Context: an optimization exercise on an open-source flow, tuned for small area. The choices shown serve that exercise and are no tape-out recipe. RTL that was checked went through simulation tests only; none was proved equivalent to the original. The series may have gaps, and a smaller design here may also do less where the tests do not look. Function not checked in runs 2 to 4: the RTL went through the layout flow alone.

## design/flow/design.v

```verilog
module CORDIC_COS_SIN #(
    parameter DATA_WIDTH = 16,
    parameter PHASE_WIDTH = 32,
    parameter STAGE = 16
) (
    input clk,
    input rst,
    input en,
    input mode,      
    input signed [DATA_WIDTH-1:0] x0,
    input signed [DATA_WIDTH-1:0] y0,
    input signed [PHASE_WIDTH-1:0] phase,    
    output valid,
    output [DATA_WIDTH:0] cos,
    output [DATA_WIDTH:0] sin
);
parameter K = 32'd39797;     
parameter [PHASE_WIDTH*STAGE-1:0] atan = {32'd128, 32'd256, 32'd448, 32'd896, 32'd1856, 32'd3648, 32'd7360, 32'd14656, 32'd29312,
                                         32'd58688, 32'd117312, 32'd234368, 32'd466944, 32'd919872, 32'd1740992, 32'd2949120};
integer i, j;
wire [1:0] quadrant;
assign quadrant = phase[PHASE_WIDTH-1:PHASE_WIDTH-2];
reg signed [DATA_WIDTH:0] x_pre;
reg signed [DATA_WIDTH:0] y_pre;
reg signed [PHASE_WIDTH-1:0] z_pre;
reg signed [DATA_WIDTH:0] x [0:STAGE-1];
reg signed [DATA_WIDTH:0] y [0:STAGE-1];
reg signed [PHASE_WIDTH-1:0] z [0:STAGE-1];
reg signed [DATA_WIDTH:0] x_shift [0:STAGE-1]; 
reg signed [DATA_WIDTH:0] y_shift [0:STAGE-1];
reg [STAGE-1:0] sign;
always @(*) begin
    for(i=0; i<STAGE; i=i+1)begin
        x_shift[i] = x[i] >>> i;
        y_shift[i] = y[i] >>> i;
        sign[i] = z[i][PHASE_WIDTH-1];
    end
end
wire [DATA_WIDTH:0] x0_pos, x0_neg;
wire [DATA_WIDTH:0] y0_pos, y0_neg;
assign x0_pos = (x0 == 0) ? 0 : {1'b0, x0};
assign x0_neg = (x0 == 0) ? 0 : {1'b1, (~x0)+16'b1};
assign y0_pos = (y0 == 0) ? 0 : {1'b0, y0};
assign y0_neg = (y0 == 0) ? 0 : {1'b1, (~y0)+16'b1};
always @(posedge clk or posedge rst) begin
    if(rst)begin
        x_pre <= 0;
        y_pre <= 0;
        z_pre <= 0;
    end
    else begin
        if(en)begin
            case (quadrant)
                0:begin
                    x_pre <= x0_pos;
                    y_pre <= y0_pos;
                    z_pre <= phase;
                end
                1:begin
                    x_pre <= y0_neg;
                    y_pre <= x0_pos;
                    z_pre <= {2'b00, phase[29:0]};
                end
                2:begin
                    x_pre <= y0_pos;
                    y_pre <= x0_neg;
                    z_pre <= {2'b11, phase[29:0]};
                end
                3:begin
                    x_pre <= x0_pos;
                    y_pre <= y0_pos;
                    z_pre <= phase;
                end
            endcase
        end
        else begin
            x_pre <= 0;
            y_pre <= 0;
            z_pre <= 0;
        end
    end
end
always @(posedge clk or posedge rst) begin
    if(rst)begin
        for(i=0; i<STAGE; i=i+1)begin
            x[i] <= 0;
            y[i] <= 0;
            z[i] <= 0;
        end
    end
    else begin
        x[0] <= x_pre;
        y[0] <= y_pre;
        z[0] <= z_pre;
        for(i=0; i<STAGE-1; i=i+1)begin    
            x[i+1] <= sign[i] ? x[i]+y_shift[i] : x[i]-y_shift[i];
            y[i+1] <= sign[i] ? y[i]-x_shift[i] : y[i]+x_shift[i];
            z[i+1] <= sign[i] ? z[i]+atan[32*(i+1)-1 -: 32] : z[i]-atan[32*(i+1)-1 -: 32];
        end
    end
end
assign cos = x[STAGE-1];
assign sin = y[STAGE-1];
assign valid = en_dly[STAGE];
reg [4:0] cnt;
always @(posedge clk or posedge rst) begin
    if(rst)begin
        cnt <= 0;
    end
    else begin
        if(cnt == 0)begin
            if(en)begin
                cnt <= cnt + 1;
            end
        end
        else begin
            cnt <= (cnt == 16) ? 0 : cnt+1;
        end
    end
end
reg [STAGE:0] en_dly;
always @(posedge clk or posedge rst) begin
    if(rst)begin
        en_dly <= 0;
    end
    else begin
        en_dly[0] <= en;
        for(i=0; i<STAGE; i=i+1)begin
            en_dly[i+1] <= en_dly[i];
        end
    end
end
endmodule
```

## design/flow/run.sh

```bash
#!/bin/bash
# synth_recipe.tcl (not shown) runs the flow's synth.tcl, then flattens the netlist and writes it again
# the make line also repeats each setting of config.mk as NAME=value (left out here)
make -C /OpenROAD-flow-scripts/flow DESIGN_CONFIG=/design/flow/config.mk WORK_HOME=/design/flow/orfs CLKGATE_MAP_FILE= SYNTH_SCRIPT=/design/flow/synth_recipe.tcl finish
```

## design/flow/config.mk

```make
export PLATFORM = sky130hd
export DESIGN_NAME = CORDIC_COS_SIN
export DESIGN_NICKNAME = CORDIC_COS_SIN
export VERILOG_FILES = /design/flow/design.v
export SDC_FILE = /design/flow/constraint.sdc
export NUM_CORES = 4
export LEC_CHECK = 0
export CAP_MARGIN = 20
export CORE_MARGIN = 2
export CORE_UTILIZATION = 40
export SLEW_MARGIN = 20
```

## design/flow/constraint.sdc

```tcl
create_clock -name core_clock -period 5.0 [get_ports {clk}]
set_input_delay 1.0000 -clock core_clock [delete_from_list [all_inputs] [get_ports {clk}]]
set_output_delay 1.0000 -clock core_clock [all_outputs]
set_load 0.01 [all_outputs]
```

Figure 1. Placed standard cells (run 1).
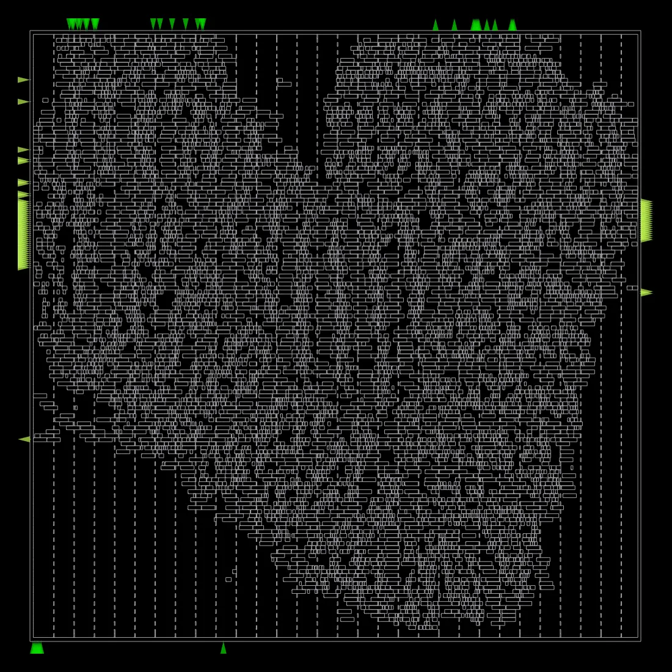
Final Non-Filler Cells: 9703
Well Taps: 2218
final core utilization: 44.9%

Figure 2. Where the registers sit (run 1).
Scale bar: 100 um. Other sequential cells in the stronger gray, the rest of the logic in the fainter gray.
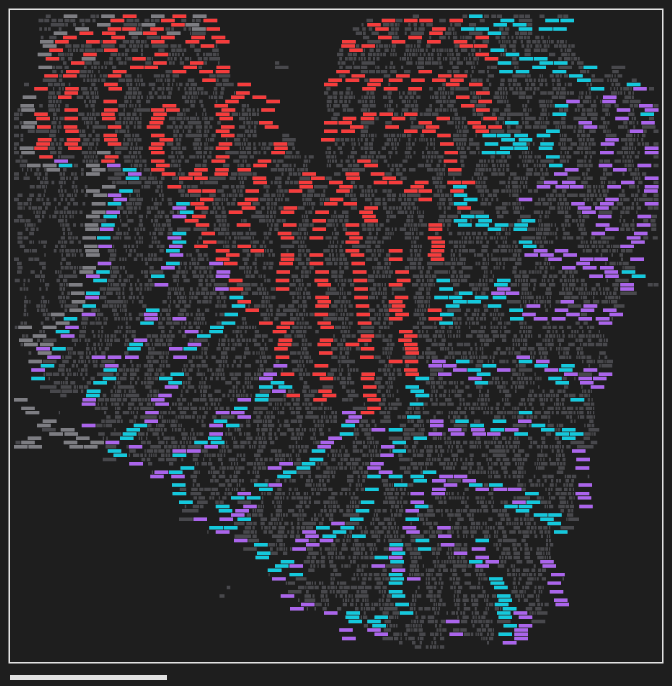
name in the netlist	color	placed flops
z	red	364
x	cyan	271
y	purple	272
not colored	76
register area: 0.0246 sq mm
fraction of area in registers: 32.4%

Figure 3. Placement by cell class (run 1).
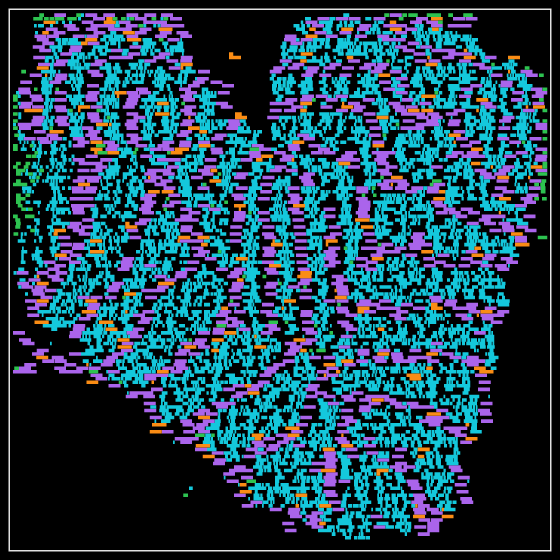
class	color	cells
clock drivers and dummy loads	orange	210
remaining logic cells	cyan	6137
sequential cells	purple	983
remaining buffers and delay cells	green	155
core area: 0.169 sq mm
Placement Rows: 151

Figure 4. Port wiring (run 1).
Scale bar: 100 um.
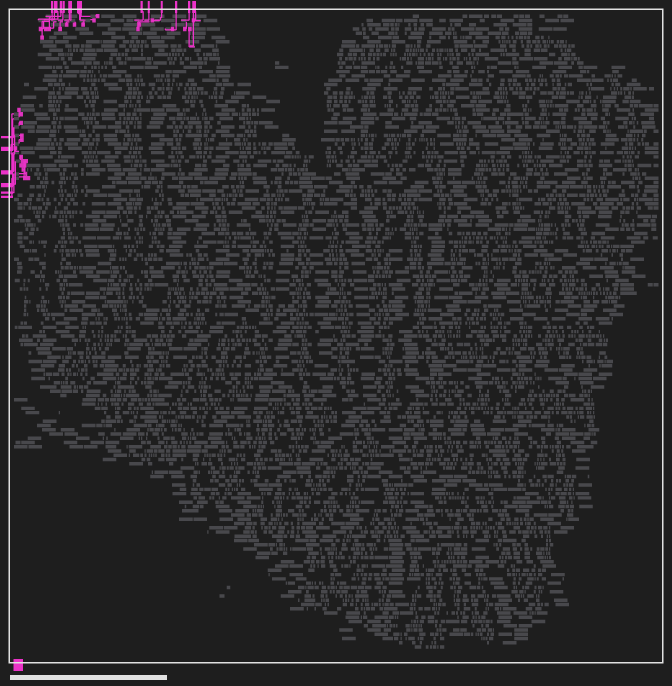
port	color	direction	end cells	buffers	wire
phase	magenta	input	29	26	530 um
Buffers on Ports: 95
IO Pins: 103

-- run 1: logic make-up after synthesis --
family | after synthesis
mux | 62
compound gates | 1905
fa+ha+maj | 926
buf+inv | 545
xor+xnor | 852
flops | 983
simple gates | 1935
-- run 1: flip-flops by register name (all words and copies together) (netlist names) --
register,count
y_pre,17
x_pre,17
z_pre,25
y,272
z,364
en_dly,17
x,271
-- run 1: cell type report --
cell class / instances / area, sq um / share of cell area [%]
multi-input cells: 5680 / 41300 / 54.3
flip-flops and latches: 983 / 24600 / 32.4
clock buffers: 158 / 3300 / 4.34
well taps: 2218 / 2780 / 3.65
inverters: 457 / 1720 / 2.26
repair buffers: 155 / 1530 / 2.01
clock inverters: 52 / 779 / 1.03
-- run 1: routing by layer --
layer	up-vias	global-route usage, %	wire length [um]
li1	26000	-	-
met2	745	32.0	76400
met4	0	5.02	4020
met5	-	0	0
met3	242	2.29	4660
met1	24700	21.7	67300
-- run 1: worst max-delay path by stage --
stage / from / end / slack, ns / cells after the start
2_1_floorplan: rst / en_dly[0]$_DFF_PP0_ / -9.54 / 1
5_1_grt: z[11][31]$_DFF_PP0_ / z[12][30]$_DFF_PP0_ / 0.76 / 12
3_5_place_dp: y0[3] / x_pre[2]$_DFF_PP0_ / 0.57 / 10
3_3_place_gp: y0[3] / x_pre[2]$_DFF_PP0_ / 0.56 / 10
4_1_cts: x[14][16]$_DFF_PP0_ / y[15][15]$_DFF_PP0_ / 0.99 / 14
6_report: x[14][16]$_DFF_PP0_ / y[15][15]$_DFF_PP0_ / 0.93 / 14
-- run 1: worst register-to-register path, delay by kind of cell (launching register included) --
family          cells  cell delay (ns)
compound gates      6             1.88
fa+ha+maj           2             0.65
simple gates        3             0.61
flops               1             0.41
buf+inv             3             0.39
-- run 1: stage by stage --
step                hold WS [ns]  worst slack (ns)  area, sq um
finish                     0.343             0.925        76000
global route               0.347             0.760        76000
CTS                        0.346             0.991        76000
detailed placement         0.335             0.569        71900
global placement           0.332             0.563        71900
floorplan                  0.331             -9.54        67900
==> out/metrics.csv, run 1 <==
stage,metric,value,unit
grt,initial antenna violation count,0,
synthesis,Adder-Cell Fraction of Synth Area,17.5,%
synthesis,number of synthesized flops with an enable pin,0,
grt,total gr overflow,0,
synthesis,main flop type after synthesis,dfrtp_1,
route,Detailed Route WL,152,mm
synthesis,Synth async-reset ratio,100,%
timing,highest clock rate,245,MHz
synthesis,"area leader, netlist",dfrtp_1,
die,Initial Util,40.2,%
synthesis,Area contributors post-synth,"dfrtp_1 36%, ha_1 16%, xnor2_1 7.5%",
placed_design,routability-driven placement congestion ratio,0.884,
die,DIE HEIGHT,416,um
cts,H-tree depth,3,
route,drt first pass iters,6,
grt,Global Route Usage Sum,17.6,%
setup_path,CP Buf/Inv Count,3,
cts,Setup Buffers After CTS,0,
timing,period utilization,81.5,%
final_layout,Nets,8384,
setup_path,Worst path max stage delay,0.62,ns
route,Vias,51700,
cts,Max clock buf depth,3,
route,WL per Instance,15.7,um
synthesis,Cell variety after synth,82,
hold_path,hold path depth,0,
cts,clock root buffer,clkbuf_16,
run,max-cap viol count,0,
die,die width,416,um
setup_path,R2R Setup Slk,0.93,ns
timing,Finish-stage setup viols,0,
setup_path,Setup CP Type,flop to flop,
timing,Max Clock Skew,0.0364,ns
grt,largest net degree at the start of global routing,144,
cts,"Reg clk slew, reported paths",0.07,ns
timing,Setup TNS Final,0,ns
setup_path,crit-path leading delay family,compound AO/OA/AOI/OAI gates,
cts,post-CTS sizing,0,
synthesis,register area share after synthesis,36.2,%
final_layout,fillers,16000,
cts,cts hold-fix bufs,0,
outcome,status,timing/DRC/antenna clean,
cts,CTS Sinks,983,
setup_path,Critical Path AT,4.68,ns
die,die area,0.173,sq mm
setup_path,capture point of the worst reg-to-reg path,y[15][15]$_DFF_PP0_,
setup_path,reg2reg start,x[14][16]$_DFF_PP0_,
setup_path,CP endpoint kind,flop,
route,DR DRC count,0,
timing,Slew HR,42.5,%
synthesis,multiplexer area fraction after synthesis,0.958,%
grt,first-pass GRT wire length,256,mm
cts,Clock Latency Late Sink,0.73,ns
placed_design,HPWL Detailed,120,mm
timing,RSZ-0062 raised after global routing,no,
synthesis,Mean Syn Cell Area,9.42,sq um
synthesis,Synth Area in Compound Gates,17.5,%
synthesis,Post-Synthesis Cells,7208,
synthesis,Yosys top cell area share,36.2,%
setup_path,CP startpoint kind,flop,
placed_design,DP Cell Count,9493,
timing,Final Slew Violations,0,
setup_path,"Data required, critical path",5.60,ns
hold_path,HP Class,flop to flop,
cts,Num CTS Buffers,113,
route,Iteration-0 DRC Markers,2661,
synthesis,Mapped Area,0.0679,sq mm
final_layout,share of cells above drive strength 1,4.62,%
synthesis,Yosys reg bits,983,
## Run 2: files that changed since run 1, shown whole
==> design/flow/design.v <==
module CORDIC_COS_SIN #(
    parameter DATA_WIDTH = 16,
    parameter PHASE_WIDTH = 32,
    parameter STAGE = 16
) (
    input clk,
    input rst,
    input en,
    input mode,
    input signed [DATA_WIDTH-1:0] x0,
    input signed [DATA_WIDTH-1:0] y0,
    input signed [PHASE_WIDTH-1:0] phase,
    output valid,
    output [DATA_WIDTH:0] cos,
    output [DATA_WIDTH:0] sin
);
reg [7:0] vld;
always @(posedge clk or posedge rst)
    if (rst) vld <= 0;
    else vld <= {vld[6:0], en};
assign valid = vld[7];
wire [1:0] q = phase[31:30];
wire signed [24:0] zq = {phase[31], phase[29:6]};
wire [17:0] z0 = (zq > 25'sd102273) ? 18'sd102273 : (zq < -25'sd102274) ? -18'sd102274 : zq[17:0];
wire [16:0] px = {1'b0, x0}, py = {1'b0, y0};
wire [16:0] nx = -px, ny = -py;
wire [16:0] fxa = (q==2'd1 || q==2'd2) ? nx : px;
wire [16:0] fxb = (q[1]==1'b0) ? ny : py;
wire [16:0] fya = q[1] ? nx : px;
wire [16:0] fyb = (q==2'd1 || q==2'd2) ? ny : py;
wire [16:0] x1f = fxa + fxb;
wire [16:0] y1f = fya + fyb;
wire s0_n2 = z0[17];
wire signed [18:0] z1_n1_f = {{1{z0[17]}}, z0} + (s0_n2 ? 19'sd46080 : -19'sd46080);
wire [16:0] z1_n1 = z1_n1_f[16:0];
wire s1_n4 = z1_n1[16];
wire signed [17:0] z2_n3_f = {{1{z1_n1[16]}}, z1_n1} + (s1_n4 ? 18'sd27203 : -18'sd27203);
wire [15:0] z2_n3 = z2_n3_f[15:0];
wire s2_n6 = z2_n3[15];
wire signed [16:0] z3_n5_f = {{1{z2_n3[15]}}, z2_n3} + (s2_n6 ? 17'sd14373 : -17'sd14373);
wire [14:0] z3_n5 = z3_n5_f[14:0];
reg [16:0] xr1, yr1;
reg sr1_1;
reg sr1_2;
reg [14:0] zr1;
always @(posedge clk) begin
    xr1 <= x1f;
    yr1 <= y1f;
    sr1_1 <= s1_n4;
    sr1_2 <= s2_n6;
    zr1 <= z3_n5;
end
wire t9 = ~sr1_1;
wire signed [16:0] x2_7_sh = $signed(yr1) >>> 1;
wire [16:0] x2_7 = xr1 + (x2_7_sh ^ {17{t9}}) + t9;
wire signed [16:0] y2_8_sh = $signed(xr1) >>> 1;
wire [16:0] y2_8 = yr1 + (y2_8_sh ^ {17{sr1_1}}) + sr1_1;
wire t12 = ~sr1_2;
wire signed [16:0] x3_10_sh = $signed(y2_8) >>> 2;
wire [16:0] x3_10 = x2_7 + (x3_10_sh ^ {17{t12}}) + t12;
wire signed [16:0] y3_11_sh = $signed(x2_7) >>> 2;
wire [16:0] y3_11 = y2_8 + (y3_11_sh ^ {17{sr1_2}}) + sr1_2;
wire s3_n14 = zr1[14];
wire signed [15:0] z4_n13_f = {{1{zr1[14]}}, zr1} + (s3_n14 ? 16'sd7296 : -16'sd7296);
wire [13:0] z4_n13 = z4_n13_f[13:0];
wire s4_n16 = z4_n13[13];
wire signed [14:0] z5_n15_f = {{1{z4_n13[13]}}, z4_n13} + (s4_n16 ? 15'sd3662 : -15'sd3662);
wire [12:0] z5_n15 = z5_n15_f[12:0];
reg [16:0] xr2, yr2;
reg sr2_3;
reg sr2_4;
reg [12:0] zr2;
always @(posedge clk) begin
    xr2 <= x3_10;
    yr2 <= y3_11;
    sr2_3 <= s3_n14;
    sr2_4 <= s4_n16;
    zr2 <= z5_n15;
end
wire t19 = ~sr2_3;
wire signed [16:0] x4_17_sh = $signed(yr2) >>> 3;
wire [16:0] x4_17 = xr2 + (x4_17_sh ^ {17{t19}}) + t19;
wire signed [16:0] y4_18_sh = $signed(xr2) >>> 3;
wire [16:0] y4_18 = yr2 + (y4_18_sh ^ {17{sr2_3}}) + sr2_3;
wire t22 = ~sr2_4;
wire signed [16:0] x5_20_sh = $signed(y4_18) >>> 4;
wire [16:0] x5_20 = x4_17 + (x5_20_sh ^ {17{t22}}) + t22;
wire signed [16:0] y5_21_sh = $signed(x4_17) >>> 4;
wire [16:0] y5_21 = y4_18 + (y5_21_sh ^ {17{sr2_4}}) + sr2_4;
wire s5_n24 = zr2[12];
wire signed [13:0] z6_n23_f = {{1{zr2[12]}}, zr2} + (s5_n24 ? 14'sd1833 : -14'sd1833);
wire [11:0] z6_n23 = z6_n23_f[11:0];
wire s6_n26 = z6_n23[11];
wire signed [12:0] z7_n25_f = {{1{z6_n23[11]}}, z6_n23} + (s6_n26 ? 13'sd917 : -13'sd917);
wire [10:0] z7_n25 = z7_n25_f[10:0];
reg [16:0] xr3, yr3;
reg sr3_5;
reg sr3_6;
reg [10:0] zr3;
always @(posedge clk) begin
    xr3 <= x5_20;
    yr3 <= y5_21;
    sr3_5 <= s5_n24;
    sr3_6 <= s6_n26;
    zr3 <= z7_n25;
end
wire t29 = ~sr3_5;
wire signed [16:0] x6_27_sh = $signed(yr3) >>> 5;
wire [16:0] x6_27 = xr3 + (x6_27_sh ^ {17{t29}}) + t29;
wire signed [16:0] y6_28_sh = $signed(xr3) >>> 5;
wire [16:0] y6_28 = yr3 + (y6_28_sh ^ {17{sr3_5}}) + sr3_5;
wire t32 = ~sr3_6;
wire signed [16:0] x7_30_sh = $signed(y6_28) >>> 6;
wire [16:0] x7_30 = x6_27 + (x7_30_sh ^ {17{t32}}) + t32;
wire signed [16:0] y7_31_sh = $signed(x6_27) >>> 6;
wire [16:0] y7_31 = y6_28 + (y7_31_sh ^ {17{sr3_6}}) + sr3_6;
wire s7_n34 = zr3[10];
wire signed [11:0] z8_n33_f = {{1{zr3[10]}}, zr3} + (s7_n34 ? 12'sd458 : -12'sd458);
wire [9:0] z8_n33 = z8_n33_f[9:0];
wire s8_n36 = z8_n33[9];
wire signed [10:0] z9_n35_f = {{1{z8_n33[9]}}, z8_n33} + (s8_n36 ? 11'sd229 : -11'sd229);
wire [8:0] z9_n35 = z9_n35_f[8:0];
reg [16:0] xr4, yr4;
reg sr4_7;
reg sr4_8;
reg [8:0] zr4;
always @(posedge clk) begin
    xr4 <= x7_30;
    yr4 <= y7_31;
    sr4_7 <= s7_n34;
    sr4_8 <= s8_n36;
    zr4 <= z9_n35;
end
wire t39 = ~sr4_7;
wire signed [16:0] x8_37_sh = $signed(yr4) >>> 7;
wire [16:0] x8_37 = xr4 + (x8_37_sh ^ {17{t39}}) + t39;
wire signed [16:0] y8_38_sh = $signed(xr4) >>> 7;
wire [16:0] y8_38 = yr4 + (y8_38_sh ^ {17{sr4_7}}) + sr4_7;
wire t42 = ~sr4_8;
wire signed [16:0] x9_40_sh = $signed(y8_38) >>> 8;
wire [16:0] x9_40 = x8_37 + (x9_40_sh ^ {17{t42}}) + t42;
wire signed [16:0] y9_41_sh = $signed(x8_37) >>> 8;
wire [16:0] y9_41 = y8_38 + (y9_41_sh ^ {17{sr4_8}}) + sr4_8;
wire s9_n44 = zr4[8];
wire signed [9:0] z10_n43_f = {{1{zr4[8]}}, zr4} + (s9_n44 ? 10'sd115 : -10'sd115);
wire [7:0] z10_n43 = z10_n43_f[7:0];
wire s10_n46 = z10_n43[7];
wire signed [8:0] z11_n45_f = {{1{z10_n43[7]}}, z10_n43} + (s10_n46 ? 9'sd57 : -9'sd57);
wire [6:0] z11_n45 = z11_n45_f[6:0];
reg [16:0] xr5, yr5;
reg sr5_9;
reg sr5_10;
reg [6:0] zr5;
always @(posedge clk) begin
    xr5 <= x9_40;
    yr5 <= y9_41;
    sr5_9 <= s9_n44;
    sr5_10 <= s10_n46;
    zr5 <= z11_n45;
end
wire t49 = ~sr5_9;
wire signed [16:0] x10_47_sh = $signed(yr5) >>> 9;
wire [16:0] x10_47 = xr5 + (x10_47_sh ^ {17{t49}}) + t49;
wire signed [16:0] y10_48_sh = $signed(xr5) >>> 9;
wire [16:0] y10_48 = yr5 + (y10_48_sh ^ {17{sr5_9}}) + sr5_9;
wire t52 = ~sr5_10;
wire signed [16:0] x11_50_sh = $signed(y10_48) >>> 10;
wire [16:0] x11_50 = x10_47 + (x11_50_sh ^ {17{t52}}) + t52;
wire signed [16:0] y11_51_sh = $signed(x10_47) >>> 10;
wire [16:0] y11_51 = y10_48 + (y11_51_sh ^ {17{sr5_10}}) + sr5_10;
wire s11_n54 = zr5[6];
wire signed [7:0] z12_n53_f = {{1{zr5[6]}}, zr5} + (s11_n54 ? 8'sd29 : -8'sd29);
wire [5:0] z12_n53 = z12_n53_f[5:0];
wire s12_n56 = z12_n53[5];
wire signed [6:0] z13_n55_f = {{1{z12_n53[5]}}, z12_n53} + (s12_n56 ? 7'sd14 : -7'sd14);
wire [4:0] z13_n55 = z13_n55_f[4:0];
reg [16:0] xr6, yr6;
reg sr6_11;
reg sr6_12;
reg [4:0] zr6;
always @(posedge clk) begin
    xr6 <= x11_50;
    yr6 <= y11_51;
    sr6_11 <= s11_n54;
    sr6_12 <= s12_n56;
    zr6 <= z13_n55;
end
wire t59 = ~sr6_11;
wire signed [16:0] x12_57_sh = $signed(yr6) >>> 11;
wire [16:0] x12_57 = xr6 + (x12_57_sh ^ {17{t59}}) + t59;
wire signed [16:0] y12_58_sh = $signed(xr6) >>> 11;
wire [16:0] y12_58 = yr6 + (y12_58_sh ^ {17{sr6_11}}) + sr6_11;
wire t62 = ~sr6_12;
wire signed [16:0] x13_60_sh = $signed(y12_58) >>> 12;
wire [16:0] x13_60 = x12_57 + (x13_60_sh ^ {17{t62}}) + t62;
wire signed [16:0] y13_61_sh = $signed(x12_57) >>> 12;
wire [16:0] y13_61 = y12_58 + (y13_61_sh ^ {17{sr6_12}}) + sr6_12;
wire s13_n64 = zr6[4];
wire signed [5:0] z14_n63_f = {{1{zr6[4]}}, zr6} + (s13_n64 ? 6'sd7 : -6'sd7);
wire [3:0] z14_n63 = z14_n63_f[3:0];
wire s14_n66 = z14_n63[3];
wire signed [4:0] z15_n65_f = {{1{z14_n63[3]}}, z14_n63} + (s14_n66 ? 5'sd4 : -5'sd4);
wire [2:0] z15_n65 = z15_n65_f[2:0];
reg [16:0] xr7, yr7;
reg sr7_13;
reg sr7_14;
always @(posedge clk) begin
    xr7 <= x13_60;
    yr7 <= y13_61;
    sr7_13 <= s13_n64;
    sr7_14 <= s14_n66;
end
wire t69 = ~sr7_13;
wire signed [16:0] x14_67_sh = $signed(yr7) >>> 13;
wire [16:0] x14_67 = xr7 + (x14_67_sh ^ {17{t69}}) + t69;
wire signed [16:0] y14_68_sh = $signed(xr7) >>> 13;
wire [16:0] y14_68 = yr7 + (y14_68_sh ^ {17{sr7_13}}) + sr7_13;
wire t72 = ~sr7_14;
wire signed [16:0] x15_70_sh = $signed(y14_68) >>> 14;
wire [16:0] x15_70 = x14_67 + (x15_70_sh ^ {17{t72}}) + t72;
wire signed [16:0] y15_71_sh = $signed(x14_67) >>> 14;
wire [16:0] y15_71 = y14_68 + (y15_71_sh ^ {17{sr7_14}}) + sr7_14;
reg [16:0] xr8, yr8;
always @(posedge clk) begin
    xr8 <= x15_70;
    yr8 <= y15_71;
end
assign cos = xr8;
assign sin = yr8;
endmodule
Figure 5. Placed standard cells (run 2).
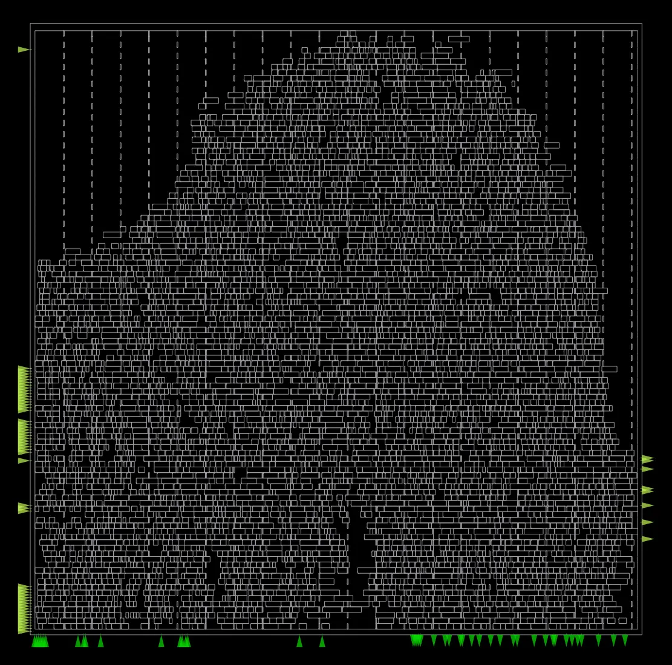
Well Taps: 1144
fraction of area in registers: 14.3%
Placement Rows: 107
Final Non-Filler Cells: 6500

Figure 6. Port wiring (run 2).
Scale bar: 100 um.
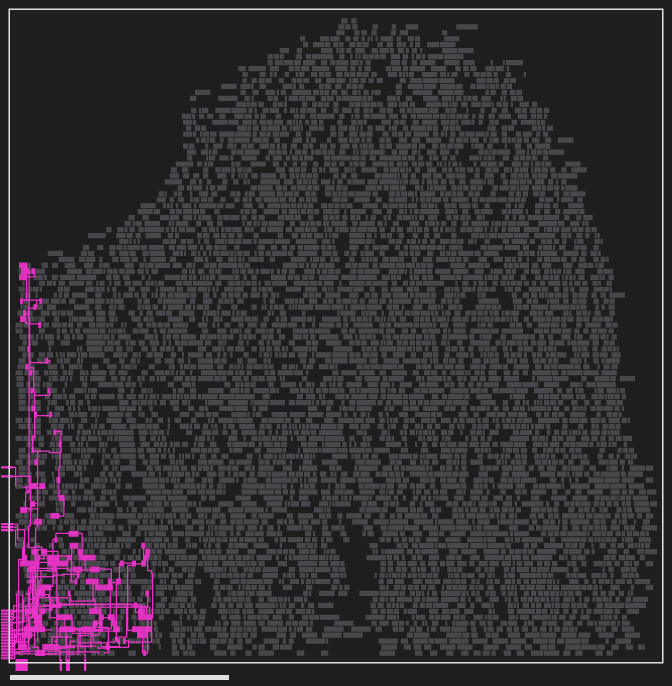
port	color	direction	end cells	buffers	wire
phase	magenta	input	112	50	2310 um

==> out/metrics.csv, run 2 <==
stage,metric,value,unit
synthesis,Mapped Area,0.0344,sq mm
setup_path,"Top cell by count, worst path",a21oi_4,
placed_design,HPWL Detailed,67.3,mm
grt,Global Route Usage Sum,18.9,%
synthesis,Mean Syn Cell Area,8.47,sq um
timing,RSZ-0062 raised after global routing,yes,
hold_path,hold path depth,0,
synthesis,Synth async-reset ratio,2.27,%
die,die width,297,um
timing,Hold WS,0.331,ns
cts,clock root buffer,clkbuf_16,
timing,Slew HR,44.9,%
setup_path,Setup CP Type,input pin to flop,
timing,Max Clock Skew,0.0327,ns
run,max-cap viol count,0,
cts,Max clock buf depth,3,
final_layout,Nets,5966,
synthesis,YS warnings,1,
timing,post-route setup slack,-1.66,ns
cts,Num CTS Buffers,45,
die,die area,0.0884,sq mm
cts,CTS Sinks,353,
grt,initial antenna violation count,0,
setup_path,"Data required, critical path",5.46,ns
timing,Final Slew Violations,0,
synthesis,Yosys top cell area share,20.1,%
cts,post-CTS sizing,330,
synthesis,Post-Synthesis Cells,4064,
die,Initial Util,40.4,%
setup_path,CP startpoint kind,input pin,
grt,number of global-route vias before repair,31100,
route,DR DRC count,0,
timing,highest clock rate,150,MHz
hold_path,HP Class,flop to flop,
synthesis,main flop type after synthesis,dfxtp_1,
final_layout,most frequent cells in the layout,"1116 x buf_4, 506 x ha_1, 489 x xnor2_1",
synthesis,Yosys reg bits,353,
synthesis,number of synthesized flops with an enable pin,0,
cts,H-tree depth,2,
outcome,Layout Check Fails,negative setup slack,
final_layout,"commonest non-fill, non-tap cell in the layout",buf_4,
timing,period utilization,133,%
die,DIE HEIGHT,297,um
final_layout,share of cells above drive strength 1,33.5,%
grt,largest net degree at the start of global routing,35,
timing,Setup TNS Final,-41.09,ns
outcome,status,finished with violations,
route,Iteration-0 DRC Markers,870,
grt,total gr overflow,0,
synthesis,Cell variety after synth,90,
synthesis,Area contributors post-synth,"dfxtp_1 20%, ha_1 20%, xnor2_1 14%",
route,drt first pass iters,5,
synthesis,register area share after synthesis,20.6,%
placed_design,DP Cell Count,6152,
synthesis,"area leader, netlist",dfxtp_1,
die,IO Pins,103,
final_layout,fillers,7547,
cts,"Reg clk slew, reported paths",0.06,ns
placed_design,Buffers on Ports,95,
route,Vias,31500,
cts,CTS tree,done,
cts,cts hold-fix bufs,0,
setup_path,Critical Path AT,7.12,ns
setup_path,CP endpoint kind,flop,
grt,first-pass GRT wire length,142,mm
route,WL per Instance,13.3,um
setup_path,R2R Setup Slk,-0.95,ns
setup_path,Worst path max stage delay,0.56,ns
cts,Setup Buffers After CTS,245,
final_layout,Area growth syn-to-layout,45.2,%
route,Detailed Route WL,86.3,mm
placed_design,routability-driven placement congestion ratio,0.859,
cts,Clock Latency Late Sink,0.60,ns
timing,Finish-stage setup viols,78,
Figure 7. Placement by cell class (run 2).
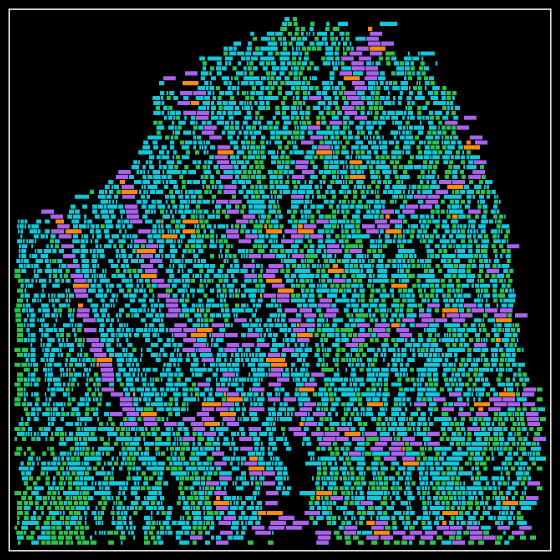
core area: 0.0853 sq mm
fin area: 0.0500 sq mm
final core utilization: 58.6%

Figure 8. Clock distribution (run 2).
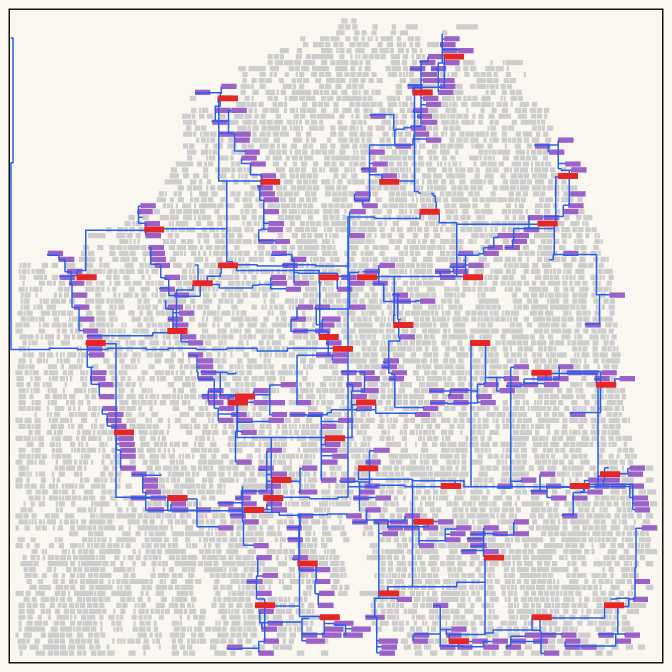
[clock-net drivers] red | count: 45
[clock wires] blue | length: 5320 um
[flip-flops] purple | count: 353
routed clock nets	46
flops lie	widely spread

## run 2: cell types whose count changed after synthesis, sizes merged, moves of 79 or more
cell / delta
a21o: -108
nor2: -197
dfrtp: -975
o21ai: -194
o21a: +91
nand3: -119
nand2: -238
inv: -163
dfxtp: +345
and3: -79
a21oi: -358
nor3: -104
ha: -343
## run 2: cell families (layout without fill, tap and decap cells)
family	Yosys count	count (layout)	share of synthesized area, %
AND/OR/NAND/NOR	914	914	12.4
AO/OA/AOI/OAI	1061	1061	19.9
adder cells (fa/ha/maj)	578	578	21.9
buffers and inverters	346	1638	3.85
XOR/XNOR	788	788	20.6
multiplexers	24	24	0.716
flip-flops	353	353	20.6
## run 2: layout make-up
class / count / area, sq um / area share (%)
multi-input cells: 3365 / 28800 / 57.7
repair buffers: 1265 / 9960 / 19.9
flip-flops and latches: 353 / 7140 / 14.3
well taps: 1144 / 1430 / 2.86
clock buffers: 55 / 1220 / 2.45
inverters: 290 / 1100 / 2.19
clock inverters: 28 / 292 / 0.583
## run 2: final timing paths
check                                  from               end
hold / removal             vld[5]$_DFF_PP0_  vld[6]$_DFF_PP0_
hold reg to reg            vld[5]$_DFF_PP0_  vld[6]$_DFF_PP0_
max in group asynchronous               rst  vld[3]$_DFF_PP0_
min in group asynchronous               rst  vld[7]$_DFF_PP0_
setup reg to reg             sr7_13$_DFF_P_   xr8[16]$_DFF_P_
setup / recovery                  phase[11]   zr1[13]$_DFF_P_
## run 2: metrics by stage
stage | utilization [%] | instance area [sq um] | worst slack, ns
final | 58.6 | 50000 | -1.66
after detailed placement | 51.8 | 44200 | -2.73
after global routing | 58.6 | 50000 | -1.87
after global placement | 51.8 | 44200 | -2.56
after floorplan | - | 35300 | -2.12
after CTS | 56.9 | 48500 | -1.38
## run 2: critical path, delay by kind of cell
kind            cells  cell delay, ns
buf+inv             4            0.46
fa+ha+maj           3            0.74
simple gates        7            1.64
compound gates     15            2.86
xor+xnor            2            0.28
mux                 1            0.12
## run 2: routing by layer
metal	global-route usage (%)	up-vias	routed length, um
li1	-	16700	-
met1	22.3	14400	38000
met2	35.3	318	43700
met3	2.33	147	2080
met4	5.52	0	2520
met5	0	-	0
==> run 3: changes to the inputs <==
--- a/design/flow/config.mk
+++ b/design/flow/config.mk
@@ -7,2 +7,3 @@
 export LEC_CHECK = 0
+export ABC_AREA = 1
 export CAP_MARGIN = 20
Figure 9. Placement by cell class (run 3).
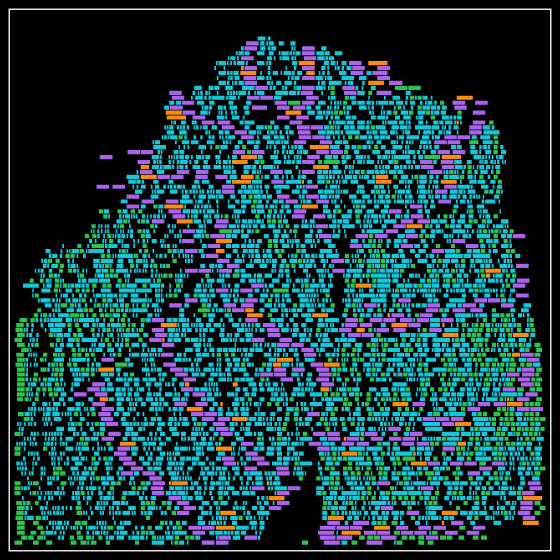
final core utilization: 53.4%
fin area: 0.0455 sq mm

Figure 10. Clock distribution (run 3).
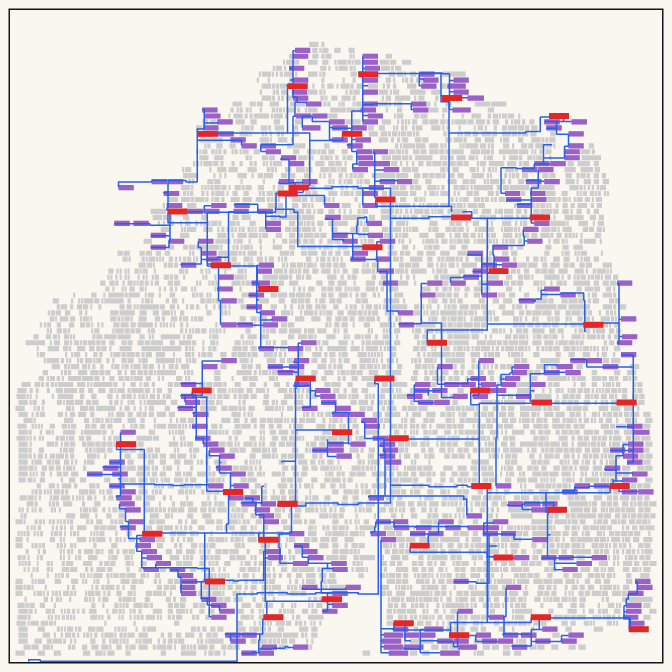
[flip-flops] purple | count: 353
[clock-net drivers] red | count: 43
[clock wires] blue | length: 5450 um
routed clock nets	44

==> out/metrics.csv, run 3 <==
stage,metric,value,unit
outcome,status,finished with violations,
outcome,Layout Check Fails,negative setup slack,
cts,CTS Sinks,353,
timing,Max Clock Skew,0.0294,ns
cts,clock root buffer,clkbuf_16,
route,Iteration-0 DRC Markers,934,
die,DIE HEIGHT,297,um
timing,Final Slew Violations,0,
synthesis,Cell variety after synth,52,
timing,highest clock rate,188,MHz
synthesis,main combinational cell family by area after synthesis,adder cells,
synthesis,"area leader, netlist",dfxtp_1,
grt,number of global-route vias before repair,28800,
setup_path,Setup CP Type,flop to flop,
synthesis,Mean Syn Cell Area,7.68,sq um
setup_path,Worst path max stage delay,0.32,ns
setup_path,Critical Path AT,5.86,ns
synthesis,Post-Synthesis Cells,4474,
synthesis,multiplexer area fraction after synthesis,0.175,%
synthesis,Synth Area in Simple Gates,14.0,%
final_layout,most frequent cells in the layout,"658 x buf_4, 609 x xor2_1, 595 x inv_1",
synthesis,Mapped Area,0.0344,sq mm
timing,post-route setup slack,-0.326,ns
timing,period utilization,107,%
placed_design,routability-driven placement congestion ratio,0.838,
cts,Num CTS Buffers,43,
synthesis,YS warnings,1,
die,Placement Rows,107,
grt,total gr overflow,0,
synthesis,Area contributors post-synth,"dfxtp_1 20%, ha_1 20%, xor2_1 16%",
final_layout,Nets,5893,
cts,CTS tree,done,
placed_design,DP Cell Count,6188,
timing,Finish-stage setup viols,9,
timing,Setup TNS Final,-1.53,ns
grt,largest net degree at the start of global routing,47,
cts,Clock Latency Late Sink,0.60,ns
placed_design,HPWL Detailed,64.6,mm
die,IO Pins,103,
synthesis,Yosys reg bits,353,
setup_path,CP endpoint kind,flop,
synthesis,register area share after synthesis,20.7,%
final_layout,"commonest non-fill, non-tap cell in the layout",buf_4,
setup_path,CP Buf/Inv Count,2,
placed_design,placed cell areas,0.0409,sq mm
die,die width,297,um
cts,H-tree depth,2,
Figure 11. Routed metal per tile (run 3).
Scale bar: 100 um. The die is cut into 30 by 30 equal tiles; black is low, pale yellow is high, scaled to the fullest tile. Values are wire area over tile area, all layers added.
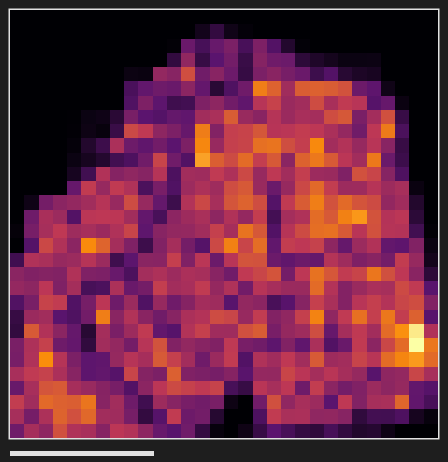
emptiest ninth of the die	upper left
nearly empty tiles	20%
tiles over half the peak	20%
fullest tile	0.44
Global Route Usage Sum: 17.4%
Detailed Route WL: 80.7 mm
Vias: 30.0k
WL per Instance: 12.6 um

Figure 12. Placed standard cells (run 3).
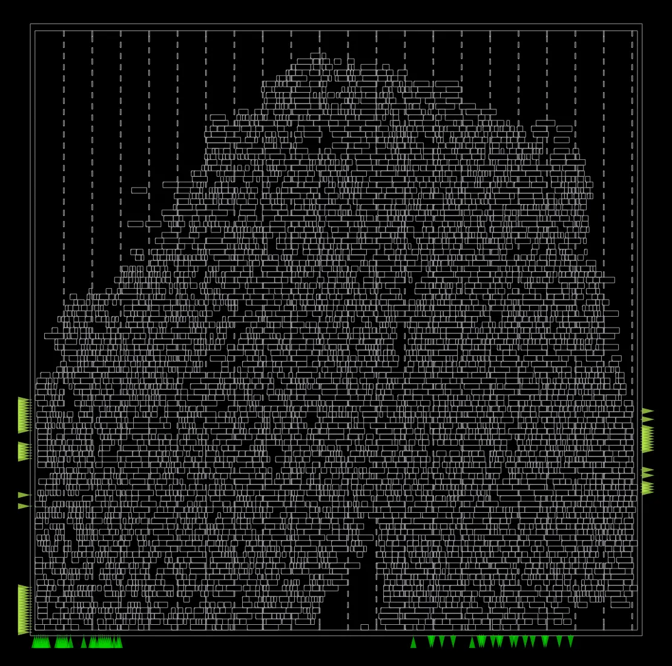
num sequential: 353
fillers: 8055
fraction of area in registers: 15.7%
core area: 0.0851 sq mm
Final Non-Filler Cells: 6426

==> run 3: cell count changes after synthesis, sizes merged, moves of 47 or more <==
cell and delta:
a21boi -48, a21o -70, a21oi +172, inv +338, nand2 +479, nand2b -52
nand3 +144, nor2 -162, nor2b -47, nor3 -82, o21a -137, xnor2 -368
xor2 +421
==> run 3: final cells by class <==
type	count	area, sq um
clock buffer	61	1240
clock inverter	19	359
fill	8055	39600
inverter	631	2380
multi-input combinational	3441	26600
sequential	353	7130
tap	1144	1430
timing repair buffer	777	6340
==> run 3: final timing paths <==
path | depth (start not counted) | slack [ns] | endpoint | startpoint
worst min-delay path | 0 | 0.34 | zr2[0]$_DFF_P_ | zr1[0]$_DFF_P_
min in group asynchronous | 2 | 0.64 | vld[6]$_DFF_PP0_ | rst
worst max register to register | 37 | -0.33 | yr7[16]$_DFF_P_ | sr6_11$_DFF_P_
max in group asynchronous | 2 | 4.13 | vld[1]$_DFF_PP0_ | rst
worst min register to register | 0 | 0.34 | zr2[0]$_DFF_P_ | zr1[0]$_DFF_P_
worst max-delay path | 37 | -0.33 | yr7[16]$_DFF_P_ | sr6_11$_DFF_P_
==> run 3: per-layer routing <==
metal  track usage [%]  vias to the layer above  wire, um
li1                  -                    16200         -
met1              21.5                    13400     37200
met2              31.9                      256     40100
met3              2.00                       92      1870
met4              3.97                        0      1550
met5                 0                        -         0
==> run 3: cells by family after synthesis <==
| family | after synthesis |
|---|---|
| compound gates | 904 |
| xor+xnor | 828 |
| fa+ha+maj | 578 |
| buf+inv | 681 |
| flops | 353 |
| mux | 6 |
| simple gates | 1124 |
==> run 3: repair_timing <==
item	CTS	global route
pin swaps	62	240
hold buffers	0	0
gates cloned	0	4
gates resized for setup	71	367
endpoints found under the setup margin	31	88
buffers inserted	80	86
--- run 4 (changed files replaced; the others as in run 3) ---
==> design/flow/design.v <==
module CORDIC_COS_SIN #(
    parameter DATA_WIDTH = 16,
    parameter PHASE_WIDTH = 32,
    parameter STAGE = 16
) (
    input clk,
    input rst,
    input en,
    input mode,
    input signed [DATA_WIDTH-1:0] x0,
    input signed [DATA_WIDTH-1:0] y0,
    input signed [PHASE_WIDTH-1:0] phase,
    output valid,
    output [DATA_WIDTH:0] cos,
    output [DATA_WIDTH:0] sin
);
reg [7:0] vld;
always @(posedge clk or posedge rst)
    if (rst) vld <= 0;
    else vld <= {vld[6:0], en};
assign valid = vld[7];
wire [1:0] q = phase[31:30];
wire signed [24:0] zq = {phase[31], phase[29:6]};    
wire [17:0] z0 = (zq > 25'sd102273) ? 18'sd102273 : (zq < -25'sd102274) ? -18'sd102274 : zq[17:0];
wire [16:0] px = {1'b0, x0}, py = {1'b0, y0};
wire [16:0] nx = -px, ny = -py;
wire [16:0] fxa = (q==2'd1 || q==2'd2) ? nx : px;
wire [16:0] fxb = (q[1]==1'b0) ? ny : py;
wire [16:0] fya = q[1] ? nx : px;
wire [16:0] fyb = (q==2'd1 || q==2'd2) ? ny : py;
wire [16:0] x1 = fxa + fxb;
wire [16:0] y1 = fya + fyb;
wire signed [18:0] z1_f = $signed(z0) + (z0[17] ? 19'sd46080 : -19'sd46080);
wire [16:0] z1 = z1_f[16:0];
reg [16:0] xr1, yr1;
reg [16:0] zr1;
always @(posedge clk) begin
    xr1 <= x1;
    yr1 <= y1;
    zr1 <= z1;
end
wire t1 = ~zr1[16];
wire signed [16:0] x2_sh = $signed(yr1) >>> 1;
wire [16:0] x2 = xr1 + (x2_sh ^ {17{t1}}) + t1;
wire signed [16:0] y2_sh = $signed(xr1) >>> 1;
wire [16:0] y2 = yr1 + (y2_sh ^ {17{zr1[16]}}) + zr1[16];
wire signed [17:0] z2_f = $signed(zr1) + (zr1[16] ? 18'sd27203 : -18'sd27203);
wire [15:0] z2 = z2_f[15:0];
wire t2 = ~z2[15];
wire signed [16:0] x3_sh = $signed(y2) >>> 2;
wire [16:0] x3 = x2 + (x3_sh ^ {17{t2}}) + t2;
wire signed [16:0] y3_sh = $signed(x2) >>> 2;
wire [16:0] y3 = y2 + (y3_sh ^ {17{z2[15]}}) + z2[15];
wire signed [16:0] z3_f = $signed(z2) + (z2[15] ? 17'sd14373 : -17'sd14373);
wire [14:0] z3 = z3_f[14:0];
reg [16:0] xr2, yr2;
reg [14:0] zr2;
always @(posedge clk) begin
    xr2 <= x3;
    yr2 <= y3;
    zr2 <= z3;
end
wire t3 = ~zr2[14];
wire signed [16:0] x4_sh = $signed(yr2) >>> 3;
wire [16:0] x4 = xr2 + (x4_sh ^ {17{t3}}) + t3;
wire signed [16:0] y4_sh = $signed(xr2) >>> 3;
wire [16:0] y4 = yr2 + (y4_sh ^ {17{zr2[14]}}) + zr2[14];
wire signed [15:0] z4_f = $signed(zr2) + (zr2[14] ? 16'sd7296 : -16'sd7296);
wire [13:0] z4 = z4_f[13:0];
wire t4 = ~z4[13];
wire signed [16:0] x5_sh = $signed(y4) >>> 4;
wire [16:0] x5 = x4 + (x5_sh ^ {17{t4}}) + t4;
wire signed [16:0] y5_sh = $signed(x4) >>> 4;
wire [16:0] y5 = y4 + (y5_sh ^ {17{z4[13]}}) + z4[13];
wire signed [14:0] z5_f = $signed(z4) + (z4[13] ? 15'sd3662 : -15'sd3662);
wire [12:0] z5 = z5_f[12:0];
reg [16:0] xr3, yr3;
reg [12:0] zr3;
always @(posedge clk) begin
    xr3 <= x5;
    yr3 <= y5;
    zr3 <= z5;
end
wire t5 = ~zr3[12];
wire signed [16:0] x6_sh = $signed(yr3) >>> 5;
wire [16:0] x6 = xr3 + (x6_sh ^ {17{t5}}) + t5;
wire signed [16:0] y6_sh = $signed(xr3) >>> 5;
wire [16:0] y6 = yr3 + (y6_sh ^ {17{zr3[12]}}) + zr3[12];
wire signed [13:0] z6_f = $signed(zr3) + (zr3[12] ? 14'sd1833 : -14'sd1833);
wire [11:0] z6 = z6_f[11:0];
wire t6 = ~z6[11];
wire signed [16:0] x7_sh = $signed(y6) >>> 6;
wire [16:0] x7 = x6 + (x7_sh ^ {17{t6}}) + t6;
wire signed [16:0] y7_sh = $signed(x6) >>> 6;
wire [16:0] y7 = y6 + (y7_sh ^ {17{z6[11]}}) + z6[11];
wire signed [12:0] z7_f = $signed(z6) + (z6[11] ? 13'sd917 : -13'sd917);
wire [10:0] z7 = z7_f[10:0];
reg [16:0] xr4, yr4;
reg [10:0] zr4;
always @(posedge clk) begin
    xr4 <= x7;
    yr4 <= y7;
    zr4 <= z7;
end
wire t7 = ~zr4[10];
wire signed [16:0] x8_sh = $signed(yr4) >>> 7;
wire [16:0] x8 = xr4 + (x8_sh ^ {17{t7}}) + t7;
wire signed [16:0] y8_sh = $signed(xr4) >>> 7;
wire [16:0] y8 = yr4 + (y8_sh ^ {17{zr4[10]}}) + zr4[10];
wire signed [11:0] z8_f = $signed(zr4) + (zr4[10] ? 12'sd458 : -12'sd458);
wire [9:0] z8 = z8_f[9:0];
wire t8 = ~z8[9];
wire signed [16:0] x9_sh = $signed(y8) >>> 8;
wire [16:0] x9 = x8 + (x9_sh ^ {17{t8}}) + t8;
wire signed [16:0] y9_sh = $signed(x8) >>> 8;
wire [16:0] y9 = y8 + (y9_sh ^ {17{z8[9]}}) + z8[9];
wire signed [10:0] z9_f = $signed(z8) + (z8[9] ? 11'sd229 : -11'sd229);
wire [8:0] z9 = z9_f[8:0];
reg [16:0] xr5, yr5;
reg [8:0] zr5;
always @(posedge clk) begin
    xr5 <= x9;
    yr5 <= y9;
    zr5 <= z9;
end
wire t9 = ~zr5[8];
wire signed [16:0] x10_sh = $signed(yr5) >>> 9;
wire [16:0] x10 = xr5 + (x10_sh ^ {17{t9}}) + t9;
wire signed [16:0] y10_sh = $signed(xr5) >>> 9;
wire [16:0] y10 = yr5 + (y10_sh ^ {17{zr5[8]}}) + zr5[8];
wire signed [9:0] z10_f = $signed(zr5) + (zr5[8] ? 10'sd115 : -10'sd115);
wire [7:0] z10 = z10_f[7:0];
wire t10 = ~z10[7];
wire signed [16:0] x11_sh = $signed(y10) >>> 10;
wire [16:0] x11 = x10 + (x11_sh ^ {17{t10}}) + t10;
wire signed [16:0] y11_sh = $signed(x10) >>> 10;
wire [16:0] y11 = y10 + (y11_sh ^ {17{z10[7]}}) + z10[7];
wire signed [8:0] z11_f = $signed(z10) + (z10[7] ? 9'sd57 : -9'sd57);
wire [6:0] z11 = z11_f[6:0];
reg [16:0] xr6, yr6;
reg [6:0] zr6;
always @(posedge clk) begin
    xr6 <= x11;
    yr6 <= y11;
    zr6 <= z11;
end
wire t11 = ~zr6[6];
wire signed [16:0] x12_sh = $signed(yr6) >>> 11;
wire [16:0] x12 = xr6 + (x12_sh ^ {17{t11}}) + t11;
wire signed [16:0] y12_sh = $signed(xr6) >>> 11;
wire [16:0] y12 = yr6 + (y12_sh ^ {17{zr6[6]}}) + zr6[6];
wire signed [7:0] z12_f = $signed(zr6) + (zr6[6] ? 8'sd29 : -8'sd29);
wire [5:0] z12 = z12_f[5:0];
wire t12 = ~z12[5];
wire signed [16:0] x13_sh = $signed(y12) >>> 12;
wire [16:0] x13 = x12 + (x13_sh ^ {17{t12}}) + t12;
wire signed [16:0] y13_sh = $signed(x12) >>> 12;
wire [16:0] y13 = y12 + (y13_sh ^ {17{z12[5]}}) + z12[5];
wire signed [6:0] z13_f = $signed(z12) + (z12[5] ? 7'sd14 : -7'sd14);
wire [4:0] z13 = z13_f[4:0];
reg [16:0] xr7, yr7;
reg [4:0] zr7;
always @(posedge clk) begin
    xr7 <= x13;
    yr7 <= y13;
    zr7 <= z13;
end
wire t13 = ~zr7[4];
wire signed [16:0] x14_sh = $signed(yr7) >>> 13;
wire [16:0] x14 = xr7 + (x14_sh ^ {17{t13}}) + t13;
wire signed [16:0] y14_sh = $signed(xr7) >>> 13;
wire [16:0] y14 = yr7 + (y14_sh ^ {17{zr7[4]}}) + zr7[4];
wire signed [5:0] z14_f = $signed(zr7) + (zr7[4] ? 6'sd7 : -6'sd7);
wire [3:0] z14 = z14_f[3:0];
reg [16:0] xr8, yr8;
reg [3:0] zr8;
always @(posedge clk) begin
    xr8 <= x14;
    yr8 <= y14;
    zr8 <= z14;
end
wire t14 = ~zr8[3];
wire signed [16:0] x15_sh = $signed(yr8) >>> 14;
wire [16:0] x15 = xr8 + (x15_sh ^ {17{t14}}) + t14;
wire signed [16:0] y15_sh = $signed(xr8) >>> 14;
wire [16:0] y15 = yr8 + (y15_sh ^ {17{zr8[3]}}) + zr8[3];
assign cos = x15;
assign sin = y15;
endmodule
==> design/flow/config.mk <==
export PLATFORM = sky130hd
export DESIGN_NAME = CORDIC_COS_SIN
export DESIGN_NICKNAME = CORDIC_COS_SIN
export VERILOG_FILES = /design/flow/design.v
export SDC_FILE = /design/flow/constraint.sdc
export NUM_CORES = 4
export LEC_CHECK = 0
export CAP_MARGIN = 20
export CORE_MARGIN = 2
export CORE_UTILIZATION = 40
export SLEW_MARGIN = 20
Figure 13. Placement by cell class (run 4).
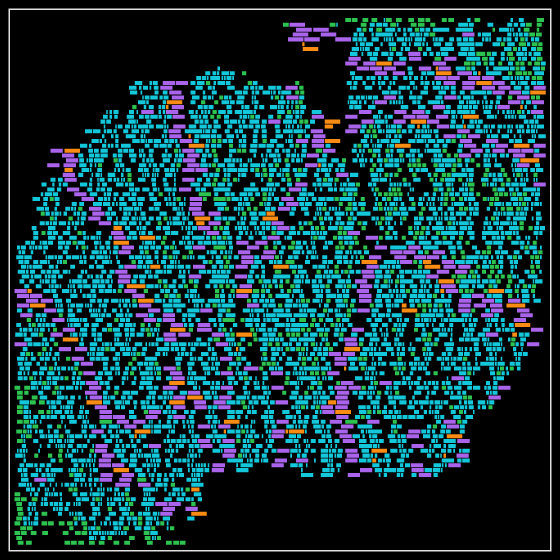
class	color	cells
remaining buffers and delay cells	green	663
remaining logic cells	cyan	3799
clock drivers and dummy loads	orange	76
sequential cells	purple	357

Figure 14. Routed metal per tile (run 4).
Scale bar: 100 um. The die is cut into 30 by 30 equal tiles; black is low, pale yellow is high, scaled to the fullest tile. Values are wire area over tile area, all layers added.
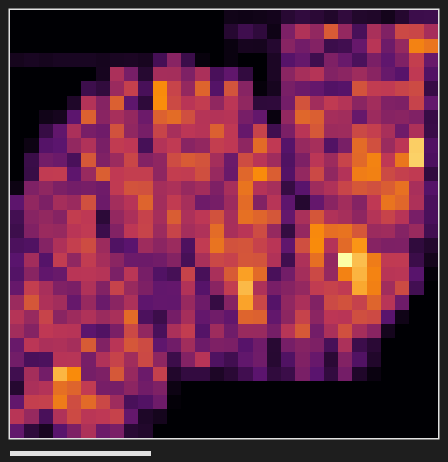
Detailed Route WL: 89.2 mm
WL per Instance: 14.7 um
Global Route Usage Sum: 18.8%
Vias: 31.3k

==> out/metrics.csv, run 4 <==
stage,metric,value,unit
outcome,status,finished with violations,
outcome,Layout Check Fails,negative setup slack,
placed_design,DP Worst Slack,-0.478,ns
timing,Finish-stage setup viols,8,
setup_path,CP Buf/Inv Count,0,
grt,largest net degree at the start of global routing,28,
grt,initial antenna violation count,0,
synthesis,YS warnings,1,
synthesis,register area share after synthesis,20.0,%
final_layout,"commonest non-fill, non-tap cell in the layout",xnor2_1,
synthesis,Synth async-reset ratio,2.24,%
placed_design,routability-driven placement congestion ratio,0.865,
timing,Final Slew Violations,0,
grt,number of global-route vias before repair,30400,
die,core area,0.0886,sq mm
final_layout,final core utilization,51.5,%
cts,CTS Sinks,357,
timing,post-route setup slack,-0.246,ns
synthesis,Mean Syn Cell Area,8.52,sq um
hold_path,HP Class,flop to flop,
hold_path,Hold Path Origin,zr2[0]$_DFF_P_,
setup_path,Critical Path AT,5.76,ns
route,routed wl met2,47.2,mm
timing,Max Clock Skew,0.0165,ns
placed_design,DP Cell Count,5869,
timing,RSZ-0062 raised after global routing,yes,
placed_design,Buffers on Ports,95,
die,Initial Util,40.5,%
final_layout,most frequent cells in the layout,"558 x xnor2_1, 545 x buf_4, 505 x ha_1",
cts,CTS tree,done,
setup_path,CP endpoint kind,flop,
synthesis,Post-Synthesis Cells,4211,
grt,met2 Usage GRT,37.3,%
run,max-cap viol count,0,
cts,clock root buffer,clkbuf_16,
timing,Setup TNS Final,-1.26,ns
die,DIE HEIGHT,303,um
synthesis,Area contributors post-synth,"dfxtp_1 19%, ha_1 18%, xnor2_1 15%",
setup_path,Critical path origin,zr6[6]$_DFF_P_,
synthesis,Yosys reg bits,357,
route,drt first pass iters,5,
cts,Max clock buf depth,3,
placed_design,placed cell areas,0.0417,sq mm
timing,Hold WS,0.327,ns
grt,first-pass GRT wire length,144,mm
final_layout,Nets,5492,
timing,period utilization,105,%
synthesis,Mapped Area,0.0359,sq mm
setup_path,Worst path max stage delay,0.38,ns
synthesis,main flop type after synthesis,dfxtp_1,
placed_design,HPWL Detailed,72.0,mm
die,die width,303,um
cts,H-tree depth,2,
setup_path,reg2reg start,zr6[6]$_DFF_P_,
grt,GRT busiest layer,met2,
final_layout,fin area,0.0457,sq mm
die,Placement Rows,109,
final_layout,share of cells above drive strength 1,20.6,%
setup_path,Setup CP Type,flop to flop,
synthesis,number of synthesized flops with an enable pin,0,
cts,Clock Latency Late Sink,0.59,ns
die,die area,0.0921,sq mm
grt,met3 Usage GRT,2.02,%
die,IO Pins,103,
route,metal1 wirelength,37.1,mm
setup_path,CP startpoint kind,flop,
timing,highest clock rate,191,MHz
Figure 15. Port wiring (run 4).
Scale bar: 100 um.
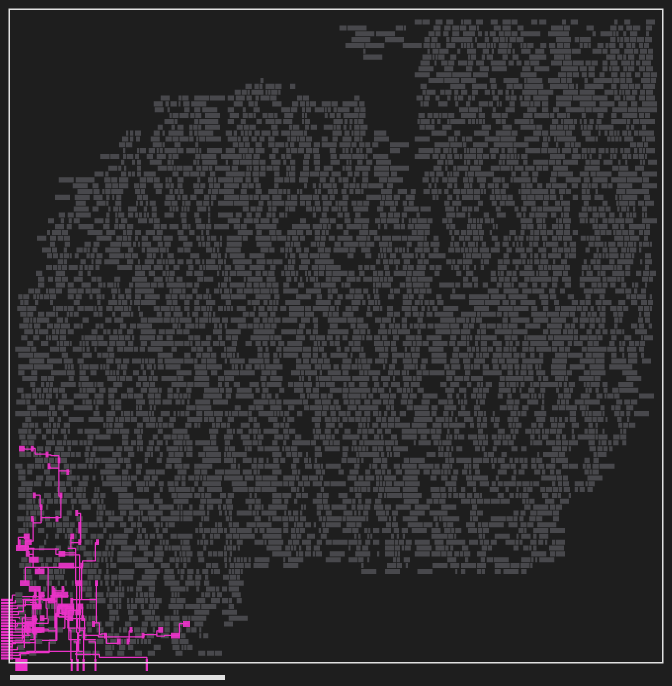

Figure 16. Placed standard cells (run 4).
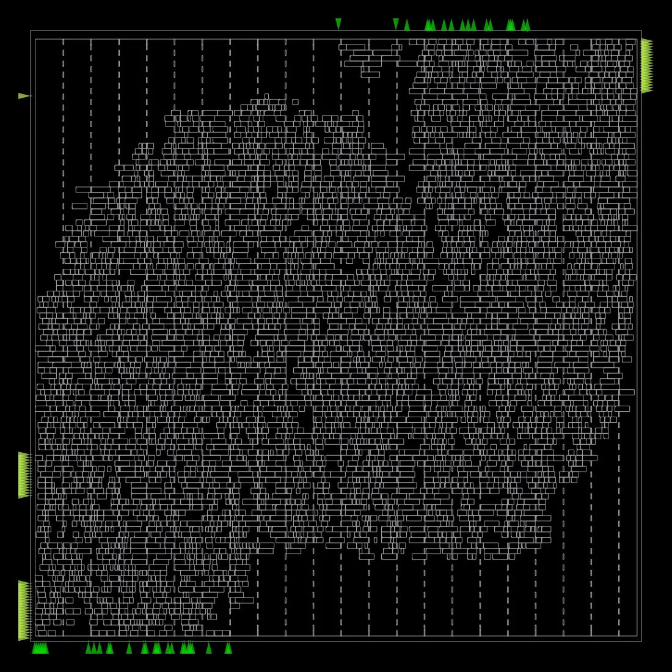
Final Non-Filler Cells: 6060
fillers: 8395

-- run 4: timing repair --
| item | CTS | global route |
|---|---|---|
| gates resized for setup | 99 | 264 |
| hold buffers | 0 | 0 |
| endpoints found under the setup margin | 36 | 74 |
| setup buffers | 44 | 79 |
| pin swaps | 71 | 175 |
-- run 4: cells by family after synthesis --
logic type / synth area share, %
AO/OA/AOI/OAI: 20.6
XOR/XNOR: 21.1
adder cells (fa/ha/maj): 20.4
buffers and inverters: 2.81
flip-flops: 20.0
multiplexers: 0.813
AND/OR/NAND/NOR: 14.2
-- run 4: worst paths after layout --
kind,to,slack [ns],cells after the start
setup reg to reg,yr7[16]$_DFF_P_,-0.25,26
min in group asynchronous,vld[5]$_DFF_PP0_,0.65,2
max in group asynchronous,vld[4]$_DFF_PP0_,4.12,2
hold reg to reg,zr3[0]$_DFF_P_,0.33,0
hold / removal,zr3[0]$_DFF_P_,0.33,0
setup / recovery,yr7[16]$_DFF_P_,-0.25,26
-- run 4: layout make-up --
type | count | area (sq um)
fillers | 8395 | 43000
multi-input cells | 3595 | 29400
flip-flops and latches | 357 | 7210
repair buffers | 663 | 5360
well taps | 1165 | 1460
clock buffers | 61 | 1240
inverters | 204 | 776
clock inverters | 15 | 176
-- run 4: worst register-to-register path: stages (launching register included) --
cell and delay [ns]:
dfxtp_4 0.38, xnor2_2 0.14, ha_1 0.29, and3_1 0.17, and3_4 0.15, o41a_1 0.34, o211a_1 0.26, o311ai_2 0.22
nand2_1 0.11, a21oi_2 0.16, nor2b_1 0.06, o21a_1 0.20, nor2_2 0.12, xnor2_2 0.14, xnor2_2 0.18, fa_2 0.36
a21o_1 0.16, a21o_1 0.20, a211oi_2 0.22, a211oi_2 0.08, nor4b_2 0.28, a211o_1 0.15, o211ai_1 0.14, a211oi_2 0.25
o21ai_1 0.09, a31oi_1 0.17, xor2_1 0.15
## Run 5: files that changed since run 4, shown whole
==> design/flow/design.v <==
module CORDIC_COS_SIN #(
    parameter DATA_WIDTH = 16,
    parameter PHASE_WIDTH = 32,
    parameter STAGE = 16
) (
    input clk,
    input rst,
    input en,
    input mode,
    input signed [DATA_WIDTH-1:0] x0,
    input signed [DATA_WIDTH-1:0] y0,
    input signed [PHASE_WIDTH-1:0] phase,
    output valid,
    output [DATA_WIDTH:0] cos,
    output [DATA_WIDTH:0] sin
);
reg [7:0] vld;
always @(posedge clk or posedge rst)
    if (rst) vld <= 0;
    else vld <= {vld[6:0], en};
assign valid = vld[7];
wire [1:0] q = phase[31:30];
wire signed [24:0] zq = {phase[31], phase[29:6]};    
wire [17:0] z0 = (zq > 25'sd102273) ? 18'sd102273 : (zq < -25'sd102274) ? -18'sd102274 : zq[17:0];
wire [16:0] px = {1'b0, x0}, py = {1'b0, y0};
wire [16:0] nx = -px, ny = -py;
wire [16:0] fxa = (q==2'd1 || q==2'd2) ? nx : px;
wire [16:0] fxb = (q[1]==1'b0) ? ny : py;
wire [16:0] fya = q[1] ? nx : px;
wire [16:0] fyb = (q==2'd1 || q==2'd2) ? ny : py;
wire [16:0] x1 = fxa + fxb;
wire [16:0] y1 = fya + fyb;
wire [18:0] z1_f = {{1{z0[17]}}, z0} + (z0[17] ? 19'd46080 : -19'd46080);
wire [16:0] z1 = z1_f[16:0];
reg [16:0] xr1, yr1;
reg [16:0] zr1;
always @(posedge clk) begin
    xr1 <= x1;
    yr1 <= y1;
    zr1 <= z1;
end
wire t1 = ~zr1[16];
wire [16:0] x2_sh = {{1{yr1[16]}}, yr1[16:1]};
wire [16:0] x2 = xr1 + (x2_sh ^ {17{t1}}) + t1;
wire [16:0] y2_sh = {{1{xr1[16]}}, xr1[16:1]};
wire [16:0] y2 = yr1 + (y2_sh ^ {17{zr1[16]}}) + zr1[16];
wire [17:0] z2_f = {{1{zr1[16]}}, zr1} + (zr1[16] ? 18'd27203 : -18'd27203);
wire [15:0] z2 = z2_f[15:0];
wire t2 = ~z2[15];
wire [16:0] x3_sh = {{2{y2[16]}}, y2[16:2]};
wire [16:0] x3 = x2 + (x3_sh ^ {17{t2}}) + t2;
wire [16:0] y3_sh = {{2{x2[16]}}, x2[16:2]};
wire [16:0] y3 = y2 + (y3_sh ^ {17{z2[15]}}) + z2[15];
wire [16:0] z3_f = {{1{z2[15]}}, z2} + (z2[15] ? 17'd14373 : -17'd14373);
wire [14:0] z3 = z3_f[14:0];
reg [16:0] xr2, yr2;
reg [14:0] zr2;
always @(posedge clk) begin
    xr2 <= x3;
    yr2 <= y3;
    zr2 <= z3;
end
wire t3 = ~zr2[14];
wire [16:0] x4_sh = {{3{yr2[16]}}, yr2[16:3]};
wire [16:0] x4 = xr2 + (x4_sh ^ {17{t3}}) + t3;
wire [16:0] y4_sh = {{3{xr2[16]}}, xr2[16:3]};
wire [16:0] y4 = yr2 + (y4_sh ^ {17{zr2[14]}}) + zr2[14];
wire [15:0] z4_f = {{1{zr2[14]}}, zr2} + (zr2[14] ? 16'd7296 : -16'd7296);
wire [13:0] z4 = z4_f[13:0];
wire t4 = ~z4[13];
wire [16:0] x5_sh = {{4{y4[16]}}, y4[16:4]};
wire [16:0] x5 = x4 + (x5_sh ^ {17{t4}}) + t4;
wire [16:0] y5_sh = {{4{x4[16]}}, x4[16:4]};
wire [16:0] y5 = y4 + (y5_sh ^ {17{z4[13]}}) + z4[13];
wire [14:0] z5_f = {{1{z4[13]}}, z4} + (z4[13] ? 15'd3662 : -15'd3662);
wire [12:0] z5 = z5_f[12:0];
reg [16:0] xr3, yr3;
reg [12:0] zr3;
always @(posedge clk) begin
    xr3 <= x5;
    yr3 <= y5;
    zr3 <= z5;
end
wire t5 = ~zr3[12];
wire [16:0] x6_sh = {{5{yr3[16]}}, yr3[16:5]};
wire [16:0] x6 = xr3 + (x6_sh ^ {17{t5}}) + t5;
wire [16:0] y6_sh = {{5{xr3[16]}}, xr3[16:5]};
wire [16:0] y6 = yr3 + (y6_sh ^ {17{zr3[12]}}) + zr3[12];
wire [13:0] z6_f = {{1{zr3[12]}}, zr3} + (zr3[12] ? 14'd1833 : -14'd1833);
wire [11:0] z6 = z6_f[11:0];
wire t6 = ~z6[11];
wire [16:0] x7_sh = {{6{y6[16]}}, y6[16:6]};
wire [16:0] x7 = x6 + (x7_sh ^ {17{t6}}) + t6;
wire [16:0] y7_sh = {{6{x6[16]}}, x6[16:6]};
wire [16:0] y7 = y6 + (y7_sh ^ {17{z6[11]}}) + z6[11];
wire [12:0] z7_f = {{1{z6[11]}}, z6} + (z6[11] ? 13'd917 : -13'd917);
wire [10:0] z7 = z7_f[10:0];
reg [16:0] xr4, yr4;
reg [10:0] zr4;
always @(posedge clk) begin
    xr4 <= x7;
    yr4 <= y7;
    zr4 <= z7;
end
wire t7 = ~zr4[10];
wire [16:0] x8_sh = {{7{yr4[16]}}, yr4[16:7]};
wire [16:0] x8 = xr4 + (x8_sh ^ {17{t7}}) + t7;
wire [16:0] y8_sh = {{7{xr4[16]}}, xr4[16:7]};
wire [16:0] y8 = yr4 + (y8_sh ^ {17{zr4[10]}}) + zr4[10];
wire [11:0] z8_f = {{1{zr4[10]}}, zr4} + (zr4[10] ? 12'd458 : -12'd458);
wire [9:0] z8 = z8_f[9:0];
wire t8 = ~z8[9];
wire [16:0] x9_sh = {{8{y8[16]}}, y8[16:8]};
wire [16:0] x9 = x8 + (x9_sh ^ {17{t8}}) + t8;
wire [16:0] y9_sh = {{8{x8[16]}}, x8[16:8]};
wire [16:0] y9 = y8 + (y9_sh ^ {17{z8[9]}}) + z8[9];
wire [10:0] z9_f = {{1{z8[9]}}, z8} + (z8[9] ? 11'd229 : -11'd229);
wire [8:0] z9 = z9_f[8:0];
reg [16:0] xr5, yr5;
reg [8:0] zr5;
always @(posedge clk) begin
    xr5 <= x9;
    yr5 <= y9;
    zr5 <= z9;
end
wire t9 = ~zr5[8];
wire [16:0] x10_sh = {{9{yr5[16]}}, yr5[16:9]};
wire [16:0] x10 = xr5 + (x10_sh ^ {17{t9}}) + t9;
wire [16:0] y10_sh = {{9{xr5[16]}}, xr5[16:9]};
wire [16:0] y10 = yr5 + (y10_sh ^ {17{zr5[8]}}) + zr5[8];
wire [9:0] z10_f = {{1{zr5[8]}}, zr5} + (zr5[8] ? 10'd115 : -10'd115);
wire [7:0] z10 = z10_f[7:0];
wire t10 = ~z10[7];
wire [16:0] x11_sh = {{10{y10[16]}}, y10[16:10]};
wire [16:0] x11 = x10 + (x11_sh ^ {17{t10}}) + t10;
wire [16:0] y11_sh = {{10{x10[16]}}, x10[16:10]};
wire [16:0] y11 = y10 + (y11_sh ^ {17{z10[7]}}) + z10[7];
wire [8:0] z11_f = {{1{z10[7]}}, z10} + (z10[7] ? 9'd57 : -9'd57);
wire [6:0] z11 = z11_f[6:0];
reg [16:0] xr6, yr6;
reg [6:0] zr6;
always @(posedge clk) begin
    xr6 <= x11;
    yr6 <= y11;
    zr6 <= z11;
end
wire t11 = ~zr6[6];
wire [16:0] x12_sh = {{11{yr6[16]}}, yr6[16:11]};
wire [16:0] x12 = xr6 + (x12_sh ^ {17{t11}}) + t11;
wire [16:0] y12_sh = {{11{xr6[16]}}, xr6[16:11]};
wire [16:0] y12 = yr6 + (y12_sh ^ {17{zr6[6]}}) + zr6[6];
wire [7:0] z12_f = {{1{zr6[6]}}, zr6} + (zr6[6] ? 8'd29 : -8'd29);
wire [5:0] z12 = z12_f[5:0];
wire t12 = ~z12[5];
wire [16:0] x13_sh = {{12{y12[16]}}, y12[16:12]};
wire [16:0] x13 = x12 + (x13_sh ^ {17{t12}}) + t12;
wire [16:0] y13_sh = {{12{x12[16]}}, x12[16:12]};
wire [16:0] y13 = y12 + (y13_sh ^ {17{z12[5]}}) + z12[5];
wire [6:0] z13_f = {{1{z12[5]}}, z12} + (z12[5] ? 7'd14 : -7'd14);
wire [4:0] z13 = z13_f[4:0];
reg [16:0] xr7, yr7;
reg [4:0] zr7;
always @(posedge clk) begin
    xr7 <= x13;
    yr7 <= y13;
    zr7 <= z13;
end
wire t13 = ~zr7[4];
wire [16:0] x14_sh = {{13{yr7[16]}}, yr7[16:13]};
wire [16:0] x14 = xr7 + (x14_sh ^ {17{t13}}) + t13;
wire [16:0] y14_sh = {{13{xr7[16]}}, xr7[16:13]};
wire [16:0] y14 = yr7 + (y14_sh ^ {17{zr7[4]}}) + zr7[4];
wire [5:0] z14_f = {{1{zr7[4]}}, zr7} + (zr7[4] ? 6'd7 : -6'd7);
wire [3:0] z14 = z14_f[3:0];
reg [16:0] xr8, yr8;
reg [3:0] zr8;
always @(posedge clk) begin
    xr8 <= x14;
    yr8 <= y14;
    zr8 <= z14;
end
wire t14 = ~zr8[3];
wire [16:0] x15_sh = {{14{yr8[16]}}, yr8[16:14]};
wire [16:0] x15 = xr8 + (x15_sh ^ {17{t14}}) + t14;
wire [16:0] y15_sh = {{14{xr8[16]}}, xr8[16:14]};
wire [16:0] y15 = yr8 + (y15_sh ^ {17{zr8[3]}}) + zr8[3];
assign cos = x15;
assign sin = y15;
endmodule
==> design/flow/config.mk <==
export PLATFORM = sky130hd
export DESIGN_NAME = CORDIC_COS_SIN
export DESIGN_NICKNAME = CORDIC_COS_SIN
export VERILOG_FILES = /design/flow/design.v
export SDC_FILE = /design/flow/constraint.sdc
export NUM_CORES = 4
export LEC_CHECK = 0
export ABC_AREA = 1
export CAP_MARGIN = 20
export CORE_MARGIN = 2
export CORE_UTILIZATION = 40
export SLEW_MARGIN = 20
Figure 17. Routed metal per tile (run 5).
Scale bar: 100 um. The die is cut into 32 by 32 equal tiles; black is low, pale yellow is high, scaled to the fullest tile. Values are wire area over tile area, all layers added.
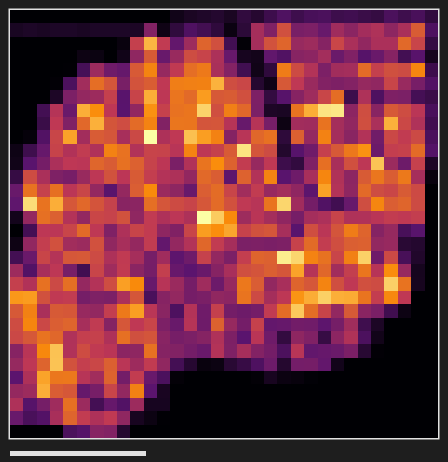
emptiest ninth of the die	lower right
mean over tiles	0.15
nearly empty tiles	18%

Figure 18. Placed standard cells (run 5).
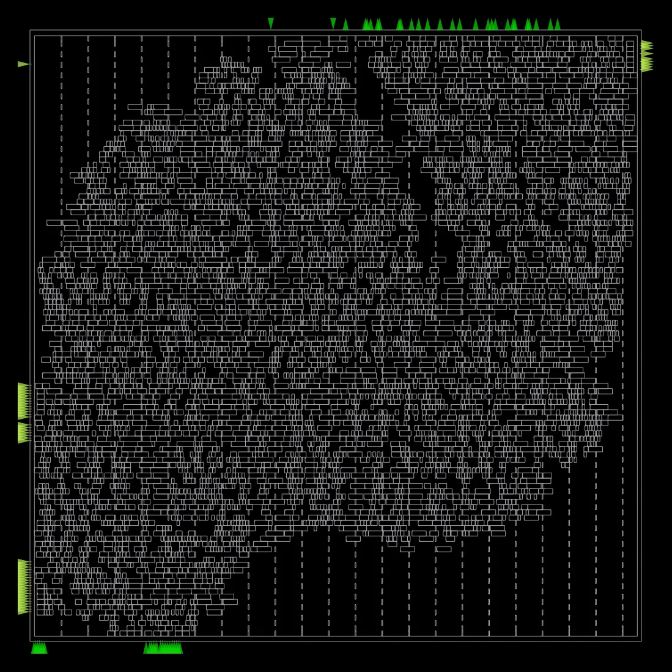
final core utilization: 44.7%
Final Non-Filler Cells: 7012
num sequential: 357
core area: 0.0966 sq mm

==> out/metrics.csv, run 5 <==
stage,metric,value,unit
setup_path,capture point of the worst reg-to-reg path,xr5[14]$_DFF_P_,
timing,RSZ-0062 raised after global routing,no,
die,die width,316,um
setup_path,CP startpoint kind,flop,
synthesis,Post-Synthesis Cells,5552,
setup_path,CP Buf/Inv Count,3,
synthesis,Synth Area in Compound Gates,14.7,%
synthesis,Area contributors post-synth,"dfxtp_1 18%, ha_1 17%, nand2_1 13%",
synthesis,Adder-Cell Fraction of Synth Area,18.8,%
synthesis,Mapped Area,0.0389,sq mm
route,Vias,34900,
cts,Num CTS Buffers,44,
setup_path,Critical Path AT,3.67,ns
timing,highest clock rate,214,MHz
grt,total gr overflow,0,
grt,number of global-route vias before repair,33800,
cts,clock root buffer,clkbuf_16,
setup_path,crit-path leading delay family,compound AO/OA/AOI/OAI gates,
synthesis,main flop type after synthesis,dfxtp_1,
setup_path,R2R Setup Slk,0.41,ns
synthesis,multiplexer area fraction after synthesis,0,%
grt,first-pass GRT wire length,164,mm
cts,CTS Sinks,357,
setup_path,CP endpoint kind,output port,
setup_path,Reg2Reg Depth,20,
synthesis,"area leader, netlist",dfxtp_1,
placed_design,HPWL Detailed,84.0,mm
cts,Clock Latency Late Sink,0.60,ns
cts,cts hold-fix bufs,0,
die,IO Pins,103,
synthesis,Yosys top cell area share,18.0,%
synthesis,Mean Syn Cell Area,7.01,sq um
cts,"Reg clk slew, reported paths",0.06,ns
hold_path,HP Class,flop to flop,
placed_design,Buffers on Ports,95,
placed_design,routability-driven placement congestion ratio,0.906,
timing,Max Clock Skew,0.0150,ns
cts,Max clock buf depth,3,
synthesis,Cell variety after synth,64,
final_layout,fillers,9875,
timing,period utilization,93.5,%
cts,H-tree depth,2,
final_layout,Area growth syn-to-layout,11.0,%
final_layout,register area,0.00720,sq mm
final_layout,Multi-input gate area,0.0290,sq mm
setup_path,crit path to,cos[13],
outcome,status,timing/DRC/antenna clean,
final_layout,share of cells above drive strength 1,4.72,%
synthesis,Synth async-reset ratio,2.24,%
route,Detailed Route WL,99.1,mm
placed_design,placed cell areas,0.0416,sq mm
timing,Finish-stage setup viols,0,
die,DIE HEIGHT,316,um
timing,Setup TNS Final,0,ns
route,WL per Instance,14.1,um
setup_path,reg2reg start,zr4[10]$_DFF_P_,
run,max-cap viol count,0,
setup_path,WP depth,12,
route,drt first pass iters,6,
Figure 19. Port wiring (run 5).
Scale bar: 100 um.
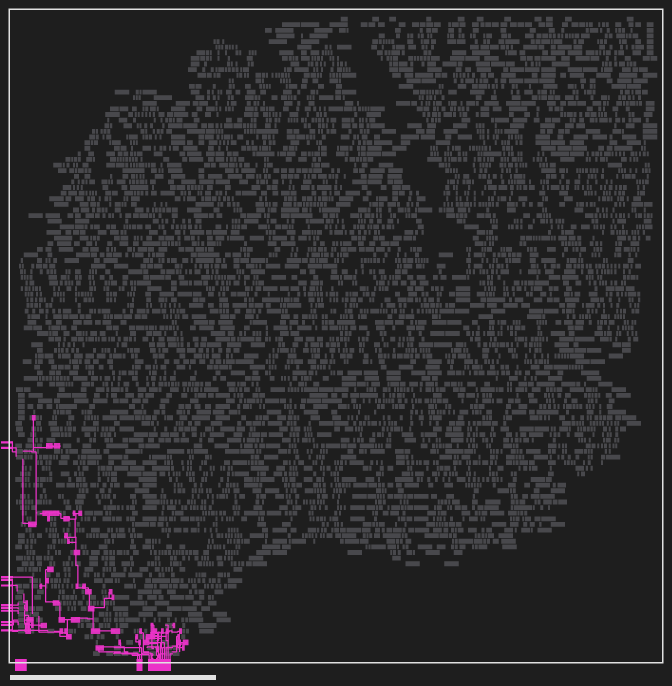
port	color	direction	end cells	buffers	wire
phase	magenta	input	76	28	855 um

Figure 20. Placement by cell class (run 5).
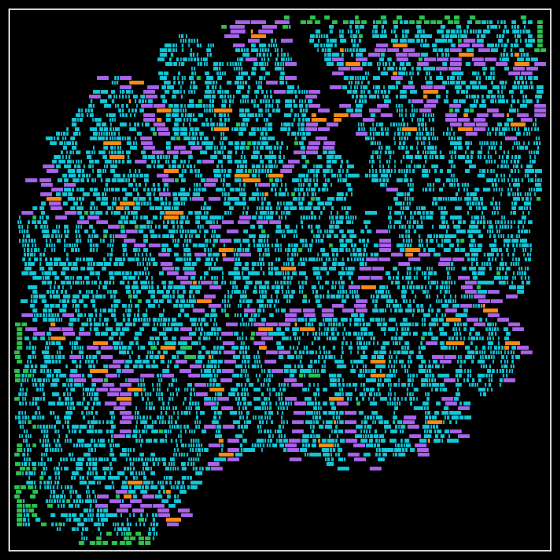
class	color	cells
clock drivers and dummy loads	orange	80
sequential cells	purple	357
remaining logic cells	cyan	5147
remaining buffers and delay cells	green	152
fin area: 0.0432 sq mm
Placement Rows: 114
fraction of area in registers: 16.7%

run 5: through the flow:
step	std cells	hold slack (ns)	worst slack, ns	utilization (%)
after CTS	7010	0.338	0.0548	44.7
after floorplan	5552	0.310	0.423	-
after detailed placement	6929	0.324	0.182	43.1
after global placement	6929	0.318	0.320	43.1
after global routing	7012	0.344	0.0141	44.7
final	7012	0.333	0.327	44.7
run 5: how the worst min path moves through the flow:
stage,from,end,slack [ns],cells after the start
6_report,zr2[0]$_DFF_P_,zr3[0]$_DFF_P_,0.33,0
5_1_grt,zr2[0]$_DFF_P_,zr3[0]$_DFF_P_,0.34,0
4_1_cts,zr2[0]$_DFF_P_,zr3[0]$_DFF_P_,0.34,0
3_5_place_dp,zr2[0]$_DFF_P_,zr3[0]$_DFF_P_,0.32,0
3_3_place_gp,zr2[0]$_DFF_P_,zr3[0]$_DFF_P_,0.32,0
2_1_floorplan,zr2[0]$_DFF_P_,zr3[0]$_DFF_P_,0.31,0
run 5: final cells by class:
cell class	count	area share [%]
clock buffers	55	2.81
well taps	1276	3.70
multi-input cells	4499	67.1
inverters	648	5.64
flip-flops and latches	357	16.7
repair buffers	152	3.29
clock inverters	25	0.753
run 5: cell families (layout without fill, tap and decap cells):
logic type / Yosys count / count (layout)
and+or+nand+nor: 2178 / 2178
AOI/OAI and AO/OA: 1016 / 1016
xor gates and xnor gates: 745 / 745
buffers and inverters: 696 / 880
adders and majority gates: 560 / 560
DFF: 357 / 357
run 5: metal layers:
layer | vias up | track usage [%] | routed length, um
li1 | 18700 | - | -
met2 | 501 | 36.7 | 48500
met4 | 0 | 5.37 | 2320
met5 | - | 0 | 0
met1 | 15600 | 24.5 | 45500
met3 | 115 | 1.73 | 2810
run 5: timing repair:
action	CTS	global route
resized for setup	2	13
pin swaps	1	2
setup buffers	1	2
setup endpoints to repair	2	16
## Run 6: large edit since run 5, in outline
design/flow/design.v: 189 -> 1294 lines; modules unchanged: 0
  CORDIC_COS_SIN: edited, 189 -> 1294 lines
--- a/design/flow/config.mk
+++ b/design/flow/config.mk
@@ -10,3 +10,4 @@
 export CORE_MARGIN = 2
 export CORE_UTILIZATION = 40
+export GPL_TIMING_DRIVEN = 0
 export SLEW_MARGIN = 20
Figure 21. Placement by cell class (run 6).
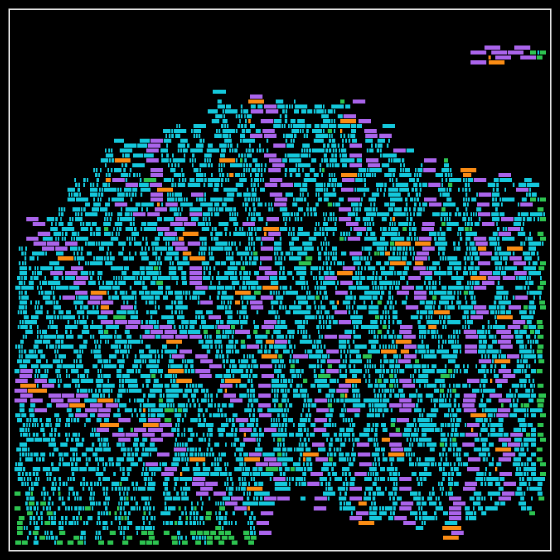
class	color	cells
sequential cells	purple	358
remaining buffers and delay cells	green	189
clock drivers and dummy loads	orange	80
remaining logic cells	cyan	3922
fraction of area in registers: 18.1%
final core utilization: 46.1%
core area: 0.0868 sq mm
Placement Rows: 108

Figure 22. Clock distribution (run 6).
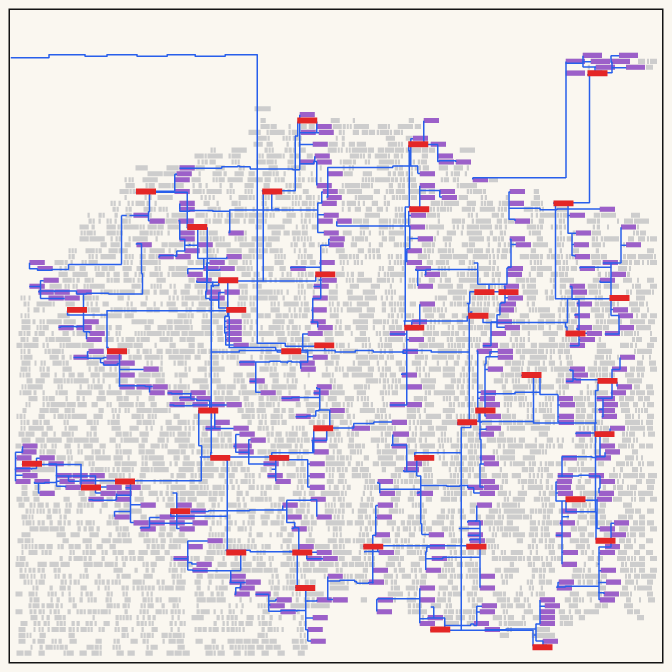
Max Clock Skew: 0.0274 ns
Clock Latency Late Sink: 0.58 ns

==> out/metrics.csv, run 6 <==
stage,metric,value,unit
cts,clock root buffer,clkbuf_16,
setup_path,crit-path max FO,3,
synthesis,main flop type after synthesis,dfxtp_1,
route,routed wl met2,38.0,mm
setup_path,"Data required, critical path",4.00,ns
setup_path,CP endpoint kind,output port,
synthesis,register area share after synthesis,20.6,%
placed_design,DP Worst Slack,-1.03,ns
synthesis,Cell variety after synth,60,
cts,H-tree depth,2,
final_layout,Area growth syn-to-layout,14.4,%
die,IO Pins,103,
timing,RSZ-0062 raised after global routing,yes,
route,metal1 wirelength,27.4,mm
cts,"Reg clk slew, reported paths",0.05,ns
timing,Finish-stage setup viols,0,
grt,first-pass GRT wire length,118,mm
placed_design,placed cell areas,0.0374,sq mm
placed_design,HPWL Detailed,58.4,mm
timing,period utilization,94.9,%
timing,post-route setup slack,0.257,ns
synthesis,"count leader, synth",nand2_1,
die,die area,0.0898,sq mm
placed_design,DP Cell Count,5570,
final_layout,most frequent cells in the layout,"830 x nand2_1, 746 x inv_1, 476 x ha_1",
setup_path,CP Buf/Inv Count,3,
setup_path,Critical Path AT,3.74,ns
grt,total gr overflow,0,
cts,Max clock buf depth,3,
final_layout,share of cells above drive strength 1,8.11,%
route,drt first pass iters,5,
timing,highest clock rate,211,MHz
setup_path,Setup CP Type,flop to output port,
placed_design,routability-driven placement congestion ratio,0.861,
hold_path,HP Class,flop to flop,
grt,number of global-route vias before repair,26200,
route,top routing layer used,met4,
final_layout,"commonest non-fill, non-tap cell in the layout",nand2_1,
die,DIE HEIGHT,300,um
die,die width,300,um
synthesis,YS warnings,1,
synthesis,Area contributors post-synth,"dfxtp_1 20%, ha_1 18%, fa_1 11%",
synthesis,Mapped Area,0.0350,sq mm
setup_path,crit-path leading delay family,adder cells,
synthesis,Yosys reg bits,358,
route,WL met3,1.72,mm
route,DRT antenna net count,0,
final_layout,Nets,5277,
setup_path,CP startpoint kind,flop,
timing,Slew HR,45.6,%
cts,Num CTS Buffers,44,
synthesis,Synth async-reset ratio,2.23,%
placed_design,Buffers on Ports,95,
grt,largest net degree at the start of global routing,20,
synthesis,number of synthesized flops with an enable pin,0,
timing,Hold WS,0.307,ns
cts,CTS Sinks,358,
final_layout,fin area,0.0400,sq mm
route,DR DRC count,0,
die,Initial Util,40.3,%
synthesis,"area leader, netlist",dfxtp_1,
grt,initial antenna violation count,0,
cts,cts hold-fix bufs,0,
synthesis,Mean Syn Cell Area,8.10,sq um
timing,Final Slew Violations,0,
route,Iteration-0 DRC Markers,680,
route,Avg Vias per Cell,4.64,
outcome,status,timing/DRC/antenna clean,
setup_path,"Top cell by count, worst path",nand3_1,
run,max-cap viol count,0,
synthesis,Yosys top cell area share,20.0,%
setup_path,Worst path max stage delay,0.55,ns
cts,CTS tree,done,
synthesis,Post-Synthesis Cells,4320,
Figure 23. Routed metal per tile (run 6).
Scale bar: 100 um. The die is cut into 30 by 30 equal tiles; black is low, pale yellow is high, scaled to the fullest tile. Values are wire area over tile area, all layers added.
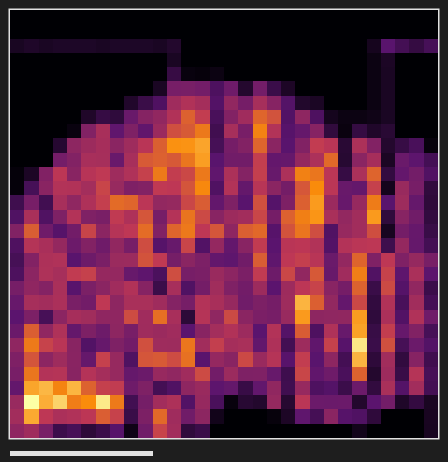
Global Route Usage Sum: 15.5%
Vias: 26.5k
Detailed Route WL: 68.9 mm
WL per Instance: 12.1 um

Figure 24. Placed standard cells (run 6).
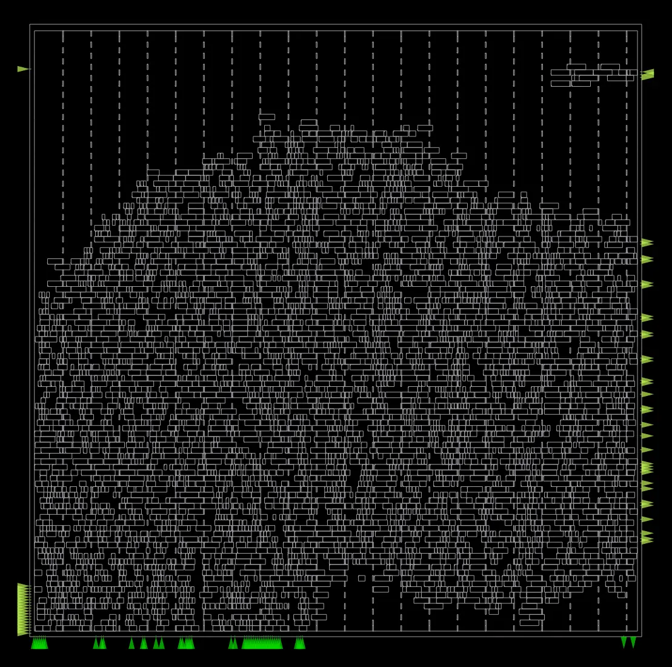
Final Non-Filler Cells: 5704
fillers: 8579

run 6: cell count changes in the layout (fill, tap and decap cells not counted), sizes merged, moves of 26 or more:
| cell | delta |
|---|---|
| a21oi | -224 |
| nor3 | -32 |
| inv | +113 |
| fa | +160 |
| xor2 | -119 |
| nand2 | -541 |
| nand4 | -40 |
| o21ai | -134 |
| nor2 | -163 |
| ha | -26 |
| o21bai | -37 |
| clkbuf | +27 |
| a21boi | -38 |
| nand3 | -79 |
run 6: cells by family after synthesis:
group | count (synthesis) | synth area share (%)
AND/OR/NAND/NOR | 1298 | 16.0
buffers and inverters | 809 | 9.04
adder cells (fa/ha/maj) | 694 | 29.1
XOR/XNOR | 648 | 17.2
AO/OA/AOI/OAI | 513 | 8.02
flip-flops | 358 | 20.6
run 6: what timing repair did:
item	in CTS	in global routing
setup buffers	12	43
gates resized for setup	33	109
endpoints found under the setup margin	78	76
hold endpoints to repair	0	0
pin swaps	1	45
run 6: per-stage QoR:
stage | TNS (ns) | util (%)
2_1_floorplan | 0 | -
4_1_cts | -0.0752 | 45.0
5_1_grt | -0.333 | 46.1
3_5_place_dp | -26.15 | 43.1
6_report | 0 | 46.1
3_3_place_gp | -24.94 | 43.1
run 6: path summary, 6_finish.rpt:
| kind | from | to | slack [ns] | depth (start not counted) |
|---|---|---|---|---|
| max | yr8[14]$_DFF_P_ | cos[12] | 0.26 | 14 |
| min | zr2[0]$_DFF_P_ | zr3[0]$_DFF_P_ | 0.31 | 0 |
| max reg2reg | zr3[12]$_DFF_P_ | xr4[15]$_DFF_P_ | 0.30 | 30 |
| min reg2reg | zr2[0]$_DFF_P_ | zr3[0]$_DFF_P_ | 0.31 | 0 |
| max in group asynchronous | rst | vld[5]$_DFF_PP0_ | 4.10 | 2 |
| min in group asynchronous | rst | vld[1]$_DFF_PP0_ | 0.67 | 2 |
run 6: layout make-up:
type	instances	area, sq um	area share (%)
Buffer	39	283	0.707
Clock buffer	65	1300	3.25
Clock inverter	15	168	0.419
Inverter	769	2910	7.28
Multi-Input combinational cell	3153	25300	63.2
Sequential cell	358	7230	18.1
Tap cell	1155	1450	3.61
Timing Repair Buffer	150	1400	3.49
run 6: metal layers:
metal | GRT usage, % | vias to the layer above
met5 | 0 | -
met4 | 4.42 | 0
met3 | 1.88 | 104
met2 | 31.8 | 232
met1 | 16.1 | 12000
li1 | - | 14100
==> run 7: changes to the inputs <==
--- a/design/flow/config.mk
+++ b/design/flow/config.mk
@@ -11,3 +11,2 @@
 export CORE_UTILIZATION = 40
-export GPL_TIMING_DRIVEN = 0
 export SLEW_MARGIN = 20
Figure 25. Clock distribution (run 7).
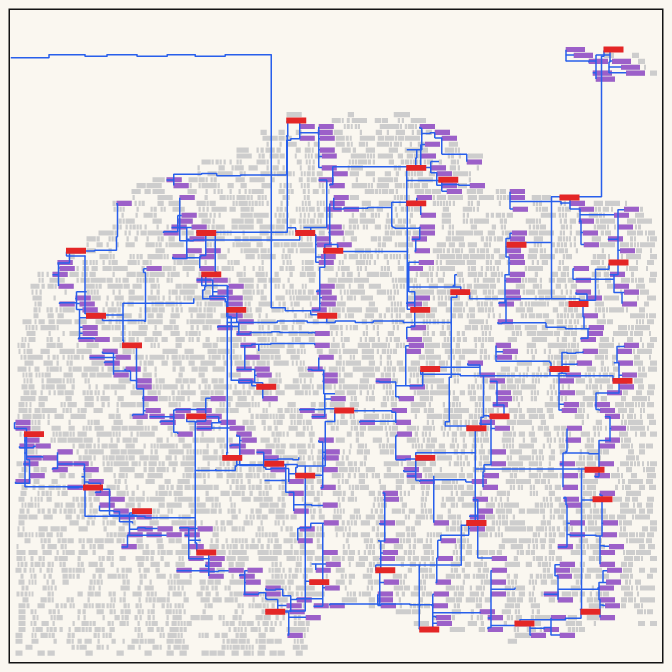
[clock-net drivers] red | count: 45
[flip-flops] purple | count: 358
[clock wires] blue | length: 5550 um
routed clock nets	46
Clock Latency Late Sink: 0.59 ns
Max Clock Skew: 0.0216 ns

Figure 26. Port wiring (run 7).
Scale bar: 100 um.
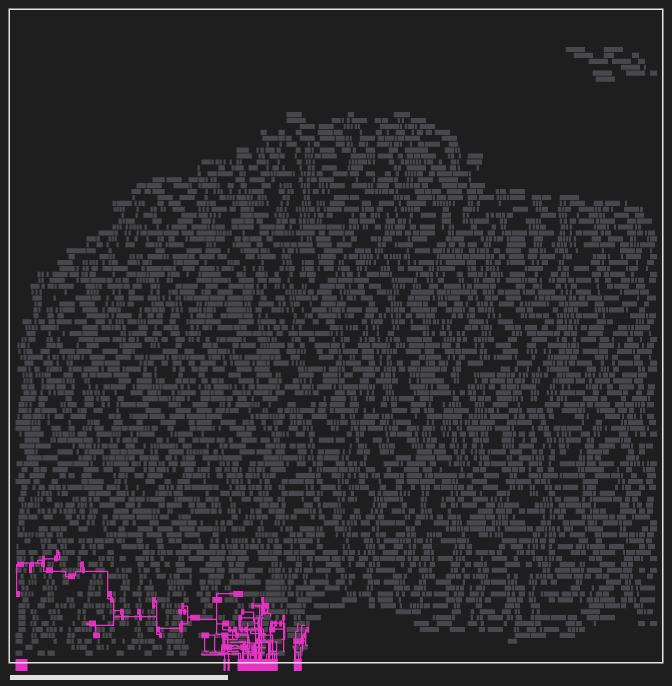
port	color	direction	end cells	buffers	wire
phase	magenta	input	76	27	930 um

==> out/metrics.csv, run 7 <==
stage,metric,value,unit
setup_path,crit-path max FO,14,
hold_path,HP Class,flop to flop,
timing,Final Slew Violations,0,
route,drt first pass iters,4,
synthesis,Yosys reg bits,358,
outcome,status,timing/DRC/antenna clean,
setup_path,"Data required, critical path",4.00,ns
grt,number of global-route vias before repair,26500,
synthesis,YS warnings,1,
final_layout,Final Non-Filler Cells,5695,
synthesis,Post-Synthesis Cells,4320,
grt,total gr overflow,0,
timing,Worst-Margin Slew,0.812,ns
placed_design,routability-driven placement congestion ratio,0.839,
final_layout,Area growth syn-to-layout,13.8,%
synthesis,number of synthesized flops with an enable pin,0,
timing,post-route setup slack,0.239,ns
synthesis,"area leader, netlist",dfxtp_1,
die,die width,300,um
route,DRT antenna net count,0,
final_layout,ANT cells,0,
timing,RSZ-0062 raised after global routing,yes,
route,Iteration-0 DRC Markers,643,
timing,Hold WS,0.318,ns
cts,clock root buffer,clkbuf_16,
final_layout,share of cells above drive strength 1,7.53,%
setup_path,CP startpoint kind,flop,
die,core area,0.0868,sq mm
synthesis,Yosys top cell area share,20.0,%
synthesis,Mapped Area,0.0350,sq mm
synthesis,Adder-Cell Fraction of Synth Area,29.1,%
cts,Num CTS Buffers,45,
cts,"Reg clk slew, reported paths",0.06,ns
synthesis,Cell variety after synth,60,
synthesis,register area share after synthesis,20.6,%
grt,largest net degree at the start of global routing,45,
setup_path,Critical Path AT,3.76,ns
cts,CTS tree,done,
die,Placement Rows,108,
synthesis,Synth async-reset ratio,2.23,%
die,Initial Util,40.3,%
timing,Finish-stage setup viols,0,
setup_path,Setup CP Type,flop to output port,
synthesis,"count leader, synth",nand2_1,
final_layout,Nets,5267,
cts,cts hold-fix bufs,0,
placed_design,DP Cell Count,5610,
die,IO Pins,103,
synthesis,Synth Area in Compound Gates,8.02,%
synthesis,Syn Nets,5082,
synthesis,multiplexer area fraction after synthesis,0,%
final_layout,most frequent cells in the layout,"836 x nand2_1, 752 x inv_1, 482 x ha_1",
grt,initial antenna violation count,0,
route,Avg Vias per Cell,4.63,
placed_design,placed cell areas,0.0377,sq mm
synthesis,main flop type after synthesis,dfxtp_1,
timing,crit path time final,4.76,ns
synthesis,Area contributors post-synth,"dfxtp_1 20%, ha_1 18%, fa_1 11%",
timing,highest clock rate,210,MHz
synthesis,Post-Synth XOR/XNOR Area,17.2,%
setup_path,CP endpoint kind,output port,
synthesis,most frequent cells after synthesis,"840 x nand2_1, 754 x inv_1, 494 x ha_1",
cts,CTS Sinks,358,
die,die area,0.0898,sq mm
cts,H-tree depth,2,
cts,Max clock buf depth,3,
timing,period utilization,95.2,%
route,DR DRC count,0,
run,max-cap viol count,0,
die,DIE HEIGHT,300,um
synthesis,main combinational cell family by area after synthesis,adder cells,
grt,first-pass GRT wire length,117,mm
timing,Setup TNS Final,0,ns
synthesis,Mean Syn Cell Area,8.10,sq um
timing,Slew HR,45.9,%
placed_design,Buffers on Ports,95,
placed_design,DP Worst Slack,0.130,ns
synthesis,Synth Area in Simple Gates,16.0,%
timing,final hold vios,0,
final_layout,"commonest non-fill, non-tap cell in the layout",nand2_1,
placed_design,HPWL Detailed,57.6,mm
Figure 27. Placement by cell class (run 7).
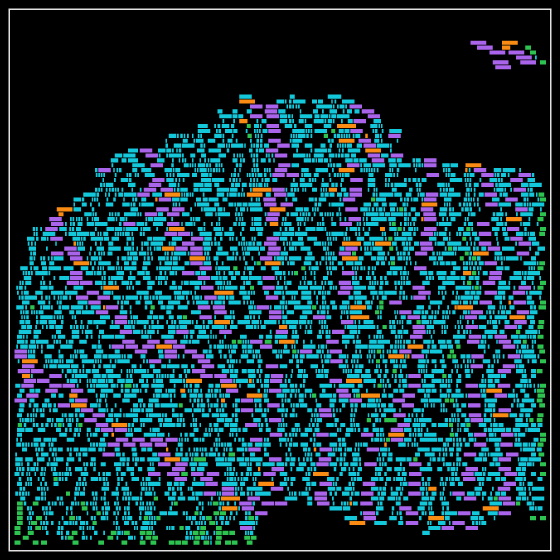
class	color	cells
remaining logic cells	cyan	3922
sequential cells	purple	358
clock drivers and dummy loads	orange	82
remaining buffers and delay cells	green	178
fin area: 0.0398 sq mm
final core utilization: 45.9%
fraction of area in registers: 18.1%

Figure 28. Routed metal per tile (run 7).
Scale bar: 100 um. The die is cut into 30 by 30 equal tiles; black is low, pale yellow is high, scaled to the fullest tile. Values are wire area over tile area, all layers added.
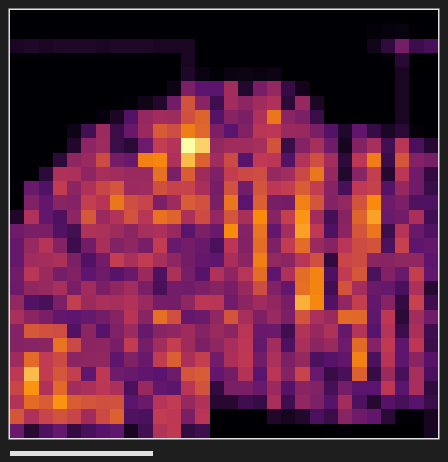
Detailed Route WL: 67.7 mm
Global Route Usage Sum: 15.3%
Vias: 26.4k
WL per Instance: 11.9 um

[run 7: cell types whose count changed in the layout (fill, tap and decap cells not counted), sizes merged]
cell           delta
clkbuf           -20
buf               +6
inv               +6
bufinv            +4
clkinvlp          -4
clkdlybuf4s50     -1
clkinv            -1
dlymetal6s2s      +1
[run 7: per-layer routing]
metal,GRT usage [%],part of all wire [%],up-vias
met5,0,0,-
met4,4.88,3.1,0
met3,1.76,2.2,127
met2,31.8,55,225
met1,15.5,39,12000
li1,-,-,14000
[run 7: area by class of cell]
cell class                 instances  area, sq um
inverter                         769         2900
clock inverter                    20          304
timing repair buffer             178         1620
multi-input combinational       3153        25000
sequential                       358         7210
fill                            8602        47000
clock buffer                      62         1280
tap                             1155         1450
[run 7: critical path, cell delays in order (launching register included)]
cell and delay [ns]:
dfxtp_1 0.33, inv_1 0.06, buf_4 0.19, ha_1 0.21
a21o_1 0.18, a31oi_2 0.26, inv_1 0.09, a31oi_2 0.20
o21ai_1 0.13, nand3_1 0.08, nand2_1 0.08, nand3_1 0.07
nand2_1 0.08, nand3_1 0.08, nand2_1 0.08, inv_1 0.08
fa_1 0.40, inv_1 0.06, clkdlybuf4s50_1 0.52
[run 7: worst paths after layout]
check                                startpoint                to  slack, ns  cells past startpoint
worst max-delay path            xr8[16]$_DFF_P_           sin[14]       0.24                     18
worst min-delay path             zr2[0]$_DFF_P_    zr3[0]$_DFF_P_       0.32                      0
worst max register to register  xr6[12]$_DFF_P_   xr7[12]$_DFF_P_       0.35                     28
worst min register to register   zr2[0]$_DFF_P_    zr3[0]$_DFF_P_       0.32                      0
max in group asynchronous                   rst  vld[5]$_DFF_PP0_       4.12                      2
min in group asynchronous                   rst  vld[6]$_DFF_PP0_       0.66                      2
[run 7: what timing repair did]
item / in CTS / in global routing
setup endpoints to repair: 3 / 51
gates resized for setup: 2 / 77
cloned: 0 / 0
buffers inserted: 0 / 3
pin swaps: 0 / 15
[run 7: logic make-up (layout without fill, tap and decap cells)]
group           Yosys count  count (layout)
compound gates          513             513
xor+xnor                648             648
fa+ha+maj               694             694
buf+inv                 809            1029
flops                   358             358
simple gates           1298            1298
==> run 8: changes to the inputs <==
--- a/design/flow/config.mk
+++ b/design/flow/config.mk
@@ -11,2 +11,3 @@
 export CORE_UTILIZATION = 40
+export CTS_BUF_LIST = sky130_fd_sc_hd__clkbuf_4
 export SLEW_MARGIN = 20
Figure 29. Clock distribution (run 8).
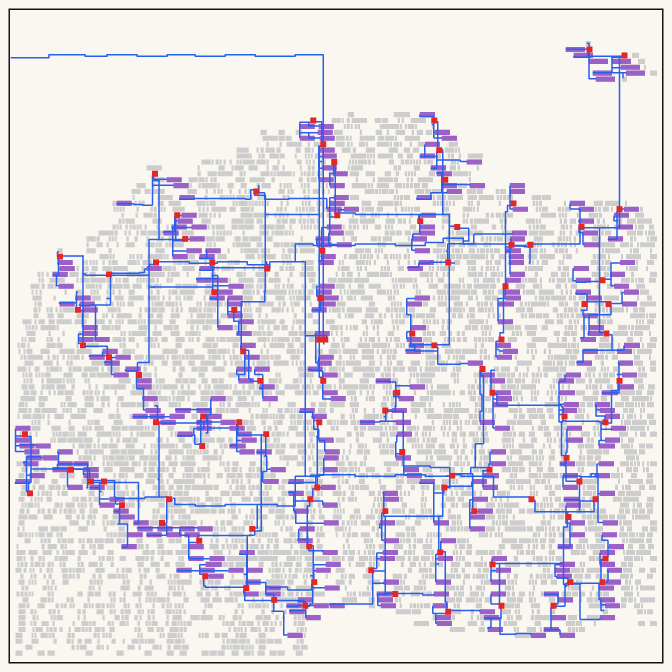
Max Clock Skew: 0.0810 ns
Clock Latency Late Sink: 0.90 ns

Figure 30. Routed metal per tile (run 8).
Scale bar: 100 um. The die is cut into 30 by 30 equal tiles; black is low, pale yellow is high, scaled to the fullest tile. Values are wire area over tile area, all layers added.
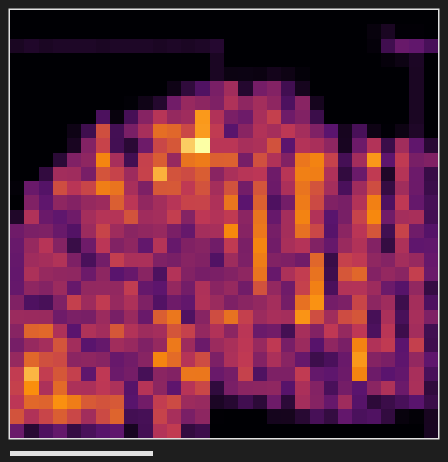
Global Route Usage Sum: 15.4%
Vias: 26.8k
WL per Instance: 11.7 um
Detailed Route WL: 67.9 mm

==> out/metrics.csv, run 8 <==
stage,metric,value,unit
hold_path,Hold Path Origin,zr2[0]$_DFF_P_,
synthesis,most frequent cells after synthesis,"840 x nand2_1, 754 x inv_1, 494 x ha_1",
cts,CTS tree,done,
timing,post-route setup slack,0.290,ns
final_layout,share of cells above drive strength 1,9.36,%
cts,cts hold-fix bufs,0,
timing,highest clock rate,212,MHz
grt,first-pass GRT wire length,117,mm
timing,Slew HR,48.0,%
grt,largest net degree at the start of global routing,45,
timing,RSZ-0062 raised after global routing,yes,
timing,Worst-Margin Slew,0.780,ns
synthesis,Cell variety after synth,60,
setup_path,"Data required, critical path",4.00,ns
synthesis,main flop type after synthesis,dfxtp_1,
synthesis,Syn Nets,5082,
die,die area,0.0898,sq mm
placed_design,Buffers on Ports,95,
synthesis,Mapped Area,0.0350,sq mm
die,IO Pins,103,
placed_design,DP Worst Slack,0.130,ns
synthesis,Yosys top cell area share,20.0,%
cts,H-tree depth,3,
synthesis,"area leader, netlist",dfxtp_1,
grt,initial antenna violation count,2,
setup_path,Critical path origin,yr8[14]$_DFF_P_,
timing,final hold vios,0,
setup_path,R2R Setup Slk,0.37,ns
synthesis,YS warnings,1,
cts,CTS Sinks,358,
synthesis,Yosys reg bits,358,
setup_path,CP endpoint kind,output port,
route,DR DRC count,0,
timing,Finish-stage setup viols,0,
timing,crit path time final,4.71,ns
setup_path,reg2reg start,xr6[12]$_DFF_P_,
synthesis,number of synthesized flops with an enable pin,0,
timing,Final Slew Violations,0,
synthesis,"count leader, synth",nand2_1,
cts,"Reg clk slew, reported paths",0.07,ns
placed_design,placed cell areas,0.0377,sq mm
run,max-cap viol count,0,
die,core area,0.0868,sq mm
synthesis,Area contributors post-synth,"dfxtp_1 20%, ha_1 18%, fa_1 11%",
outcome,status,timing/DRC/antenna clean,
die,die width,300,um
placed_design,HPWL Detailed,57.6,mm
final_layout,"commonest non-fill, non-tap cell in the layout",nand2_1,
synthesis,Post-Synthesis Cells,4320,
final_layout,most frequent cells in the layout,"836 x nand2_1, 752 x inv_1, 480 x ha_1",
die,Placement Rows,108,
route,DRT antenna net count,0,
die,DIE HEIGHT,300,um
synthesis,Synth async-reset ratio,2.23,%
synthesis,Mean Syn Cell Area,8.10,sq um
die,Initial Util,40.3,%
setup_path,CP startpoint kind,flop,
synthesis,register area share after synthesis,20.6,%
cts,clock root buffer,clkbuf_4,
final_layout,Nets,5335,
timing,Setup TNS Final,0,ns
setup_path,Setup CP Type,flop to output port,
cts,Num CTS Buffers,99,
grt,total gr overflow,0,
setup_path,crit-path max FO,3,
grt,number of global-route vias before repair,26800,
hold_path,HP Class,flop to flop,
timing,period utilization,94.2,%
setup_path,Critical Path AT,3.71,ns
placed_design,routability-driven placement congestion ratio,0.839,
route,Iteration-0 DRC Markers,636,
final_layout,Area growth syn-to-layout,13.0,%
route,drt first pass iters,4,
cts,Max clock buf depth,3,
route,Avg Vias per Cell,4.63,
Figure 31. Placement by cell class (run 8).
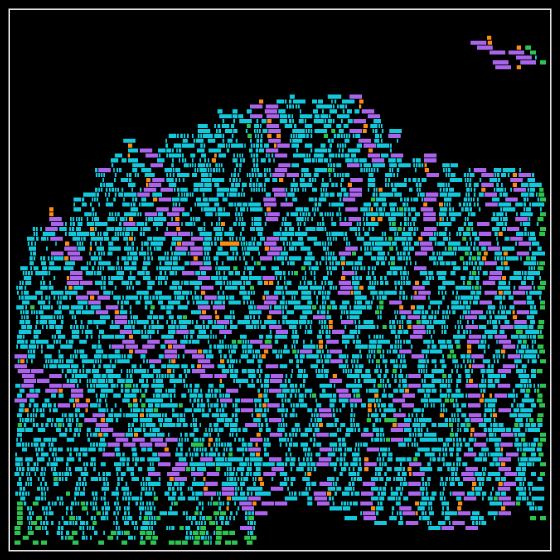
class	color	cells
clock drivers and dummy loads	orange	164
remaining logic cells	cyan	3922
remaining buffers and delay cells	green	192
sequential cells	purple	358
fraction of area in registers: 18.2%
fin area: 0.0395 sq mm
final core utilization: 45.6%

Figure 32. Placed standard cells (run 8).
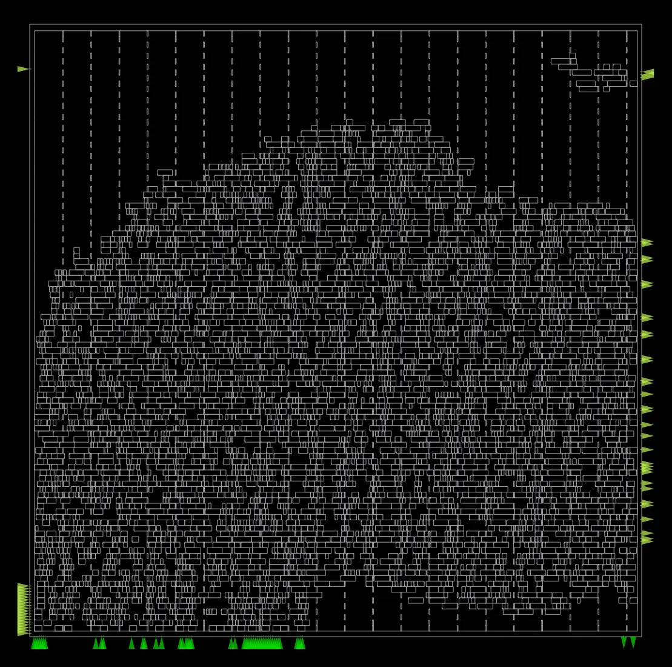
Well Taps: 1155
Final Non-Filler Cells: 5795
fillers: 8696
num sequential: 358

==> run 8: cell counts after synthesis <==
No cell type changed its count.
==> run 8: path summary, 6_finish.rpt <==
| kind | to | cells after the start |
|---|---|---|
| hold / removal | zr3[0]$_DFF_P_ | 0 |
| min in group asynchronous | vld[2]$_DFF_PP0_ | 2 |
| setup reg to reg | xr7[12]$_DFF_P_ | 28 |
| hold reg to reg | zr3[0]$_DFF_P_ | 0 |
| setup / recovery | cos[15] | 15 |
| max in group asynchronous | vld[3]$_DFF_PP0_ | 2 |
==> run 8: cells by family after synthesis <==
kind of cell	count (synthesis)	share of synthesized area [%]
AND/OR/NAND/NOR	1298	16.0
adder cells (fa/ha/maj)	694	29.1
XOR/XNOR	648	17.2
flip-flops	358	20.6
buffers and inverters	809	9.04
AO/OA/AOI/OAI	513	8.02
==> run 8: area by class of cell <==
cell class	instances	area, sq um
antenna	4	10.0
clock buffer	128	961
clock inverter	36	183
fill	8696	47200
inverter	769	2900
multi-input combinational	3153	25100
sequential	358	7210
tap	1155	1450
timing repair buffer	192	1710
==> run 8: through the flow <==
step	hold slack, ns	cells	util, %
5_1_grt	0.298	5795	45.6
3_3_place_gp	0.314	5610	43.5
4_1_cts	0.258	5777	44.9
6_report	0.320	5795	45.6
3_5_place_dp	0.312	5610	43.5
2_1_floorplan	0.310	4320	-
==> run 8: timing repair <==
action,CTS,global route
pin swaps,4,15
buffers inserted,3,14
setup endpoints to repair,15,60
resized for setup,21,77
==> run 8: layer usage <==
layer / global-route usage [%] / wire length (um)
met1: 15.1 / 26300
met4: 6.10 / 2460
met3: 2.49 / 1700
met5: 0 / 0
met2: 31.5 / 37500
==> run 8: critical path: stages (launching register included) <==
cell and delay (ns):
dfxtp_2 0.33, ha_1 0.19, fa_2 0.36, nand3_2 0.09
nand3_4 0.09, a31oi_4 0.16, inv_1 0.06, a31o_2 0.21
a31o_2 0.21, nand3_1 0.06, nand2_1 0.08, nand3_1 0.09
nand2_2 0.08, fa_1 0.38, xor2_1 0.16, dlygate4sd2_1 0.28

## Gallery

Clock distribution.
Plate I
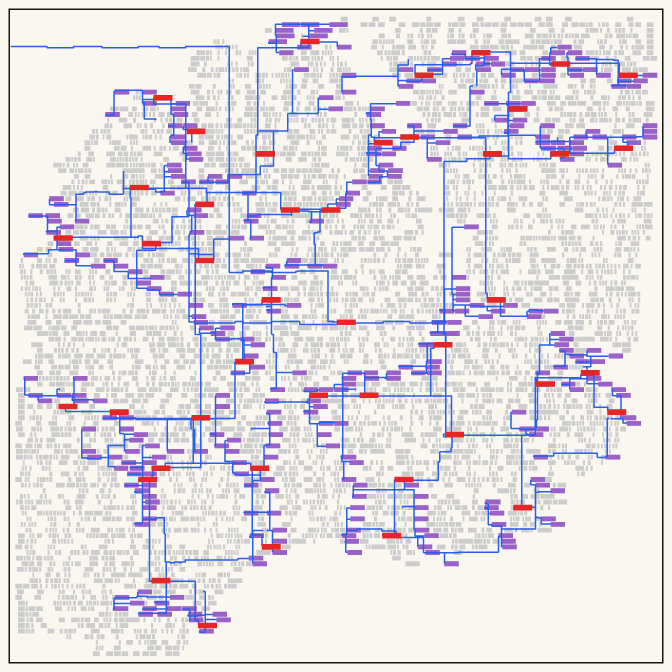
Plate II
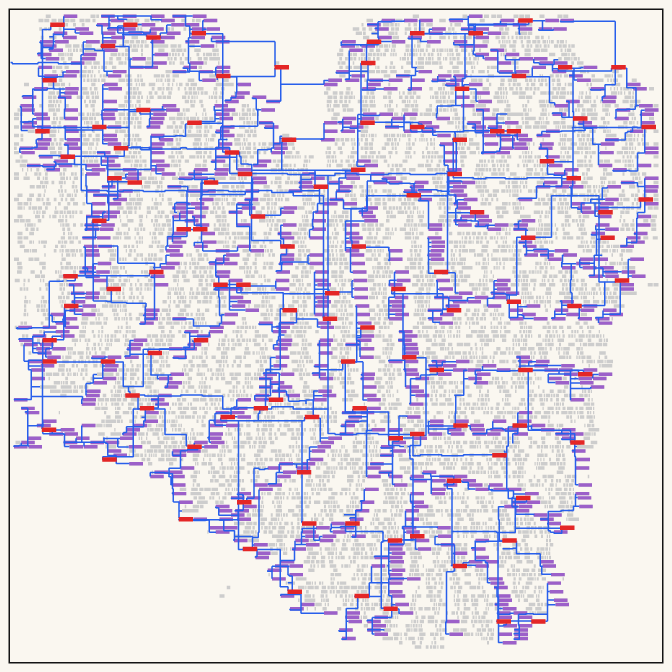
| from | picture |
|---|---|
| run 1 | Plate II |
| run 5 | Plate I |

Key to Plate II:
[clock wires] blue | length: 13800 um
[clock-net drivers] red | count: 113
[flip-flops] purple | count: 983
routed clock nets	114


==> layout pictures side by side <==
Port wiring.
Scale bar: 100 um.
image #1
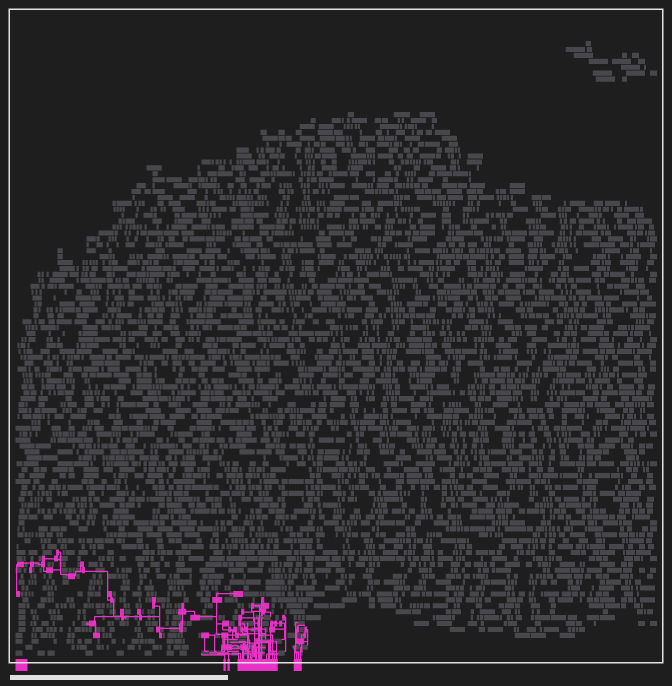
image #2
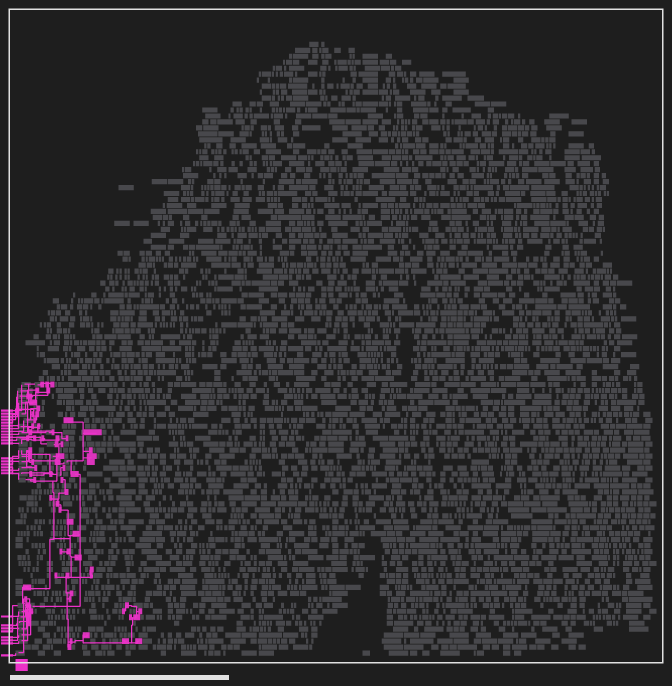
Image #2 comes from run 3.
Image #1 comes from run 8.

-- what the ideal ports hide --
The flow's constraints put no driver on any port. The routed layouts listed below were extracted and timed again, unchanged, in two steps.
Step 1, drivers: a clkbuf_16 drives clk and a buf_2 each remaining input, both assumed.
Step 2 adds t to the input delays and takes it off the output delays; t is the mean of the earliest and latest rising clock arrival at the registers after step 1. Input paths then give back, and output paths get back, about the clock's delay inside the block.
Three values: ideal, step 1, step 2; two values: the first two.
run | t (ns) | slack for setup (ns) | clock arrival spread, ns | worst data-port slew with drivers (ns) | pins driven straight from the clock port
run 1 | 0.799 | 0.925 / 0.925 / 0.605 | 0.045 / 0.045 | 0.05 | 1
run 2 | 0.648 | -1.657 / -1.651 / -2.299 | 0.036 / 0.036 | 0.07 | 1
run 3 | 0.655 | -0.326 / -0.326 / -0.326 | 0.031 / 0.031 | 0.06 | 1
run 4 | 0.641 | -0.246 / -0.246 / -0.246 | 0.016 / 0.017 | 0.05 | 1
run 5 | 0.663 | 0.327 / 0.259 / 0.388 | 0.018 / 0.018 | 0.07 | 1
run 6 | 0.629 | 0.257 / 0.193 / -0.191 | 0.028 / 0.029 | 0.05 | 1
run 7 | 0.639 | 0.239 / 0.180 / 0.223 | 0.023 / 0.023 | 0.05 | 1
run 8 | 0.920 | 0.290 / 0.232 / 0.201 | 0.083 / 0.084 | 0.05 | 1
Met with ideal ports but missed after step 2: setup timing in run 6. For run 2, which loses most, drivers alone change the setup slack by +0.006 ns; drivers and shift together by -0.642 ns.
